Source: an optimization exercise on an open RTL-to-GDS flow (aim: small area and a short achievable clock period). Production flows keep margins and buffers that such runs may drop. At most, simulation tests tie the RTL to the original design; equivalence was not proved. Not every run is shown, and edits may drop behaviour that the tests do not exercise. For runs 3 and 4, only the layout was checked, not whether the RTL still works.

Fig. 1: run 1, the metal 3 layer
Cells faint in the background.
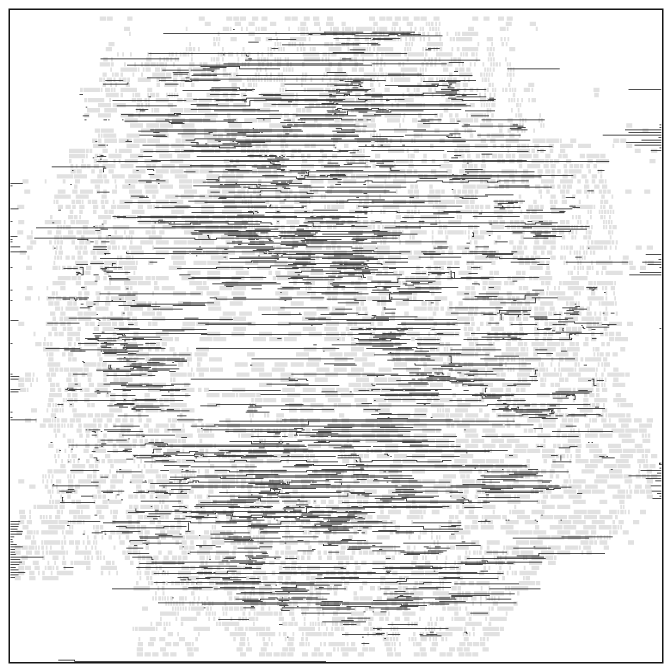
Fig. 2: run 1, track usage over the die
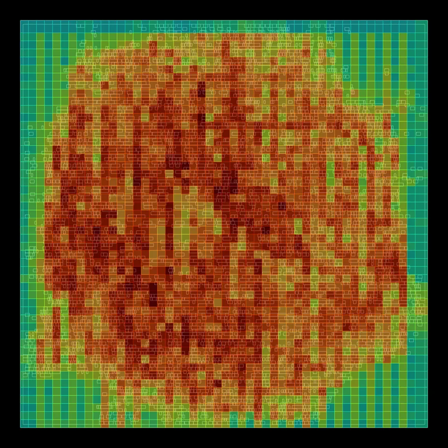
Fig. 3: run 1, I/O nets highlighted
Scale bar: 100 um.
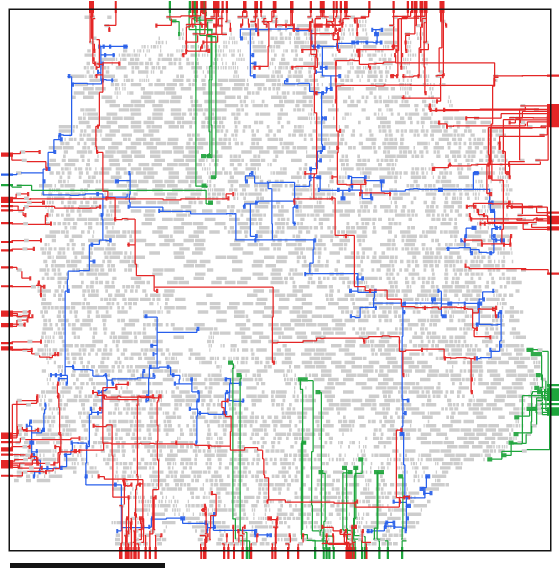
## flow/design.v in outline (module list and top-level ports)
// module async_reg: 16 lines
// module tapped_delay_block: 21 lines
// module fir_n: 3548 lines
// module fa_cell: 4 lines
module fir_n(x_in, y_out, b, clk, ena, rst);
  // ...
==> flow/run.sh <==
#!/bin/bash
# synth_recipe.tcl (not shown) runs the flow's synth.tcl, then flattens the netlist and writes it again
# the make line also repeats each setting of config.mk as NAME=value (left out here)
make -C /OpenROAD-flow-scripts/flow DESIGN_CONFIG=/design/flow/config.mk WORK_HOME=/design/flow/orfs CLKGATE_MAP_FILE= SYNTH_SCRIPT=/design/flow/synth_recipe.tcl finish
==> flow/config.mk <==
export PLATFORM = sky130hd
export DESIGN_NAME = fir_n
export DESIGN_NICKNAME = fir_n
export VERILOG_FILES = /design/flow/design.v
export SDC_FILE = /design/flow/constraint.sdc
export NUM_CORES = 4
export LEC_CHECK = 0
export ABC_AREA = 1
export CAP_MARGIN = 20
export CORE_MARGIN = 2
export CORE_UTILIZATION = 40
export PLACE_DENSITY = 0.6
export SLEW_MARGIN = 20
export SYNTH_HIERARCHICAL = 1
export SYNTH_MINIMUM_KEEP_SIZE = 0
==> flow/constraint.sdc <==
create_clock -name core_clock -period 16.0 [get_ports {clk}]
set_input_delay 3.2000 -clock core_clock [delete_from_list [all_inputs] [get_ports {clk}]]
set_output_delay 3.2000 -clock core_clock [all_outputs]
set_load 0.01 [all_outputs]
==> results.txt, run 1 <==
CTS root buffer=clkbuf_16; Seq/total area=under 10%; multiplexer share of the synthesized area=less than 1%; number of global-route vias before repair=42.63k; Net Count, Synth=6,453; Seq/Total Area, Yosys=6.738%; antenna cells=3; worst-path cell chain=clkdlybuf4s50_1 -> clkinv_1 -> buf_4 -> o22ai_1 -> xor2_1 -> fa_1 -> fa_1 -> fa_1 -> fa_1 -> fa_1 -> fa_1 -> fa_1 -> fa_1 -> fa_1 -> ha_1 -> nand4_1 -> nor3_1 -> nand3_1 -> nand3_1 -> nand3_1 -> nand2_1 -> a31oi_1 -> xor2_1 -> clkdlybuf4s50_1; Register Area=approximately 0.0032 mm^2; die height=around 350 um; Synth Register Bits=128; share of layout cells above drive strength 1=5.932%; antenna-violating nets left=0; Critical path buffers and inverters=4; fin cells=just under 7k; crit-path leading delay family=adder cells; fmax=between 60 and 70 MHz; grt total ovfl=0; Synth Area in Adders=41.72%; Syn Area/Cell=9.000 um^2; CP max stage cell=clkdlybuf4s50_1; final-stage net count=6,350; CP Class=in -> out; Syn-to-layout area delta=7.807%; antenna violations before repair=5; CTS Sinks=between 100 and 150; status=timing/DRC/antenna clean; most frequent cells in the layout=xor2_1 (1,018), o22ai_1 (972), fa_1 (962); CTS tree=done; Starting Density=between 40% and 50%; Core Region=around 0.12 mm^2; post-synthesis xor/xnor area fraction=between 15 and 20%; pre-CTS setup slack=0.7307 ns; commonest non-fill, non-tap cell in the layout=xor2_1; fraction of area in multi-input gates=79.50%; global-route wire length before repair=327,700 um; worst skew pair latency=about 0.56 ns; Max Slew Vio Count=0; Seq Cell Count=128; Setup TNS Final=0 ns; fin crit period=between 15 and 20 ns; Worst Setup End Kind=output port
## Picture notes: Fig. 1
- nets with wire on the layer: 1,038
- main direction: horizontal
Total Wirelength: 233,000 um
met3 usage: 11.57%
via count: 43.04k

## Picture notes: Fig. 2
global routing's busiest layer: met2
Layout Utilization: 43.46%
WL per Instance: 34.62 um
GRT Total Usage: 38.17%
met1 GRT Util: 48.97%

## Picture notes: Fig. 3
- blue: ena (bits 1; direction input; end cells 225; buffers 3; wire 2,740 um)
- red: b (bits 128; direction input; end cells 245; buffers 132; wire 6,450 um)
- green: y_out (bits 32; direction output; end cells 32; buffers 32; wire 2,170 um)
port bufs: 194
# IOs: 195

-- run 1: synthesized netlist by cell type, drive strengths merged (9+ instances only) --
cell | count | share of area [%]
buf | 141 | 1.6
dfrtp | 128 | 6.7
nand3b | 9 | 0.14
clkbuf | 331 | 2.6
o22ai | 984 | 13
ha | 46 | 1.2
nand3 | 121 | 1.4
xnor2 | 46 | 0.85
nand4 | 13 | 0.18
nor2 | 90 | 0.71
inv | 395 | 3.1
clkinv | 37 | 0.30
o21ai | 189 | 2.1
nand2 | 676 | 5.4
xor2 | 1020 | 19
a21oi | 48 | 0.53
fa | 962 | 41
-- run 1: per-layer routing --
| layer | wire, um | global-route usage, % | vias up |
|---|---|---|---|
| met5 | 13 | 0 | - |
| met4 | 20660 | 27.01 | 2 |
| met3 | 28630 | 11.57 | 626 |
| met2 | 97100 | 54.71 | 3110 |
| met1 | 86640 | 48.97 | 21960 |
| li1 | - | - | 17340 |
-- run 1: worst register-to-register path, stage by stage (launching register included) --
cell	delay, ns
dfrtp_2	0.97
inv_1	0.51
o21ai_0	0.28
==> inputs of run 2 (changes only) <==
==> flow/flow/run.sh (new file) <==
#!/bin/bash
# The standard layout (standard.sh), with one change: the port buffers are
# plain buf_2 cells instead of buffer_ports' default pick (a clock delay
# buffer, clkdlybuf4s50_1, which is slower and twice the area).
set -euo pipefail
export BUFFER_PORTS_ARGS="-buffer_cell sky130_fd_sc_hd__buf_2"
bash standard.sh > standard.log 2>&1
==> flow/standard.sh (new file) <==
#!/bin/bash
# synth_recipe.tcl (not shown) runs the flow's synth.tcl, then flattens the netlist and writes it again
# the make line also repeats each setting of config.mk as NAME=value (left out here)
make -C /OpenROAD-flow-scripts/flow DESIGN_CONFIG=/design/flow/config.mk WORK_HOME=/design/flow/orfs CLKGATE_MAP_FILE= SYNTH_SCRIPT=/design/flow/synth_recipe.tcl "${@:-finish}"
removed: flow/run.sh
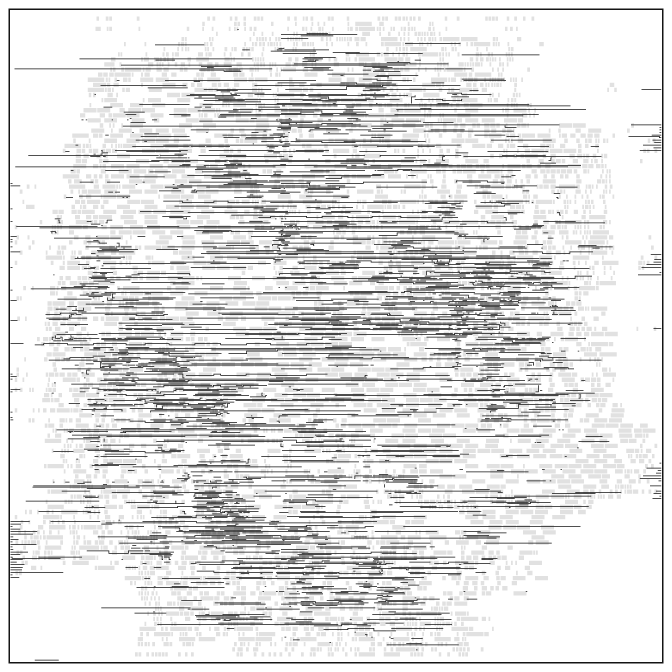
Fig. 4. The metal 3 layer (run 2).
Cells faint in the background.
- main direction: horizontal
- nets with wire on the layer: 1,053
- share of all routed wire: 13%
- wire length on this layer: 30.9 mm
Total Wirelength: 238,600 um
met3 usage: 11.82%

==> results.txt, run 2 <==
Worst Setup End Kind=output port; met2 Track Usage GR=55.82%; Critical path buffers and inverters=4; Synth Register Bits=128; antenna violations before repair=4; top cell type's share of synthesized area=40.51%; most frequent cell after synthesis=xor2_1; via count=approximately 43k; fin crit period=about 15 ns; commonest non-fill, non-tap cell in the layout=xor2_1; final-stage net count=6,316; met3 wire len=30,920 um; met1 GRT Util=about half; global-route wire length before repair=around 330,000 um; fin cells=6,699; Synth Instances=roughly 5.3k; Setup TNS Final=0 ns; CTS root buffer=clkbuf_16; number of global-route vias before repair=42.54k; met1 WL=between 80,000 and 90,000 um; post-synthesis xor/xnor area fraction=19.67%; die area=0.1216 mm^2; largest area contributor in the netlist=fa_1; Syn Area/Cell=about 9.0 um^2; RSZ-0062 raised after global routing=no; die height=348.7 um; Max Slew Vio Count=0; Net Count, Synth=between 6k and 7k; largest cells by area after synthesis=fa_1 (41%), xor2_1 (19%), o22ai_1 (13%), dfrtp_1 (6.7%), nand2_1 (5.3%); port bufs=around 190; CTS tree=done; Register Area=~0.0032 mm^2; Synth Area in Adders=41.72%; pre-CTS setup slack=~1.5 ns; number of DRC markers in iteration 0=7,188; # IOs=just under 200; cell count of the worst hold path=2; met2 wire len=98,720 um; global routing's busiest layer=met2; grt total ovfl=0; multiplexer share of the synthesized area=less than 1%; Yosys Warn Count=7; Synth top cells by count=xor2_1 (1,018), o22ai_1 (972), fa_1 (962), nand2_1 (668), inv_1 (345); top sig layer=met4; worst skew pair latency=0.58 ns; fmax=between 60 and 70 MHz; Syn-to-layout area delta=5.256%; CP Class=in -> out; GRT Total Usage=39.12%; status=timing/DRC/antenna clean; CP max stage cell=o22ai_1; Fillers=11.82k; share of layout cells above drive strength 1=under 10%; most frequent cells in the layout=xor2_1 (1,018), o22ai_1 (972), fa_1 (962); Seq/Total Area, Yosys=6.738%; crit-path leading delay family=adder cells; CTS Sinks=128; antenna-violating nets left=0
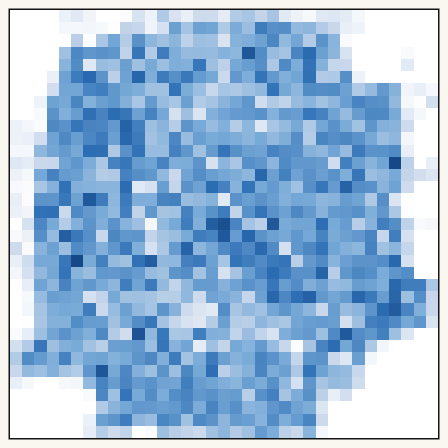
Fig. 5. Placement density heat map (run 2).
35 x 35 tiles, from white (low) to dark blue (high), 0 to 100% covered.
- nearly empty tiles: 16%
- densest ninth of the die: middle
- tiles over 75% full: 3.2%
Core Region: 0.1179 mm^2
Layout Utilization: 42.43%
Starting Density: 40.31%

-- run 2: cell types whose count changed in the layout (fill, tap and decap cells not counted), sizes merged --
cell	change
clkdlybuf4s50	-193
diode	+2
bufinv	+1
buf	+158
-- run 2: through the flow --
step | hold slack [ns] | area [um^2]
global placement | 0.5033 | 49380
global route | 0.5698 | 50020
detailed placement | 0.4985 | 49390
CTS | 0.5175 | 50000
floorplan | 0.4742 | 47540
finish | 0.5205 | 50040
-- run 2: final cells by class --
cell class                      count  share of cell area, %
Antenna cell                        5                0.02501
Inverter                          432                  3.256
Tap cell                         1536                  3.841
Multi-Input combinational cell   4250                  81.44
Sequential cell                   128                  6.419
Clock inverter                     14                 0.3601
Clock buffer                       18                 0.8577
Timing Repair Buffer              316                  3.803
-- run 2: cells by family (layout without fill, tap and decap cells) --
group | after synthesis | after routing
AOI/OAI and AO/OA | 1250 | 1250
xor gates and xnor gates | 1066 | 1066
adders and majority gates | 1008 | 1008
buffers and inverters | 904 | 780
DFF | 128 | 128
muxes | 1 | 1
other | 0 | 5
and+or+nand+nor | 925 | 925
## Run 3: files that changed since run 2, shown whole
removed: flow/flow/run.sh
removed: flow/standard.sh
==> flow/design.v <==
`default_nettype none
module async_reg(clk, ena, rst, d, q);
parameter N = 1;
input wire clk, ena, rst;
input wire [N-1:0] d;
output logic [N-1:0] q;
always_ff @(posedge clk, posedge rst) begin
  if (rst) begin
    q <= 0;
  end
  else begin
    if (ena) begin
      q <= d;
    end
  end
end
endmodule
`timescale 1ns / 100ps
`default_nettype none
module tapped_delay_block(b, x_in, x_out, y_in, y_out, clk, ena, rst);
parameter N = 32;
input  wire  signed [N-1:0] b;      
input  wire  signed [N-1:0] x_in;   
input  wire  signed [N-1:0] y_in;   
output logic signed [N-1:0] x_out;  
output logic signed [N-1:0] y_out;  
input  wire                 clk;
input  wire                 ena;
input  wire                 rst;
async_reg #(.N(N)) REGISTER(   
    .clk(clk),
    .ena(ena),
    .rst(rst),
    .d(x_in),
    .q(x_out)
);
always_comb begin : output_logic
    y_out = (x_in * b) + y_in;   
end
endmodule
`default_nettype wire  
`timescale 1ns / 100ps
`default_nettype none
module fir_n(x_in, y_out, b, clk, ena, rst);
parameter DELAYS = 3;   
parameter N = 32;
input  wire  signed [N-1:0]            x_in;   
output logic signed [N-1:0]            y_out;  
input  wire         [(DELAYS+1)*N-1:0] b;      
input  wire                            clk;    
input  wire                            ena;
input  wire                            rst;
logic signed [N-1:0] x_in_sync;
async_reg #(.N(N)) SYNCHRONIZER_X_IN(
    .clk(clk),
    .ena(ena),
    .rst(rst),
    .d(x_in),
    .q(x_in_sync)
);
wire [DELAYS * N -1:0] x_wire;  
wire [DELAYS * N -1:0] y_wire;  
generate
    genvar i;
    for(i = 0; i <= DELAYS; i++) begin
        if (i == 0) begin
            tapped_delay_block #(.N(N)) TDB0(   
                .b(b         [N-1 : 0]),
                .x_in(x_in_sync),  
                .x_out(x_wire[N-1 : 0]),
                .y_in(0),  
                .y_out(y_wire[N-1 : 0]),
                .clk(clk),
                .ena(ena),
                .rst(rst)
            );
        end else if (i == DELAYS) begin
            tapped_delay_block #(.N(N)) TDBD(   
                .b(b         [(DELAYS+1)*N-1  :  DELAYS*N]),
                .x_in(x_wire [ DELAYS*N -1    : (DELAYS-1)*N]),
                .y_in(y_wire [ DELAYS*N -1    : (DELAYS-1)*N]),
                .y_out(y_out),  
                .clk(clk),
                .ena(ena),
                .rst(rst)
            );
        end else begin
            tapped_delay_block #(.N(N)) TDBI(   
                .b(b         [(i+1)*N-1 :  i*N]),
                .x_in(x_wire [ i*N-1    : (i-1)*N]),
                .x_out(x_wire[(i+1)*N-1 :  i*N]),
                .y_in(y_wire [ i*N -1   : (i-1)*N]),
                .y_out(y_wire[(i+1)*N-1 :  i*N]),
                .clk(clk),
                .ena(ena),
                .rst(rst)
            );
        end
    end
endgenerate
task print_io();
    $display("%d,%d", x_in, y_out);
endtask
endmodule
`default_nettype wire  
==> flow/run.sh <==
#!/bin/bash
# synth_recipe.tcl (not shown) runs the flow's synth.tcl, then flattens the netlist and writes it again
# the make line also repeats each setting of config.mk as NAME=value (left out here)
make -C /OpenROAD-flow-scripts/flow DESIGN_CONFIG=/design/flow/config.mk WORK_HOME=/design/flow/orfs CLKGATE_MAP_FILE= SYNTH_SCRIPT=/design/flow/synth_recipe.tcl finish
==> flow/config.mk <==
export PLATFORM = sky130hd
export DESIGN_NAME = fir_n
export DESIGN_NICKNAME = fir_n
export VERILOG_FILES = /design/flow/design.v
export SDC_FILE = /design/flow/constraint.sdc
export NUM_CORES = 4
export LEC_CHECK = 0
export CAP_MARGIN = 20
export CORE_MARGIN = 2
export CORE_UTILIZATION = 40
export PLACE_DENSITY = 0.6
export SLEW_MARGIN = 20
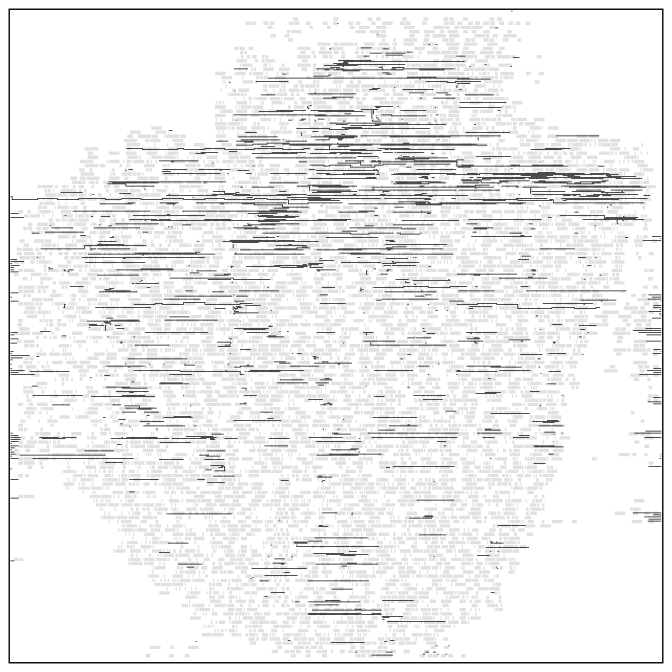
Fig. 6. The metal 3 layer (run 3).
Cells faint in the background.
- share of all routed wire: 6.4%
- wire length on this layer: 13,900 um
- nets with wire on the layer: 569
- main direction: horizontal
via count: 49.77k
met3 usage: 3.782%
Total Wirelength: 218,300 um

==> results.txt, run 3 <==
number of DRC markers in iteration 0=3,365; Fillers=16.84k; CTS tree=done; global-route wire length before repair=339,600 um; fin cells=9,938; share of layout cells above drive strength 1=5.099%; Net Count, Synth=10.08k; crit-path max cell delay=0.64 ns; final-layout clock-cell area share=0.8685%; fin area=roughly 0.077 mm^2; main combinational cell family by area after synthesis=adder cells; status=timing/DRC/antenna clean; cell count of the worst hold path=1; share of synthesized registers carrying an async set or reset=100.0%; die height=423.4 um; Core Region=approximately 0.17 mm^2; Synth Area in Compound Gates=0.6047%; port bufs=194; Starting Density=between 40% and 50%; Multi-input comb cells=5,008; largest net degree at the start of global routing=a little over 80; commonest non-fill, non-tap cell in the layout=inv_1; number of global-route vias before repair=55.71k; Seq/total area=4.174%; CP Class=in -> out; dpl cell area=approximately 0.076 mm^2; Plain + repair buffers=407; pre-CTS setup slack=-0.1068 ns; Layout Utilization=between 40% and 50%; die area=0.1793 mm^2; CTS Sinks=128; largest area contributor in the netlist=fa_1; crit-path leading delay family=adder cells; Non-clock inverters=2,034; final-layout non-clock buffer area share=5.499%; critical path data required time=12.80 ns; Seq/Total Area, Yosys=4.553%; antenna violations before repair=3; fraction of area in multi-input gates=75.71%; Setup TNS Final=0 ns; largest class=multi-input combinational cells; Worst Setup End Kind=output port; fmax=63.76 MHz; grt total ovfl=0; clk_buf instances=18; top cell type's share of synthesized area=slightly above 50%; RSZ-0062 raised after global routing=no; antenna-violating nets left=0; GRT Total Usage=25.22%; Synth Register Bits=approximately 130; multiplexer share of the synthesized area=2.065%; worst-case clock buffer depth=2; Rows=approximately 150; antenna cells=4; final-stage net count=10.13k; post-synthesis xor/xnor area fraction=~3.6%; Max Slew Vio Count=0; Critical path buffers and inverters=13; TAP cells=2,325; GP Congestion=approximately 0.95; Syn-to-layout area delta=9.148%; most frequent cell after synthesis=inv_1; Syn Area/Cell=between 9 and 10 um^2; # IOs=195; CP max stage cell=clkdlybuf4s50_1; Register Area=0.003206 mm^2; Final Hold Fails=0; Synth Instances=7,548; CTS root buffer=clkbuf_16; Seq Cell Count=~130; Max FO, Critical Path=20; total iterations of the first detailed-routing run=6; fin crit period=between 15 and 20 ns; max FFs per register=64; largest cells by area after synthesis=fa_1 (51%), inv_1 (11%), ha_1 (10%), and2_1 (8.6%), nand2_1 (6.2%); Synth Area in Adders=61.30%; FF-to-FF path depth=1; mapped cell area=around 0.070 mm^2; Yosys Warn Count=2; Final Hold Slack=between 0.5 and 0.6 ns; most frequent cells in the layout=inv_1 (2,033), fa_1 (1,796), nand2_1 (1,153); Synth top cells by count=inv_1 (2,034), fa_1 (1,796), nand2_1 (1,153), and2_1 (966), ha_1 (573); WL per Instance=around 22 um
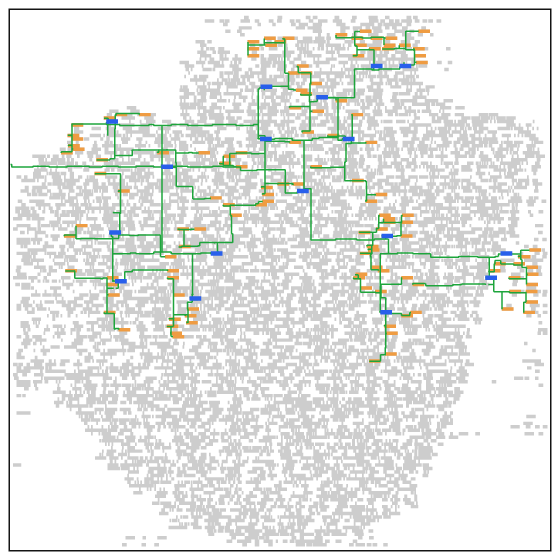
Fig. 7. Routed clock nets over the placement (run 3).
- orange: flip-flops (count 128)
- blue: clock-net drivers (count 17)
- green: clock wires (length 3,390 um)
- routed clock nets: 18
Layout Skew: 0.01961 ns
worst skew pair latency: 0.54 ns

## run 3: cell types whose count changed in the layout (fill, tap and decap cells not counted), moves of 527 or more
| cell | delta |
|---|---|
| inv_1 | +1690 |
| fa_1 | +834 |
| xor2_1 | -964 |
| o22ai_1 | -971 |
| ha_1 | +527 |
| and2_1 | +966 |
## run 3: kinds of logic after synthesis
kind of cell	after synthesis
adders and majority gates	2369
and+or+nand+nor	2157
AOI/OAI and AO/OA	67
DFF	128
xor gates and xnor gates	286
buffers and inverters	2412
muxes	129
## run 3: layer usage
metal / up-vias / GRT usage [%] / part of all wire, %
met1: 26380 / 33.24 / 41
met2: 1788 / 42.06 / 48
met5: - / 0 / 0
li1: 21200 / - / -
met4: 0 / 9.312 / 4.2
met3: 399 / 3.782 / 6.4
## run 3: repair_timing
item | 4_1_cts | 5_1_grt
endpoints found under the setup margin | 3 | 8
setup buffers | 1 | 0
gates resized for setup | 2 | 17
pin swaps | 1 | 1
## Run 4: large edit since run 3, in outline
flow/design.v: 105 -> 3467 lines; modules unchanged: 2
  fir_n: edited, 61 -> 3420 lines
  fa_cell: new, 4 lines
==> module fa_cell as of run 4 <==
module fa_cell(input wire a, b, c, output wire s, co);
assign s = a ^ b ^ c;
assign co = (a & b) | (c & (a ^ b));
endmodule
--- a/flow/config.mk
+++ b/flow/config.mk
@@ -6,4 +6,5 @@
 export NUM_CORES = 4
 export LEC_CHECK = 0
+export ABC_AREA = 1
 export CAP_MARGIN = 20
 export CORE_MARGIN = 2
@@ -11,2 +12,4 @@
 export PLACE_DENSITY = 0.6
 export SLEW_MARGIN = 20
+export SYNTH_HIERARCHICAL = 1
+export SYNTH_MINIMUM_KEEP_SIZE = 0
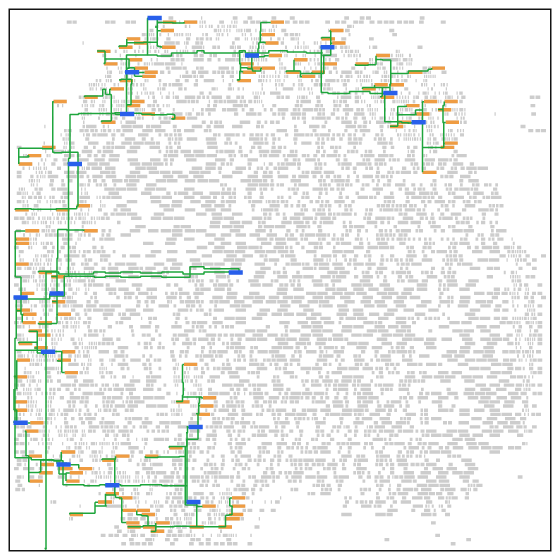
Fig. 8. Routed clock nets over the placement (run 4).
- green: clock wires (length 2,980 um)
- blue: clock-net drivers (count 17)
- orange: flip-flops (count 128)
- flops lie: all over the die
- routed clock nets: 18
Layout Skew: 0.01403 ns
worst skew pair latency: 0.53 ns

==> results.txt, run 4 <==
commonest non-fill, non-tap cell in the layout=xor2_1; Synth Instances=5,432; cell count of the worst hold path=2; CTS tree=done; multiplexer share of the synthesized area=less than 1%; global-route wire length before repair=333,700 um; status=timing/DRC/antenna clean; CP Class=in -> out; Synth Area in Compound Gates=14.92%; Syn-to-layout area delta=7.792%; Max FO, Critical Path=18; die height=352.0 um; WL per Instance=about 34 um; most frequent cell after synthesis=xor2_1; largest cells by area after synthesis=fa_1 (40%), xor2_1 (20%), o22ai_1 (12%), dfrtp_1 (6.6%), nand2_1 (6.0%); crit-path max cell delay=0.66 ns; via count=~44k; GRT Total Usage=37.77%; number of global-route vias before repair=43.83k; largest net degree at the start of global routing=between 100 and 150; final-stage net count=around 6.5k; fin cells=6,957; Final Hold Fails=0; number of DRC markers in iteration 0=6,088; pre-CTS setup slack=roughly 1.1 ns; Synth Register Bits=128; fmax=66.10 MHz; Syn Area/Cell=about 8.9 um^2; total iterations of the first detailed-routing run=6; Core Region=0.1200 mm^2; Synth Area in Adders=41.41%; main combinational cell family by area after synthesis=adder cells; FF-to-FF path depth=3
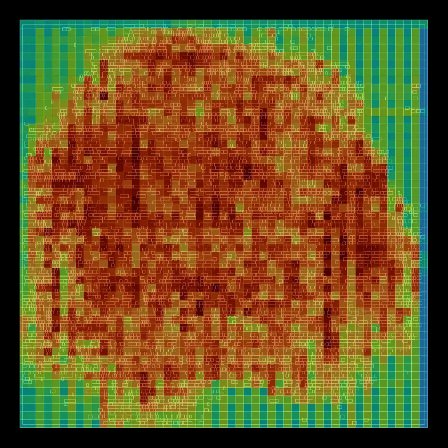
Fig. 9. Track usage over the die (run 4).
met2 Track Usage GR: 55.31%
met1 GRT Util: 46.37%

==> run 4: cell types whose count changed in the layout (fill, tap and decap cells not counted), moves of 187 or more <==
cell	change
and2_1	-951
xnor2_1	-187
o22ai_1	+961
fa_1	-832
inv_1	-1716
ha_1	-512
nand2_1	-374
xor2_1	+1039
==> run 4: metal layers <==
layer / GRT usage (%) / share of wire [%] / vias up
met4: 29.16 / 9.6 / 6
met2: 55.31 / 42 / 3252
li1: - / - / 17840
met3: 11.66 / 12 / 689
met5: 0 / 0.019 / -
met1: 46.37 / 36 / 21880
==> run 4: layout make-up <==
cell class	instances	share of cell area, %
timing repair buffer	329	5.667
clock inverter	13	0.4001
multi-input combinational	4456	80.16
tap	1612	3.862
clock buffer	19	0.8482
sequential	128	6.167
antenna	2	0.009584
inverter	398	2.887
==> run 4: worst max-delay path, delay by kind of cell <==
kind	cells	cell delay, ns
adder cells (fa/ha/maj)	11	5.03
AND/OR/NAND/NOR	6	0.91
AO/OA/AOI/OAI	2	0.44
buffers and inverters	5	2.04
XOR/XNOR	1	0.27
--- run 5: outline of the changes from run 4 ---
flow/design.v: 3467 -> 4086 lines; modules unchanged: 3
  fir_n: edited, 3420 -> 4003 lines
  pp_cell: new, 3 lines
  dec_cell: new, 6 lines
  cninv_c: new, 3 lines
  pp0_cell: new, 3 lines
  inv_c: new, 3 lines
  nand2_c: new, 3 lines
  nor2_c: new, 3 lines
  aoi21_c: new, 3 lines
  oai21_c: new, 3 lines
  xor2_c: new, 3 lines
  xnor2_c: new, 3 lines
==> module aoi21_c as of run 5 <==
module aoi21_c(input wire a, b, c, output wire y);
assign y = ~((a & b) | c);
endmodule
==> module inv_c as of run 5 <==
module inv_c(input wire a, output wire y);
assign y = ~a;
endmodule
==> module dec_cell as of run 5 <==
module dec_cell(input wire a, b, output wire p1, p2, n1, nn);
assign p1 = ~a & b;
assign p2 = a & ~b;
assign n1 = a & b;
assign nn = ~(p1 | p2);
endmodule
==> module nor2_c as of run 5 <==
module nor2_c(input wire a, b, output wire y);
assign y = ~(a | b);
endmodule
==> module xor2_c as of run 5 <==
module xor2_c(input wire a, b, output wire y);
assign y = a ^ b;
endmodule
==> module cninv_c as of run 5 <==
module cninv_c(input wire a, output wire y);
assign y = ~a;
endmodule
==> module xnor2_c as of run 5 <==
module xnor2_c(input wire a, b, output wire y);
assign y = ~(a ^ b);
endmodule
==> module pp_cell as of run 5 <==
module pp_cell(input wire p1, c, n1, cn, p2, cm, output wire q);
assign q = ~((p1 & c) | (n1 & cn) | (p2 & cm));
endmodule
==> module nand2_c as of run 5 <==
module nand2_c(input wire a, b, output wire y);
assign y = ~(a & b);
endmodule
==> module pp0_cell as of run 5 <==
module pp0_cell(input wire n1, c, p1, cn, p2, output wire q);
assign q = ~((n1 & c) | (p1 & cn) | p2);
endmodule
==> module oai21_c as of run 5 <==
module oai21_c(input wire a, b, c, output wire y);
assign y = ~((a | b) & c);
endmodule
==> flow/flow/run.sh (new file) <==
#!/bin/bash
# Own flow: the standard layout (standard.sh) with three changes.
#  1. fir_n.sv's one-cell helper modules are tied to the library cells they
#     describe (fa_cell -> fa_1, pp_cell -> a222oi_1, pp2_cell -> a22oi_1),
#     see flow/cellmap.py; ABC does not find a222oi on its own.
#  2. The port buffers are buf_4 cells instead of buffer_ports' default pick
#     (clkdlybuf4s50_1, a clock delay cell: slower and twice the area).
#  3. The standard synthesis runs first, and the flip-flops of ours are
#     checked against it (same names and cell types).
# Every tool's output goes to a log file of its own in this folder.
set -euo pipefail
W=$(pwd)
R=orfs/results/sky130hd/fir_n/base

bash standard.sh synth > std_synth.log 2>&1
cp $R/1_2_yosys.v std_1_2_yosys.v
rm -rf orfs

python3 flow/cellmap.py design.v design_mapped.v > cellmap.log 2>&1
export BUFFER_PORTS_ARGS="-buffer_cell sky130_fd_sc_hd__buf_4"
bash standard.sh synth VERILOG_FILES=$W/design_mapped.v > synth.log 2>&1
python3 flow/regcheck.py std_1_2_yosys.v $R/1_2_yosys.v > regcheck.log 2>&1
bash standard.sh finish VERILOG_FILES=$W/design_mapped.v > standard.log 2>&1
==> flow/flow/cellmap.py (new file) <==
#!/usr/bin/env python3
"""Rewrite the design so that the one-cell helper modules of fir_n.sv are
library cells: fa_cell -> sky130 fa_1 (c on CIN), pp_cell -> a222oi_1,
pp2_cell -> a22oi_1, pp0_cell -> a221oi_1,
and the gate helpers (inv_c, nand2_c, ...) -> their _1 cells.  Each keeps its function; only the mapping is fixed.
usage: cellmap.py IN.v OUT.v"""
import re, sys

WRAP = {
    'fa_cell': ('module fa_cell(input wire a, b, c, output wire s, co);\n'
                'sky130_fd_sc_hd__fa_1 fa (.A(a), .B(b), .CIN(c), .SUM(s), .COUT(co));\n'
                'endmodule\n'),
    'pp_cell': ('module pp_cell(input wire p1, c, n1, cn, p2, cm, output wire q);\n'
                'sky130_fd_sc_hd__a222oi_1 g (.A1(p1), .A2(c), .B1(n1), .B2(cn), .C1(p2), .C2(cm), .Y(q));\n'
                'endmodule\n'),
    'pp2_cell': ('module pp2_cell(input wire p1, c, n1, cn, output wire q);\n'
                 'sky130_fd_sc_hd__a22oi_1 g (.A1(p1), .A2(c), .B1(n1), .B2(cn), .Y(q));\n'
                 'endmodule\n'),
    'dec_cell': ('module dec_cell(input wire a, b, output wire p1, p2, n1, nn);\n'
                 'sky130_fd_sc_hd__nor2b_1 g1 (.A(a), .B_N(b), .Y(p1));\n'
                 'sky130_fd_sc_hd__nor2b_1 g2 (.A(b), .B_N(a), .Y(p2));\n'
                 'sky130_fd_sc_hd__and2_1 g3 (.A(a), .B(b), .X(n1));\n'
                 'sky130_fd_sc_hd__nor2_1 g4 (.A(p1), .B(p2), .Y(nn));\n'
                 'endmodule\n'),
    'pp0_cell': ('module pp0_cell(input wire n1, c, p1, cn, p2, output wire q);\n'
                 'sky130_fd_sc_hd__a221oi_1 g (.A1(n1), .A2(c), .B1(p1), .B2(cn), .C1(p2), .Y(q));\n'
                 'endmodule\n'),
}
for nm, cell, ins, out in [('inv_c', 'inv_1', 'A', 'Y'), ('cninv_c', 'inv_4', 'A', 'Y'), ('nand2_c', 'nand2_1', 'AB', 'Y'),
                           ('nor2_c', 'nor2_1', 'AB', 'Y'), ('aoi21_c', 'a21oi_1', ['A1', 'A2', 'B1'], 'Y'),
                           ('oai21_c', 'o21ai_1', ['A1', 'A2', 'B1'], 'Y'), ('xor2_c', 'xor2_1', 'AB', 'X'),
                           ('xnor2_c', 'xnor2_1', 'AB', 'Y')]:
    ports = 'abc'[:len(ins)]
    WRAP[nm] = ('module %s(input wire %s, output wire y);\n' % (nm, ', '.join(ports)) +
                'sky130_fd_sc_hd__%s g (%s, .%s(y));\n' % (cell, ', '.join('.%s(%s)' % (pin, pt) for pin, pt in zip(ins, ports)), out) +
                'endmodule\n')
t = open(sys.argv[1]).read()
for name, body in WRAP.items():
    pat = re.compile(r'\bmodule\s+' + name + r'\b.*?\bendmodule\b', re.S)
    t, n = pat.subn(body.rstrip('\n'), t)
    print(name, 'replaced', n)
    if n > 1 or (n == 0 and name in ('fa_cell', 'pp_cell')):
        sys.exit('module %s found %d times' % (name, n))
open(sys.argv[2], 'w').write(t)
==> flow/flow/regcheck.py (new file) <==
#!/usr/bin/env python3
"""Compare the flip-flops of two netlists: same instance names, same cell
types (drive strength aside).  usage: regcheck.py STD.v OURS.v"""
import re, sys


def flops(path):
    t = open(path).read()
    out = {}
    for typ, name in re.findall(r'^\s*(sky130_fd_sc_hd__(?:df|dl|edf|sdf|sedf)\w*)\s+(\S+)\s*\(', t, re.M):
        out[name] = re.sub(r'_\d+$', '', typ)
    return out


a, b = flops(sys.argv[1]), flops(sys.argv[2])
print('standard', len(a), 'ours', len(b))
bad = [n for n in set(a) | set(b) if a.get(n) != b.get(n)]
for n in sorted(bad)[:20]:
    print('differs:', n, a.get(n), b.get(n))
sys.exit(1 if bad else 0)
==> flow/standard.sh (new file) <==
#!/bin/bash
# synth_recipe.tcl (not shown) runs the flow's synth.tcl, then flattens the netlist and writes it again
# the make line also repeats each setting of config.mk as NAME=value (left out here)
make -C /OpenROAD-flow-scripts/flow DESIGN_CONFIG=/design/flow/config.mk WORK_HOME=/design/flow/orfs CLKGATE_MAP_FILE= SYNTH_SCRIPT=/design/flow/synth_recipe.tcl "${@:-finish}"
--- a/flow/config.mk
+++ b/flow/config.mk
@@ -8,7 +8,9 @@
 export ABC_AREA = 1
 export CAP_MARGIN = 20
+export CELL_PAD_IN_SITES_DETAIL_PLACEMENT = 1
+export CELL_PAD_IN_SITES_GLOBAL_PLACEMENT = 2
 export CORE_MARGIN = 2
-export CORE_UTILIZATION = 40
-export PLACE_DENSITY = 0.6
+export CORE_UTILIZATION = 30
+export PLACE_DENSITY = 0.45
 export SLEW_MARGIN = 20
 export SYNTH_HIERARCHICAL = 1
removed: flow/run.sh
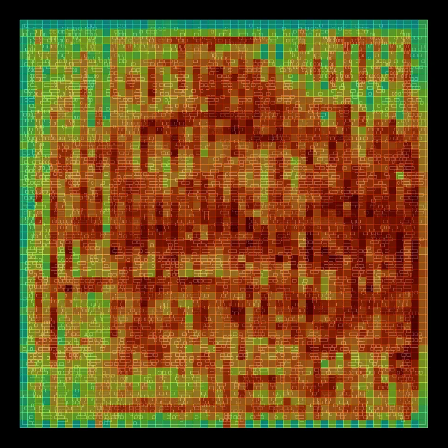
Fig. 10. Track usage over the die (run 5).
GRT Total Usage: 39.35%
Layout Utilization: 34.23%

==> results.txt, run 5 <==
number of DRC markers in iteration 0=between 10k and 15k; CTS Sinks=128; fin area=0.04642 mm^2; Seq Cell Count=128; antenna violations before repair=2; antenna cells=3; final-stage net count=a little over 5k; die area=approximately 0.14 mm^2; fin cells=5,634; # Post-CTS Setup Buffers=0; Rows=135; Synth top cells by count=a222oi_1 (1,024), fa_1 (963), nand2_1 (304), xor2_1 (137); TAP cells=roughly 1.8k; Fillers=14.80k; Resized cells post-CTS=0; Seq/total area=6.900%; RSZ-0062 raised after global routing=no; most frequent cells in the layout=a222oi_1 (1,024), fa_1 (963), buf_4 (330); largest area contributor in the netlist=fa_1; Worst Setup End Kind=output port; fraction of area in multi-input gates=approximately four fifths; top sig layer=met4; Layout Skew=0.01808 ns; Synth Instances=3,517; Core Region=between 0.1 and 0.15 mm^2; commonest non-fill, non-tap cell in the layout=a222oi_1; worst-case clock buffer depth=3; Final Hold Fails=0; final-layout non-clock buffer area share=under 10%; Syn-to-layout area delta=13.13%; Syn Area/Cell=about 12 um^2; Seq/Total Area, Yosys=under 10%; mapped cell area=0.04103 mm^2; die height=roughly 370 um; met3 wire len=29,500 um; FF-to-FF path depth=2; fin crit period=around 14 ns; Register Area=0.003203 mm^2; # IOs=195; met2 wire len=125,900 um; grt total ovfl=0; status=timing/DRC/antenna clean; antenna-violating nets left=0; critical path data required time=12.80 ns; largest net degree at the start of global routing=between 70 and 80; share of synthesized registers carrying an async set or reset=100.0%; Max Slew Vio Count=0; post-synthesis xor/xnor area fraction=about 3.4%; GP Congestion=between 1 and 1.5; WL per Instance=50.06 um; port bufs=194; Setup TNS Final=0 ns; CP Class=in -> out; Yosys Warn Count=7; main combinational cell family by area after synthesis=adder cells
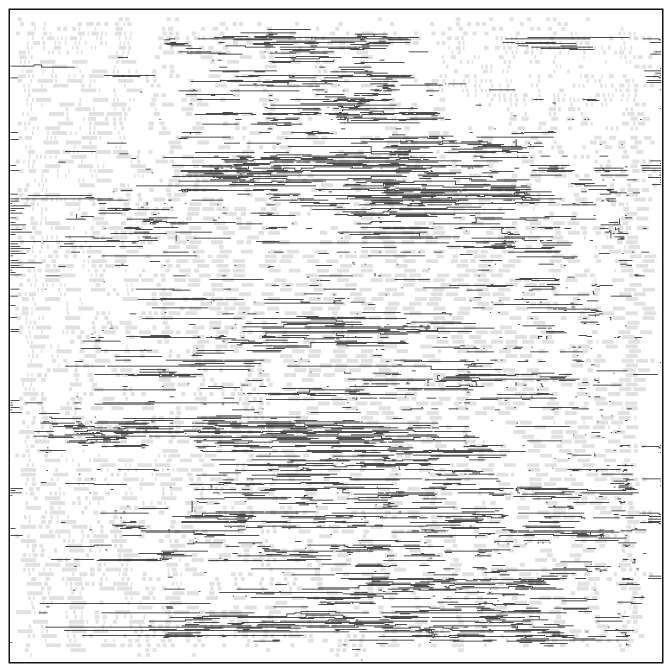
Fig. 11. The metal 3 layer (run 5).
Cells faint in the background.
- share of all routed wire: 10%
- wire length on this layer: 29.5 mm
met3 usage: 7.153%
via count: 42.94k
Total Wirelength: 282,000 um

run 5: cell types whose count changed after synthesis, moves of 42 or more:
| cell | delta |
|---|---|
| nor2b_1 | +128 |
| o22ai_1 | -962 |
| and2_1 | +49 |
| xor2_1 | -957 |
| clkinv_1 | -42 |
| a222oi_1 | +1024 |
| nand3_1 | -148 |
| clkbuf_1 | -314 |
| inv_4 | +125 |
| o21ai_0 | -64 |
| inv_1 | -214 |
| buf_1 | -73 |
| nand2_1 | -476 |
| a221oi_1 | +63 |
run 5: critical path: stages:
cell and delay (ns):
buf_4 0.32, inv_4 0.26, a222oi_1 0.71, fa_1 0.57
fa_1 0.73, fa_1 0.52, fa_1 0.42, fa_1 0.46
fa_1 0.45, fa_1 0.42, fa_1 0.52, fa_1 0.48
ha_1 0.38, ha_1 0.48, nand2_1 0.12, nor2_1 0.17
nand2_1 0.09, o21ai_1 0.14, a21oi_1 0.07, xnor2_1 0.20
buf_4 0.16
run 5: metal layers:
metal	global-route usage [%]	vias up
met2	61.19	3882
met4	32.43	0
met3	7.153	828
li1	-	15650
met1	47.66	22580
met5	0	-
==> inputs of run 6 (changes only) <==
--- a/flow/config.mk
+++ b/flow/config.mk
@@ -12,6 +12,7 @@
 export CORE_MARGIN = 2
 export CORE_UTILIZATION = 30
 export PLACE_DENSITY = 0.45
+export SETUP_SLACK_MARGIN = 2.6
 export SLEW_MARGIN = 20
 export SYNTH_HIERARCHICAL = 1
 export SYNTH_MINIMUM_KEEP_SIZE = 0
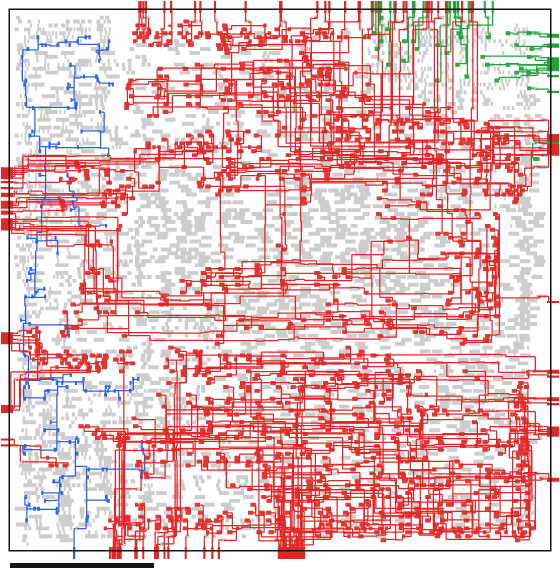
Fig. 12. I/O nets highlighted (run 6).
Scale bar: 100 um.
- green: y_out (bits 32; direction output; end cells 32; buffers 32; wire 923 um)
- blue: ena (bits 1; direction input; end cells 129; buffers 2; wire 1,420 um)
- red: b (bits 128; direction input; end cells 1,216; buffers 128; wire 34.0 mm)

==> results.txt, run 6 <==
antenna-violating nets left=0; worst-path cell chain=buf_6 -> inv_4 -> a222oi_1 -> fa_1 -> fa_1 -> fa_1 -> fa_1 -> fa_1 -> fa_1 -> fa_1 -> ha_1 -> ha_1 -> a21oi_1 -> o21ai_1 -> a21oi_1 -> o21ai_1 -> a21oi_1 -> xnor2_1 -> buf_4; Syn Area/Cell=11.67 um^2; critical path data required time=~13 ns; Synth Area in Simple Gates=6.989%; antenna violations before repair=1; pre-CTS setup slack=2.054 ns; most used cell, CP=fa_1; Net Count, Synth=4,733; main combinational cell family by area after synthesis=adder cells; GRT Total Usage=between 30% and 40%; cell count of the worst hold path=2; Rows=135; Total Wirelength=between 200,000 and 300,000 um; number of DRC markers in iteration 0=11.66k; Syn-to-layout area delta=15.29%; CP max stage cell=a222oi_1; CP Class=in -> out; share of layout cells above drive strength 1=17.72%; # IOs=about 200; die height=373.8 um; final-stage net count=~5.1k; Max Slew Vio Count=0; DP Wirelength=221,100 um; Worst Slack Setup Final=2.585 ns; fin cells=5,639; Worst-Margin Slew=1.276 ns; Synth Register Bits=between 100 and 150; fmax=~75 MHz; crit-path leading delay family=adder cells; crit-path max cell delay=between 0.9 and 1 ns; largest net degree at the start of global routing=between 70 and 80; total iterations of the first detailed-routing run=17; Seq/Total Area, Yosys=a little under 8%; CTS Sinks=128; Synth Area in Adders=49.73%; number of global-route vias before repair=45.07k; dpl cell area=approximately 0.046 mm^2; most frequent cell after synthesis=a222oi_1; Critical path buffers and inverters=3; port bufs=194; worst skew pair latency=0.50 ns; post-synthesis xor/xnor area fraction=3.351%; Synth top cells by count=a222oi_1 (1,024), fa_1 (963), nand2_1 (304), xor2_1 (137); status=timing/DRC/antenna clean; Synth Area in Compound Gates=about 29%; global-route wire length before repair=384,500 um; most frequent cells in the layout=a222oi_1 (1,024), fa_1 (901), buf_4 (302); Register Area=around 0.0032 mm^2; Core Region=0.1356 mm^2; mapped cell area=a little over 0.04 mm^2; commonest non-fill, non-tap cell in the layout=a222oi_1; footprint of the multi-input gates=approximately 0.037 mm^2; fin area=about 0.047 mm^2; fin crit period=13.42 ns; Final Hold Fails=0; GP Congestion=1.085; top cell type's share of synthesized area=a little under half; Top FF cell, synth=dfrtp_1; CP Depth=19; Hold WC Path Type=reg -> reg; via count=42.95k; share of synthesized registers carrying an async set or reset=100.0%; Synth Instances=between 3k and 4k; Setup TNS Final=0 ns; CTS root buffer=clkbuf_16; CTS tree=done; Worst Setup End Kind=output port; Yosys Warn Count=7; grt total ovfl=0; Layout Skew=0.01597 ns; # Post-CTS Setup Buffers=0; worst-case clock buffer depth=3; largest area contributor in the netlist=fa_1; synth unique cells=23; Resized cells post-CTS=69; multiplexer share of the synthesized area=0%; die area=around 0.14 mm^2; RSZ-0062 raised after global routing=yes; largest cells by area after synthesis=fa_1 (47%), a222oi_1 (25%), dfrtp_1 (7.8%), xor2_1 (2.9%), nand2_1 (2.8%); Final Hold Slack=0.5472 ns; Fillers=14.74k; Max FO, Critical Path=25; FF-to-FF path depth=2; Starting Density=slightly above 30%
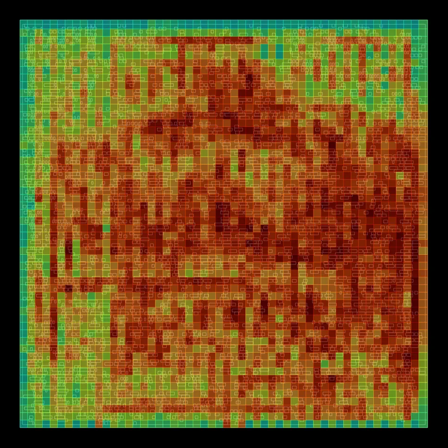
Fig. 13. Track usage over the die (run 6).
WL per Instance: 50.15 um
Layout Utilization: 34.88%
met3 usage: 7.181%
met1 GRT Util: 47.56%
met2 Track Usage GR: 61.28%

## run 6: cell types whose count changed in the layout (fill, tap and decap cells not counted), sizes merged
cell   change
diode      +1
buf        +4
## run 6: layout make-up
class                   instances  share of cell area, %
diodes                          4                0.02116
clock buffers                  30                  1.426
clock inverters                 2                0.02116
inverters                     233                  2.693
multi-input cells            3127                  78.73
flip-flops and latches        128                  6.771
well taps                    1781                  4.711
repair buffers                334                  5.626
## run 6: stage by stage
step                utilization [%]
floorplan                         -
global placement              33.71
detailed placement            33.71
CTS                           34.42
global route                  34.87
finish                        34.88
## run 6: routing by layer
layer,vias up,global-route usage (%),share of wire [%],wire (um)
li1,15660,-,-,-
met1,22670,47.56,34,97520
met2,3794,61.28,45,126000
met3,822,7.181,10,29460
met4,0,32.57,11,29770
met5,-,0.06861,0,0
==> inputs of run 7 (changes only) <==
--- a/flow/config.mk
+++ b/flow/config.mk
@@ -11,8 +11,10 @@
 export CELL_PAD_IN_SITES_GLOBAL_PLACEMENT = 2
 export CORE_MARGIN = 2
 export CORE_UTILIZATION = 30
+export CTS_BUF_LIST = sky130_fd_sc_hd__clkbuf_4 sky130_fd_sc_hd__clkbuf_8
+export CTS_CLUSTER_DIAMETER = 100
+export CTS_CLUSTER_SIZE = 30
 export PLACE_DENSITY = 0.45
-export SETUP_SLACK_MARGIN = 2.6
 export SLEW_MARGIN = 20
 export SYNTH_HIERARCHICAL = 1
 export SYNTH_MINIMUM_KEEP_SIZE = 0
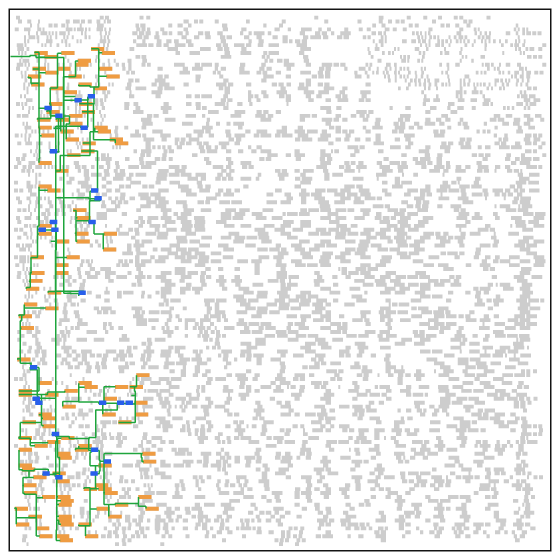
Fig. 14. Routed clock nets over the placement (run 7).
Layout Skew: 0.03224 ns
worst skew pair latency: 0.54 ns

==> results.txt, run 7 <==
mapped cell area=0.04103 mm^2; hold_buf cts=0; antenna violations before repair=3; critical path data required time=12.80 ns; Hold WC Path Type=reg -> reg; FF-to-FF path depth=2; synth unique cells=23; Top FF cell, synth=dfrtp_1; grt total ovfl=0; top cell type's share of synthesized area=46.98%; Arr. time, crit path=10.91 ns; Yosys Warn Count=7; commonest non-fill, non-tap cell in the layout=a222oi_1; worst-case clock buffer depth=3; crit-path leading delay family=adder cells; final-stage net count=5,061; Critical path buffers and inverters=3; die area=0.1398 mm^2; Synth Instances=~3.5k; Synth Register Bits=between 100 and 150; # Post-CTS Setup Buffers=0; largest area contributor in the netlist=fa_1; GRT Total Usage=39.30%; Synth Area in Compound Gates=28.76%; share of layout cells above drive strength 1=14.16%; post-synthesis xor/xnor area fraction=3.351%; total iterations of the first detailed-routing run=22; Net Count, Synth=4,733; via count=around 43k; share of synthesized registers carrying an async set or reset=100.0%; Synth Area in Simple Gates=6.989%; CP max stage cell=a222oi_1; RSZ-0062 raised after global routing=no; DP Wirelength=221,100 um; Resized cells post-CTS=0; WL per Instance=50.03 um; multiplexer share of the synthesized area=0%; status=timing/DRC/antenna clean; main combinational cell family by area after synthesis=adder cells; Final Hold Slack=about 0.55 ns; port bufs=approximately 190; most frequent cell after synthesis=a222oi_1; most frequent cells in the layout=a222oi_1 (1,024), fa_1 (963), buf_4 (330); antenna-violating nets left=0; GP Congestion=1.085; most used cell, CP=fa_1; Synth Area in Adders=49.73%; cell count of the worst hold path=2; Fillers=14.83k; Final Hold Fails=0; Register Area=0.003203 mm^2; footprint of the multi-input gates=0.03662 mm^2; Worst-Margin Slew=1.222 ns; Syn-to-layout area delta=12.49%; Seq/Total Area, Yosys=under 10%; largest cells by area after synthesis=fa_1 (47%), a222oi_1 (25%), dfrtp_1 (7.8%), xor2_1 (2.9%), nand2_1 (2.8%); number of global-route vias before repair=45.06k; Syn Area/Cell=11.67 um^2; global-route wire length before repair=384,000 um; Rows=135; worst-path cell chain=buf_4 -> inv_4 -> a222oi_1 -> fa_1 -> fa_1 -> fa_1 -> fa_1 -> fa_1 -> fa_1 -> fa_1 -> fa_1 -> fa_1 -> ha_1 -> ha_1 -> nand2_1 -> nor2_1 -> nand2_1 -> o21ai_1 -> a21oi_1 -> xnor2_1 -> buf_4; Setup TNS Final=0 ns; Max FO, Critical Path=31; fmax=70.87 MHz; crit-path max cell delay=0.73 ns; Max Slew Vio Count=0; # H-tree levels=4; CP Class=in -> out; die height=373.8 um; Synth top cells by count=a222oi_1 (1,024), fa_1 (963), nand2_1 (304), xor2_1 (137); Total Wirelength=282,100 um; largest net degree at the start of global routing=between 70 and 80; Worst Setup End Kind=output port; CTS Sinks=about 130; number of DRC markers in iteration 0=12.28k; CTS root buffer=clkbuf_8; CTS tree=done; fin crit period=14.11 ns; CP Depth=21; # IOs=195
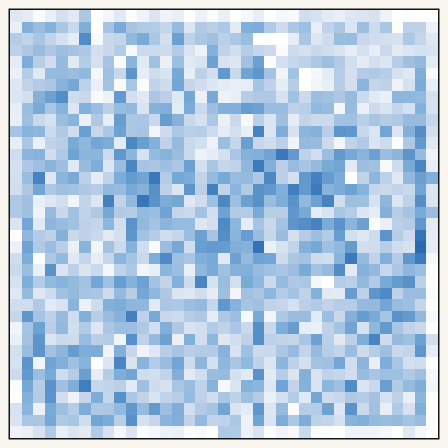
Fig. 15. Placement density heat map (run 7).
37 x 37 tiles, from white (low) to dark blue (high), 0 to 100% covered.
- nearly empty tiles: 2.8%
- mean over tiles: 31%
- tiles over 75% full: 0.10%
- fullest tile: 77%
Layout Utilization: 34.03%
Core Region: 0.1356 mm^2
Starting Density: 30.25%

-- run 7: cell type report --
| type | instances | share of cell area, % |
|---|---|---|
| diodes | 7 | 0.03795 |
| clock inverters | 2 | 0.02169 |
| well taps | 1781 | 4.828 |
| clock buffers | 30 | 0.8674 |
| flip-flops and latches | 128 | 6.939 |
| repair buffers | 330 | 5.367 |
| inverters | 233 | 2.602 |
| multi-input cells | 3127 | 79.34 |
-- run 7: cell families after synthesis --
group | Yosys count
adder cells (fa/ha/maj) | 1053
AND/OR/NAND/NOR | 631
buffers and inverters | 262
XOR/XNOR | 157
flip-flops | 128
AO/OA/AOI/OAI | 1286
-- run 7: metrics by stage --
| stage | instances | setup slack, ns | area, um^2 |
|---|---|---|---|
| 3_3_place_gp | 5598 | 2.052 | 45720 |
| 4_1_cts | 5631 | 2.035 | 46140 |
| 2_1_floorplan | 3517 | 3.729 | 41030 |
| 5_1_grt | 5633 | 1.700 | 46150 |
| 3_5_place_dp | 5599 | 2.054 | 45730 |
| 6_report | 5638 | 1.889 | 46160 |
-- run 7: layer usage --
metal,wire length [um],track usage (%)
met3,28870,7.259
met2,126100,61.11
met1,98130,47.39
met4,29000,32.75
met5,0,0
==> inputs of run 8 (changes only) <==
--- a/flow/config.mk
+++ b/flow/config.mk
@@ -15,6 +15,7 @@
 export CTS_CLUSTER_DIAMETER = 100
 export CTS_CLUSTER_SIZE = 30
 export PLACE_DENSITY = 0.45
+export SETUP_SLACK_MARGIN = 3.1
 export SLEW_MARGIN = 20
 export SYNTH_HIERARCHICAL = 1
 export SYNTH_MINIMUM_KEEP_SIZE = 0
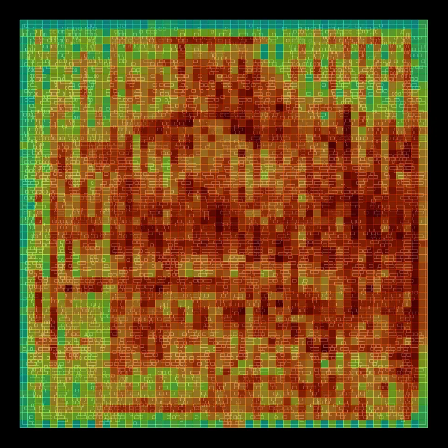
Fig. 16. Track usage over the die (run 8).
met3 usage: 6.781%
WL per Instance: 50.15 um
Layout Utilization: 35.65%
GRT Total Usage: 39.48%

==> results.txt, run 8 <==
Vias/cell=7.600; Syn-to-layout area delta=17.85%; Seq/Total Area, Yosys=7.806%; CTS tree=done; worst-path cell chain=buf_6 -> inv_4 -> a222oi_1 -> fa_1 -> fa_2 -> fa_2 -> fa_2 -> fa_1 -> fa_2 -> fa_2 -> fa_1 -> fa_2 -> ha_4 -> ha_4 -> a21oi_4 -> buf_4 -> o21ai_2 -> a21oi_2 -> o21ai_2 -> a21oi_2 -> xnor2_1 -> buf_4; fin cells=5,662; fmax=75.92 MHz; grt total ovfl=0; largest net degree at the start of global routing=75; largest cells by area after synthesis=fa_1 (47%), a222oi_1 (25%), dfrtp_1 (7.8%), xor2_1 (2.9%), nand2_1 (2.8%); Layout Skew=0.03423 ns; dpl cell area=0.04573 mm^2; share of synthesized registers carrying an async set or reset=100.0%; mapped cell area=0.04103 mm^2; most frequent cells in the layout=a222oi_1 (1,024), fa_1 (818), buf_4 (295); Fillers=14.66k; footprint of the multi-input gates=~0.038 mm^2; CP max stage cell=a222oi_1; Max FO, Critical Path=11; Worst Slack Setup Final=2.829 ns; DP Wirelength=approximately 220,000 um; Worst Setup End Kind=output port; Synth top cells by count=a222oi_1 (1,024), fa_1 (963), nand2_1 (304), xor2_1 (137); Synth Area in Adders=just under 50%; RSZ-0062 raised after global routing=yes; most frequent cell after synthesis=a222oi_1; FF-to-FF path depth=2; Synth Register Bits=128; Final Hold Slack=0.5432 ns; cell count of the worst hold path=2; global-route wire length before repair=a little under 400,000 um; number of global-route vias before repair=45.15k; CTS Sinks=128; Hold WC Path Type=reg -> reg; Synth Area in Simple Gates=6.989%; Synth Area in Compound Gates=28.76%; main combinational cell family by area after synthesis=adder cells; CP Class=in -> out; top cell type's share of synthesized area=46.98%; antenna violations before repair=2; share of layout cells above drive strength 1=a little under a quarter; Total Wirelength=283,900 um; final-stage net count=5,088; synth unique cells=23; Resized cells post-CTS=343; Final Hold Fails=0; # IOs=195; CTS root buffer=clkbuf_8; Register Area=0.003203 mm^2; status=timing/DRC/antenna clean; Max Slew Vio Count=0; crit-path max cell delay=0.93 ns; Rows=135; via count=43.03k; Post-synth EDFFs=0; number of DRC markers in iteration 0=11.95k; die area=roughly 0.14 mm^2; commonest non-fill, non-tap cell in the layout=a222oi_1; Inst Count DP=5,599; worst-case clock buffer depth=3; Setup TNS Final=0 ns; Top FF cell, synth=dfrtp_1; Syn Area/Cell=11.67 um^2; Worst-Margin Slew=1.316 ns; port bufs=194; hold_buf cts=0; die height=373.8 um; Net Count, Synth=4,733; # H-tree levels=4; Arr. time, crit path=9.97 ns; Synth Instances=3,517; # Post-CTS Setup Buffers=13; largest area contributor in the netlist=fa_1; Core Region=0.1356 mm^2; Starting Density=30.25%; fin crit period=13.17 ns; total iterations of the first detailed-routing run=17
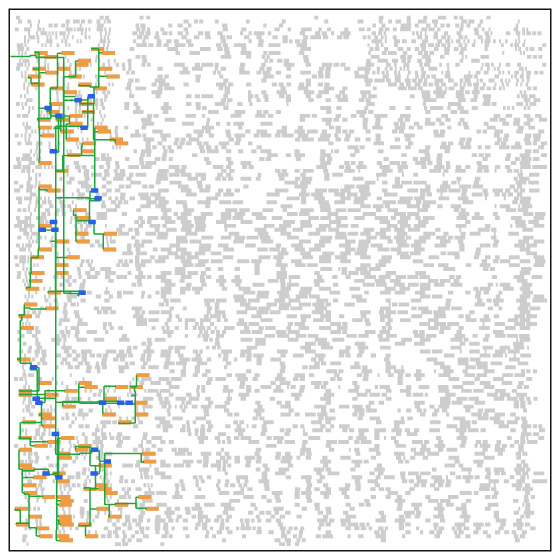
Fig. 17. Routed clock nets over the placement (run 8).
- green: clock wires (length 2,410 um)
- blue: clock-net drivers (count 25)
- orange: flip-flops (count 128)
- flops lie: a vertical strip on the left
worst skew pair latency: 0.55 ns

[run 8: cell types whose count changed in the layout (fill, tap and decap cells not counted), moves of 26 or more]
cell,change
nor2_1,-26
a21oi_1,-43
fa_1,-145
ha_1,-32
inv_4,-47
a21oi_2,+28
buf_6,+36
nand2_1,-27
buf_4,-35
inv_6,+34
o21ai_1,-27
fa_2,+145
[run 8: routing by layer]
layer	share of wire (%)	GRT usage, %	vias up
met1	34	47.95	22590
met2	44	61.31	3895
li1	-	-	15730
met3	10	6.781	816
met5	0.032	0.4803	-
met4	11	32.90	2
[run 8: cell type report]
class                   instances  share of cell area [%]
diodes                          4                 0.02070
clock buffers                  30                  0.8279
clock inverters                 2                 0.02070
inverters                     233                   2.851
multi-input cells            3127                   78.65
flip-flops and latches        128                   6.624
well taps                    1781                   4.608
repair buffers                356                   6.375
repair inverters                1                 0.01811
[run 8: worst max-delay path, delay by kind of cell]
family	cells	cell delay (ns)
AO/OA/AOI/OAI	6	1.52
adder cells (fa/ha/maj)	11	4.61
buffers and inverters	4	0.46
XOR/XNOR	1	0.14
==> inputs of run 9 (changes only) <==
--- a/flow/config.mk
+++ b/flow/config.mk
@@ -15,7 +15,7 @@
 export CTS_CLUSTER_DIAMETER = 100
 export CTS_CLUSTER_SIZE = 30
 export PLACE_DENSITY = 0.45
-export SETUP_SLACK_MARGIN = 3.1
+export SETUP_SLACK_MARGIN = 2.6
 export SLEW_MARGIN = 20
 export SYNTH_HIERARCHICAL = 1
 export SYNTH_MINIMUM_KEEP_SIZE = 0
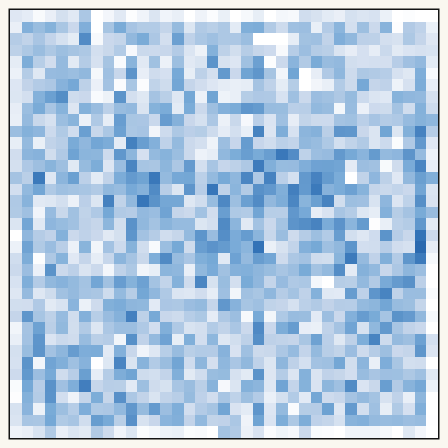
Fig. 18. Placement density heat map (run 9).
37 x 37 tiles, from white (low) to dark blue (high), 0 to 100% covered.
- nearly empty tiles: 2.8%
- densest ninth of the die: middle
- fullest tile: 77%
- mean over tiles: 32%
- tiles over 75% full: 0.10%
Layout Utilization: 34.65%

==> results.txt, run 9 <==
antenna-violating nets left=0; Synth Area in Adders=between 40% and 50%; WL per Instance=around 50 um; CP Class=in -> out; share of layout cells above drive strength 1=17.65%; port bufs=194; fmax=74.55 MHz; Net Count, Synth=4,733; total iterations of the first detailed-routing run=22; CP max stage cell=a222oi_1; DP Wirelength=221,100 um; GP Congestion=approximately 1.1; worst skew pair latency=0.55 ns; Final Hold Fails=0; DRC Markers=0; met3 wire len=29,190 um; largest net degree at the start of global routing=75; Vias/cell=around 7.6; fin cells=5,640; Resized cells post-CTS=69; antenna violations before repair=3; die span in x=373.8 um; share of synthesized registers carrying an async set or reset=100.0%; multiplexer share of the synthesized area=0%; FF-to-FF path depth=2; RSZ-0062 raised after global routing=yes; Post-synth EDFFs=0; Starting Density=30.25%; most used cell, CP=fa_1; Synth Register Bits=128; number of global-route vias before repair=45.14k; Max-Cap Viols=0; post-synthesis xor/xnor area fraction=3.351%; CTS tree=done; Worst Setup End Kind=output port; Worst-Margin Slew=between 1 and 1.5 ns; Synth top cells by count=a222oi_1 (1,024), fa_1 (963), nand2_1 (304), xor2_1 (137); footprint of the multi-input gates=roughly 0.037 mm^2; status=timing/DRC/antenna clean; commonest non-fill, non-tap cell in the layout=a222oi_1; Seq/Total Area, Yosys=7.806%; Yosys Warn Count=7; die area=0.1398 mm^2; Max Slew Vio Count=0; CTS root buffer=clkbuf_8; crit-path leading delay family=adder cells; fin crit period=13.41 ns; crit-path max cell delay=about 0.95 ns; Core Region=approximately 0.14 mm^2; Max FO, Critical Path=12; worst-case clock buffer depth=3; Synth Area in Simple Gates=6.989%; main combinational cell family by area after synthesis=adder cells; hold_buf cts=0; met2 wire len=126,100 um; largest area contributor in the netlist=fa_1; CTS Sinks=128; met1 WL=just under 100,000 um; Rows=between 100 and 150; global-route wire length before repair=384,100 um; largest cells by area after synthesis=fa_1 (47%), a222oi_1 (25%), dfrtp_1 (7.8%), xor2_1 (2.9%), nand2_1 (2.8%); # IOs=approximately 200; number of DRC markers in iteration 0=~12k; grt total ovfl=0; most frequent cells in the layout=a222oi_1 (1,024), fa_1 (904), buf_4 (302); die height=approximately 370 um; Top FF cell, synth=dfrtp_1; Syn-to-layout area delta=14.55%; top sig layer=met5; most frequent cell after synthesis=a222oi_1; Critical path buffers and inverters=3; CP Depth=21; Layout Skew=around 0.034 ns; critical path data required time=12.80 ns; fin crit share=83.84%; # H-tree levels=4; cell count of the worst hold path=2; Fillers=around 15k; Register Area=0.003203 mm^2; final-stage net count=5,063; Synth Area in Compound Gates=28.76%; top cell type's share of synthesized area=46.98%; Setup TNS Final=0 ns; worst-path cell chain=buf_4 -> inv_4 -> a222oi_1 -> fa_1 -> fa_1 -> fa_2 -> fa_1 -> fa_1 -> fa_1 -> fa_1 -> fa_1 -> fa_2 -> ha_4 -> ha_4 -> nand2_2 -> nor2_4 -> nand2_1 -> nor2_1 -> a21oi_2 -> xnor2_1 -> buf_4; Inst Count DP=5,599; # Post-CTS Setup Buffers=0; Hold WC Path Type=reg -> reg; Arr. time, crit path=10.21 ns; GRT Total Usage=between 30% and 40%; mapped cell area=roughly 0.041 mm^2; Synth Instances=3,517; Syn Area/Cell=11.67 um^2; synth unique cells=23
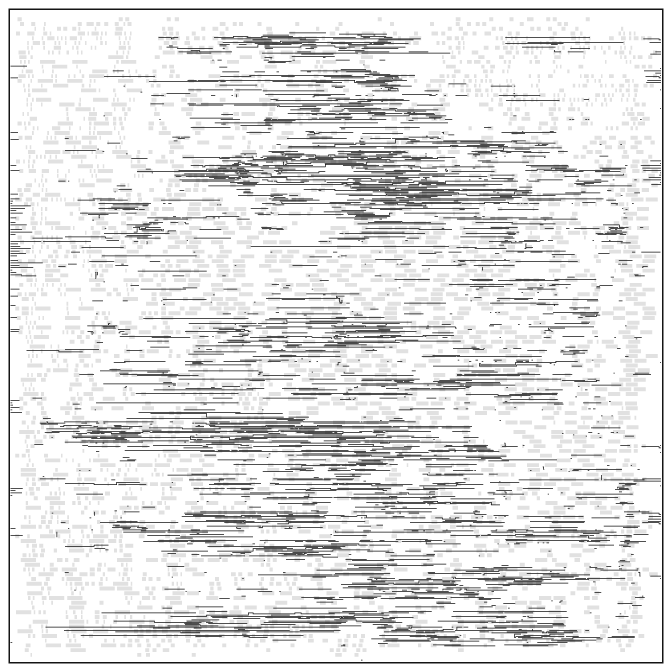
Fig. 19. The metal 3 layer (run 9).
Cells faint in the background.
- longest straight run: 140 um
- main direction: horizontal
- share of all routed wire: 10%
- wire length on this layer: 29.2 mm
Total Wirelength: 282,500 um
via count: 42.82k
met3 usage: 7.479%

==> run 9: area by class of cell <==
cell class              count  area share [%]
flip-flops and latches    128           6.814
well taps                1781           4.741
inverters                 233           2.710
diodes                      7         0.03727
repair buffers            332           5.611
clock buffers              30          0.8518
multi-input cells        3127           79.21
clock inverters             2         0.02130
==> run 9: layer usage <==
| layer | GRT usage (%) | up-vias |
|---|---|---|
| li1 | - | 15670 |
| met1 | 47.16 | 22530 |
| met2 | 61.32 | 3789 |
| met3 | 7.479 | 827 |
| met4 | 32.82 | 6 |
| met5 | 0 | - |
==> run 9: per-stage QoR <==
stage               hold slack [ns]  util, %  setup WS [ns]  area (um^2)
finish                       0.5470    34.65          2.586        47000
global route                 0.5758    34.65          2.576        46990
CTS                          0.5512    34.22          2.530        46420
detailed placement           0.5332    33.71          2.054        45730
global placement             0.5101    33.71          2.052        45720
floorplan                    0.4807        -          3.729        41030
==> inputs of run 10 (changes only) <==
--- a/flow/flow/run.sh
+++ b/flow/flow/run.sh
@@ -3,7 +3,7 @@
 #  1. fir_n.sv's one-cell helper modules are tied to the library cells they
 #     describe (fa_cell -> fa_1, pp_cell -> a222oi_1, pp2_cell -> a22oi_1),
 #     see flow/cellmap.py; ABC does not find a222oi on its own.
-#  2. The port buffers are buf_4 cells instead of buffer_ports' default pick
+#  2. The port buffers are buf_2 cells instead of buffer_ports' default pick
 #     (clkdlybuf4s50_1, a clock delay cell: slower and twice the area).
 #  3. The standard synthesis runs first, and the flip-flops of ours are
 #     checked against it (same names and cell types).
@@ -17,7 +17,7 @@
 rm -rf orfs
 
 python3 flow/cellmap.py design.v design_mapped.v > cellmap.log 2>&1
-export BUFFER_PORTS_ARGS="-buffer_cell sky130_fd_sc_hd__buf_4"
+export BUFFER_PORTS_ARGS="-buffer_cell sky130_fd_sc_hd__buf_2"
 bash standard.sh synth VERILOG_FILES=$W/design_mapped.v > synth.log 2>&1
 python3 flow/regcheck.py std_1_2_yosys.v $R/1_2_yosys.v > regcheck.log 2>&1
 bash standard.sh finish VERILOG_FILES=$W/design_mapped.v > standard.log 2>&1
--- a/flow/config.mk
+++ b/flow/config.mk
@@ -15,7 +15,7 @@
 export CTS_CLUSTER_DIAMETER = 100
 export CTS_CLUSTER_SIZE = 30
 export PLACE_DENSITY = 0.45
-export SETUP_SLACK_MARGIN = 2.6
+export SETUP_SLACK_MARGIN = 2.8
 export SLEW_MARGIN = 20
 export SYNTH_HIERARCHICAL = 1
 export SYNTH_MINIMUM_KEEP_SIZE = 0
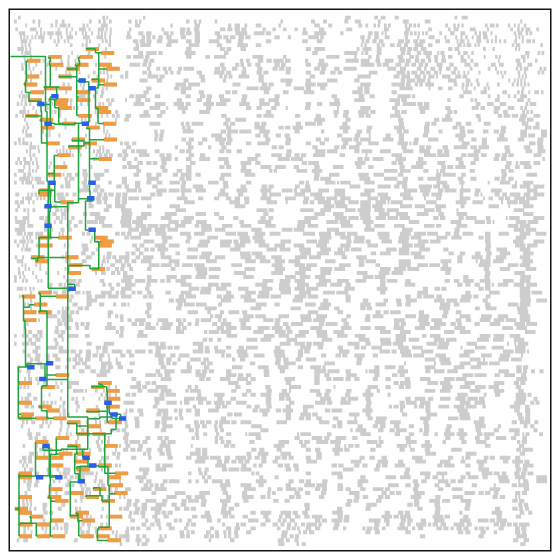
Fig. 20. Routed clock nets over the placement (run 10).
- orange: flip-flops (count 128)
- green: clock wires (length 2,260 um)
- blue: clock-net drivers (count 25)
- flops lie: a vertical strip on the left
- routed clock nets: 26
Layout Skew: 0.02495 ns
worst skew pair latency: 0.53 ns

==> results.txt, run 10 <==
number of global-route vias before repair=44.98k; Hold WC Path Type=reg -> reg; number of DRC markers in iteration 0=12.66k; fin crit share=between 80% and 90%; antenna violations before repair=6; met1 WL=98,000 um; Max FO, Critical Path=11; Critical path buffers and inverters=3; DP Wirelength=between 200,000 and 250,000 um; CP max stage cell=a222oi_1; Syn-to-layout area delta=15.35%; fin crit period=13.52 ns; Fillers=~15k; Final Hold Slack=between 0.5 and 0.6 ns; Vias/cell=7.630; # IOs=about 200; CP Depth=21; global-route wire length before repair=384,000 um; worst-path cell chain=buf_12 -> inv_8 -> a222oi_1 -> fa_1 -> fa_2 -> fa_2 -> fa_2 -> fa_1 -> fa_2 -> fa_2 -> fa_1 -> fa_2 -> ha_4 -> ha_4 -> nand2_4 -> o21ai_4 -> a21oi_2 -> o21ai_2 -> a21oi_2 -> xnor2_1 -> buf_2; FF-to-FF path depth=2; Synth Instances=3,517; pre-CTS setup slack=around 1.7 ns; die height=between 300 and 400 um; share of synthesized registers carrying an async set or reset=100.0%; total iterations of the first detailed-routing run=17; dpl cell area=0.04520 mm^2; Max Slew Vio Count=0; footprint of the multi-input gates=0.03773 mm^2; status=timing/DRC/antenna clean; share of layout cells above drive strength 1=slightly above 20%; die span in x=373.8 um; Max-Cap Viols=0; most frequent cells in the layout=a222oi_1 (1,024), fa_1 (871), nand2_1 (286); Post-synth EDFFs=0; cell count of the worst hold path=2; Final Hold Fails=0; largest area contributor in the netlist=fa_1; Top FF cell, synth=dfrtp_1; fmax=73.97 MHz; Register Area=0.003203 mm^2; final-stage net count=5,062; CP startpoint kind=primary input; Seq/Total Area, Yosys=under 10%; CTS root buffer=clkbuf_8; most used cell, CP=fa_2; commonest non-fill, non-tap cell in the layout=a222oi_1; DRC Markers=0; mapped cell area=0.04103 mm^2; GP Congestion=~1.1; # H-tree levels=4; via count=43.00k; die area=0.1398 mm^2; Core Region=approximately 0.14 mm^2; Total Wirelength=283,400 um; Rows=135; critical path data required time=12.80 ns; reg2reg setup slack=between 10 and 15 ns; top sig layer=met5; Yosys Warn Count=7; crit-path leading delay family=adder cells; top cell type's share of synthesized area=46.98%; Worst-Margin Slew=1.471 ns; synth unique cells=23; most frequent cell after synthesis=a222oi_1; fin area=0.04733 mm^2; crit-path max cell delay=approximately 1.2 ns; largest net degree at the start of global routing=77; RSZ-0062 raised after global routing=yes; antenna-violating nets left=0; Synth Register Bits=128; fin cells=between 5k and 6k; CP Class=in -> out; grt total ovfl=0; Syn Area/Cell=11.67 um^2; met2 wire len=about 130,000 um; Arr. time, crit path=10.32 ns; largest cells by area after synthesis=fa_1 (47%), a222oi_1 (25%), dfrtp_1 (7.8%), xor2_1 (2.9%), nand2_1 (2.8%); met1 GRT Util=47.69%; Starting Density=between 30 and 40%
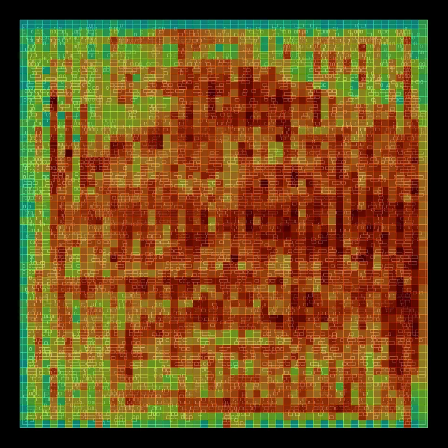
Fig. 21. Track usage over the die (run 10).
met3 usage: 6.574%
Layout Utilization: 34.90%
WL per Instance: 50.28 um
GRT Total Usage: 39.31%
met2 Track Usage GR: 62.17%

-- run 10: changes by cell type in the layout (fill, tap and decap cells not counted), sizes merged --
cell,delta
clkbuf,+1
clkinv,-1
diode,-2
bufinv,+1
buf,-3
-- run 10: layout make-up --
class	count	share of cell area (%)
tap	1781	4.708
antenna	5	0.02643
timing repair buffer	331	5.165
clock buffer	29	0.8036
sequential	128	6.767
inverter	233	2.739
clock inverter	2	0.07402
multi-input combinational	3127	79.72
-- run 10: what timing repair did --
item / 4_1_cts / 5_1_grt
hold buffers: 0 / 0
gates resized for setup: 304 / 151
pin swaps: 133 / 97
setup buffers: 2 / 4
endpoints found under the setup margin: 17 / 17
-- run 10: logic make-up (layout without fill, tap and decap cells) --
kind of cell | Yosys count | count (layout) | share of synthesized area, %
other | 0 | 5 | 0
AO/OA/AOI/OAI | 1286 | 1286 | 28.76
flip-flops | 128 | 128 | 7.806
XOR/XNOR | 157 | 157 | 3.351
adder cells (fa/ha/maj) | 1053 | 1053 | 49.73
AND/OR/NAND/NOR | 631 | 631 | 6.989
buffers and inverters | 262 | 595 | 3.366
-- run 10: tightest hold or removal path: stages (launching register included) --
cell and delay (ns):
dfrtp_1 0.38, nand2_1 0.06, o21ai_0 0.06
==> inputs of run 11 (changes only) <==
--- a/flow/flow/run.sh
+++ b/flow/flow/run.sh
@@ -3,7 +3,7 @@
 #  1. fir_n.sv's one-cell helper modules are tied to the library cells they
 #     describe (fa_cell -> fa_1, pp_cell -> a222oi_1, pp2_cell -> a22oi_1),
 #     see flow/cellmap.py; ABC does not find a222oi on its own.
-#  2. The port buffers are buf_2 cells instead of buffer_ports' default pick
+#  2. The port buffers are buf_4 cells instead of buffer_ports' default pick
 #     (clkdlybuf4s50_1, a clock delay cell: slower and twice the area).
 #  3. The standard synthesis runs first, and the flip-flops of ours are
 #     checked against it (same names and cell types).
@@ -17,7 +17,7 @@
 rm -rf orfs
 
 python3 flow/cellmap.py design.v design_mapped.v > cellmap.log 2>&1
-export BUFFER_PORTS_ARGS="-buffer_cell sky130_fd_sc_hd__buf_2"
+export BUFFER_PORTS_ARGS="-buffer_cell sky130_fd_sc_hd__buf_4"
 bash standard.sh synth VERILOG_FILES=$W/design_mapped.v > synth.log 2>&1
 python3 flow/regcheck.py std_1_2_yosys.v $R/1_2_yosys.v > regcheck.log 2>&1
 bash standard.sh finish VERILOG_FILES=$W/design_mapped.v > standard.log 2>&1
==> flow/config.mk (replaced) <==
export PLATFORM = sky130hd
export DESIGN_NAME = fir_n
export DESIGN_NICKNAME = fir_n
export VERILOG_FILES = /design/flow/design.v
export SDC_FILE = /design/flow/constraint.sdc
export NUM_CORES = 4
export LEC_CHECK = 0
export ABC_AREA = 1
export CAP_MARGIN = 20
export CELL_PAD_IN_SITES_DETAIL_PLACEMENT = 2
export CELL_PAD_IN_SITES_GLOBAL_PLACEMENT = 3
export CORE_MARGIN = 2
export CORE_UTILIZATION = 25
export PLACE_DENSITY = 0.4
export SLEW_MARGIN = 20
export SYNTH_HIERARCHICAL = 1
export SYNTH_MINIMUM_KEEP_SIZE = 0
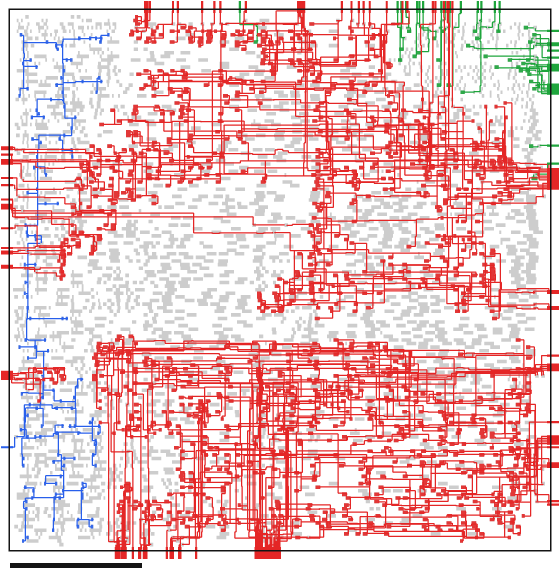
Fig. 22. I/O nets highlighted (run 11).
Scale bar: 100 um.
- blue: ena (bits 1; direction input; end cells 129; buffers 3; wire 1,480 um)
- green: y_out (bits 32; direction output; end cells 32; buffers 32; wire 1,090 um)
- red: b (bits 128; direction input; end cells 1,216; buffers 128; wire 34.9 mm)

==> results.txt, run 11 <==
TAP cells=2,175; share of layout cells above drive strength 1=14.27%; Max FO, Critical Path=24; Max-Cap Viols=0; Synth top cells by count=a222oi_1 (1,024), fa_1 (963), nand2_1 (304), xor2_1 (137); Worst Slack Setup Final=1.511 ns; Seq Cell Count=128; Total Wirelength=314,700 um; worst-case clock buffer depth=3; crit-path max cell delay=0.69 ns; final-layout clock-cell area share=1.573%; RSZ-0062 raised after global routing=no; CP Depth=21; total iterations of the first detailed-routing run=14; CP startpoint kind=primary input; pre-CTS setup slack=1.685 ns; die height=roughly 410 um; Resized cells post-CTS=0; Post-synth EDFFs=0; fin area=0.04693 mm^2; most frequent cell after synthesis=a222oi_1; hold_buf cts=0; Non-clock inverters=about 230; status=timing/DRC/antenna clean; # H-tree levels=4; share of synthesized registers carrying an async set or reset=100.0%; Worst Setup End Kind=output port; DRC Markers=0; fraction of area in multi-input gates=78.13%; largest net degree at the start of global routing=85; dpl cell area=0.04617 mm^2; largest cells by area after synthesis=fa_1 (47%), a222oi_1 (25%), dfrtp_1 (7.8%), xor2_1 (2.9%), nand2_1 (2.8%); Max Slew Vio Count=0; fmax=69.02 MHz; Top FF cell, synth=dfrtp_1; Starting Density=25.18%; # IOs=~200; die span in x=409.1 um; most used cell, CP=fa_1; Hold WC Path Type=reg -> reg; CP max stage cell=a222oi_1
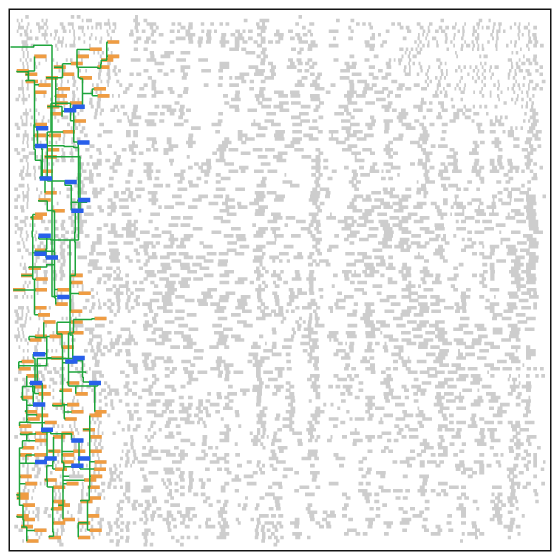
Fig. 23. Routed clock nets over the placement (run 11).
- orange: flip-flops (count 128)
- green: clock wires (length 2,730 um)
- blue: clock-net drivers (count 25)
- routed clock nets: 26
worst skew pair latency: 0.50 ns
Layout Skew: 0.02227 ns

## run 11: kinds of logic (layout without fill, tap and decap cells)
| kind of cell | after synthesis | after routing | share of synthesized area, % |
|---|---|---|---|
| XOR/XNOR | 157 | 157 | 3.351 |
| buffers and inverters | 262 | 585 | 3.366 |
| AO/OA/AOI/OAI | 1286 | 1286 | 28.76 |
| AND/OR/NAND/NOR | 631 | 631 | 6.989 |
| other | 0 | 6 | 0 |
| flip-flops | 128 | 128 | 7.806 |
| adder cells (fa/ha/maj) | 1053 | 1053 | 49.73 |
## run 11: through the flow
| stage | cells | utilization (%) |
|---|---|---|
| 4_1_cts | 6013 | 28.78 |
| 6_report | 6021 | 28.80 |
| 5_1_grt | 6015 | 28.79 |
| 3_3_place_gp | 5976 | 28.31 |
| 3_5_place_dp | 5980 | 28.33 |
| 2_1_floorplan | 3517 | - |
## run 11: worst min-delay path: cells and delay by family, from the launching register on
family             cells  cell delay, ns
AOI/OAI and AO/OA      1            0.08
and+or+nand+nor        1            0.06
DFF                    1            0.38
## run 11: routing by layer
metal  share of wire (%)  wire, um  GRT usage [%]
met3                 8.6     27080          5.272
met5               0.014        44              0
met2                  46    145600          59.39
met1                  37    117000          45.76
met4                 8.0     25040          23.54

==> re-timing with driven ports <==
In the flow no input, the clock included, has a driving cell. The finished layouts below were timed again as built, in two steps.
Step 1, drivers: a clkbuf_16 drives clk and a buf_2 each remaining input, both assumed.
Step 2 also shifts input and output timing later by t, the mid clock arrival at the registers, as if the neighbouring blocks saw the same clock.
Three values: ideal, step 1, step 2; two values: the first two.
| run | t (ns) | slack for setup (ns) | slew at the worst register clock pin (ns) |
|---|---|---|---|
| run 1 | 0.615 | 0.440 / 0.403 / 0.403 | 0.10 / 0.10 |
| run 2 | 0.647 | 1.295 / 1.272 / 1.272 | 0.09 / 0.09 |
| run 3 | 0.601 | 0.316 / 0.294 / 0.294 | 0.08 / 0.08 |
| run 4 | 0.609 | 0.870 / 0.837 / 0.837 | 0.07 / 0.07 |
| run 5 | 0.558 | 1.884 / 1.856 / 1.856 | 0.06 / 0.06 |
| run 6 | 0.556 | 2.585 / 2.540 / 2.540 | 0.06 / 0.06 |
| run 7 | 0.582 | 1.889 / 1.861 / 1.861 | 0.09 / 0.09 |
| run 8 | 0.587 | 2.829 / 2.772 / 2.772 | 0.09 / 0.09 |
| run 9 | 0.582 | 2.586 / 2.558 / 2.558 | 0.09 / 0.09 |
| run 10 | 0.568 | 2.482 / 2.412 / 2.412 | 0.08 / 0.08 |
| run 11 | 0.551 | 1.511 / 1.483 / 1.483 | 0.07 / 0.07 |
After both steps setup and hold are still met in every run listed. For run 10, which loses most, drivers alone change the setup slack by -0.070 ns; drivers and shift together by -0.070 ns.
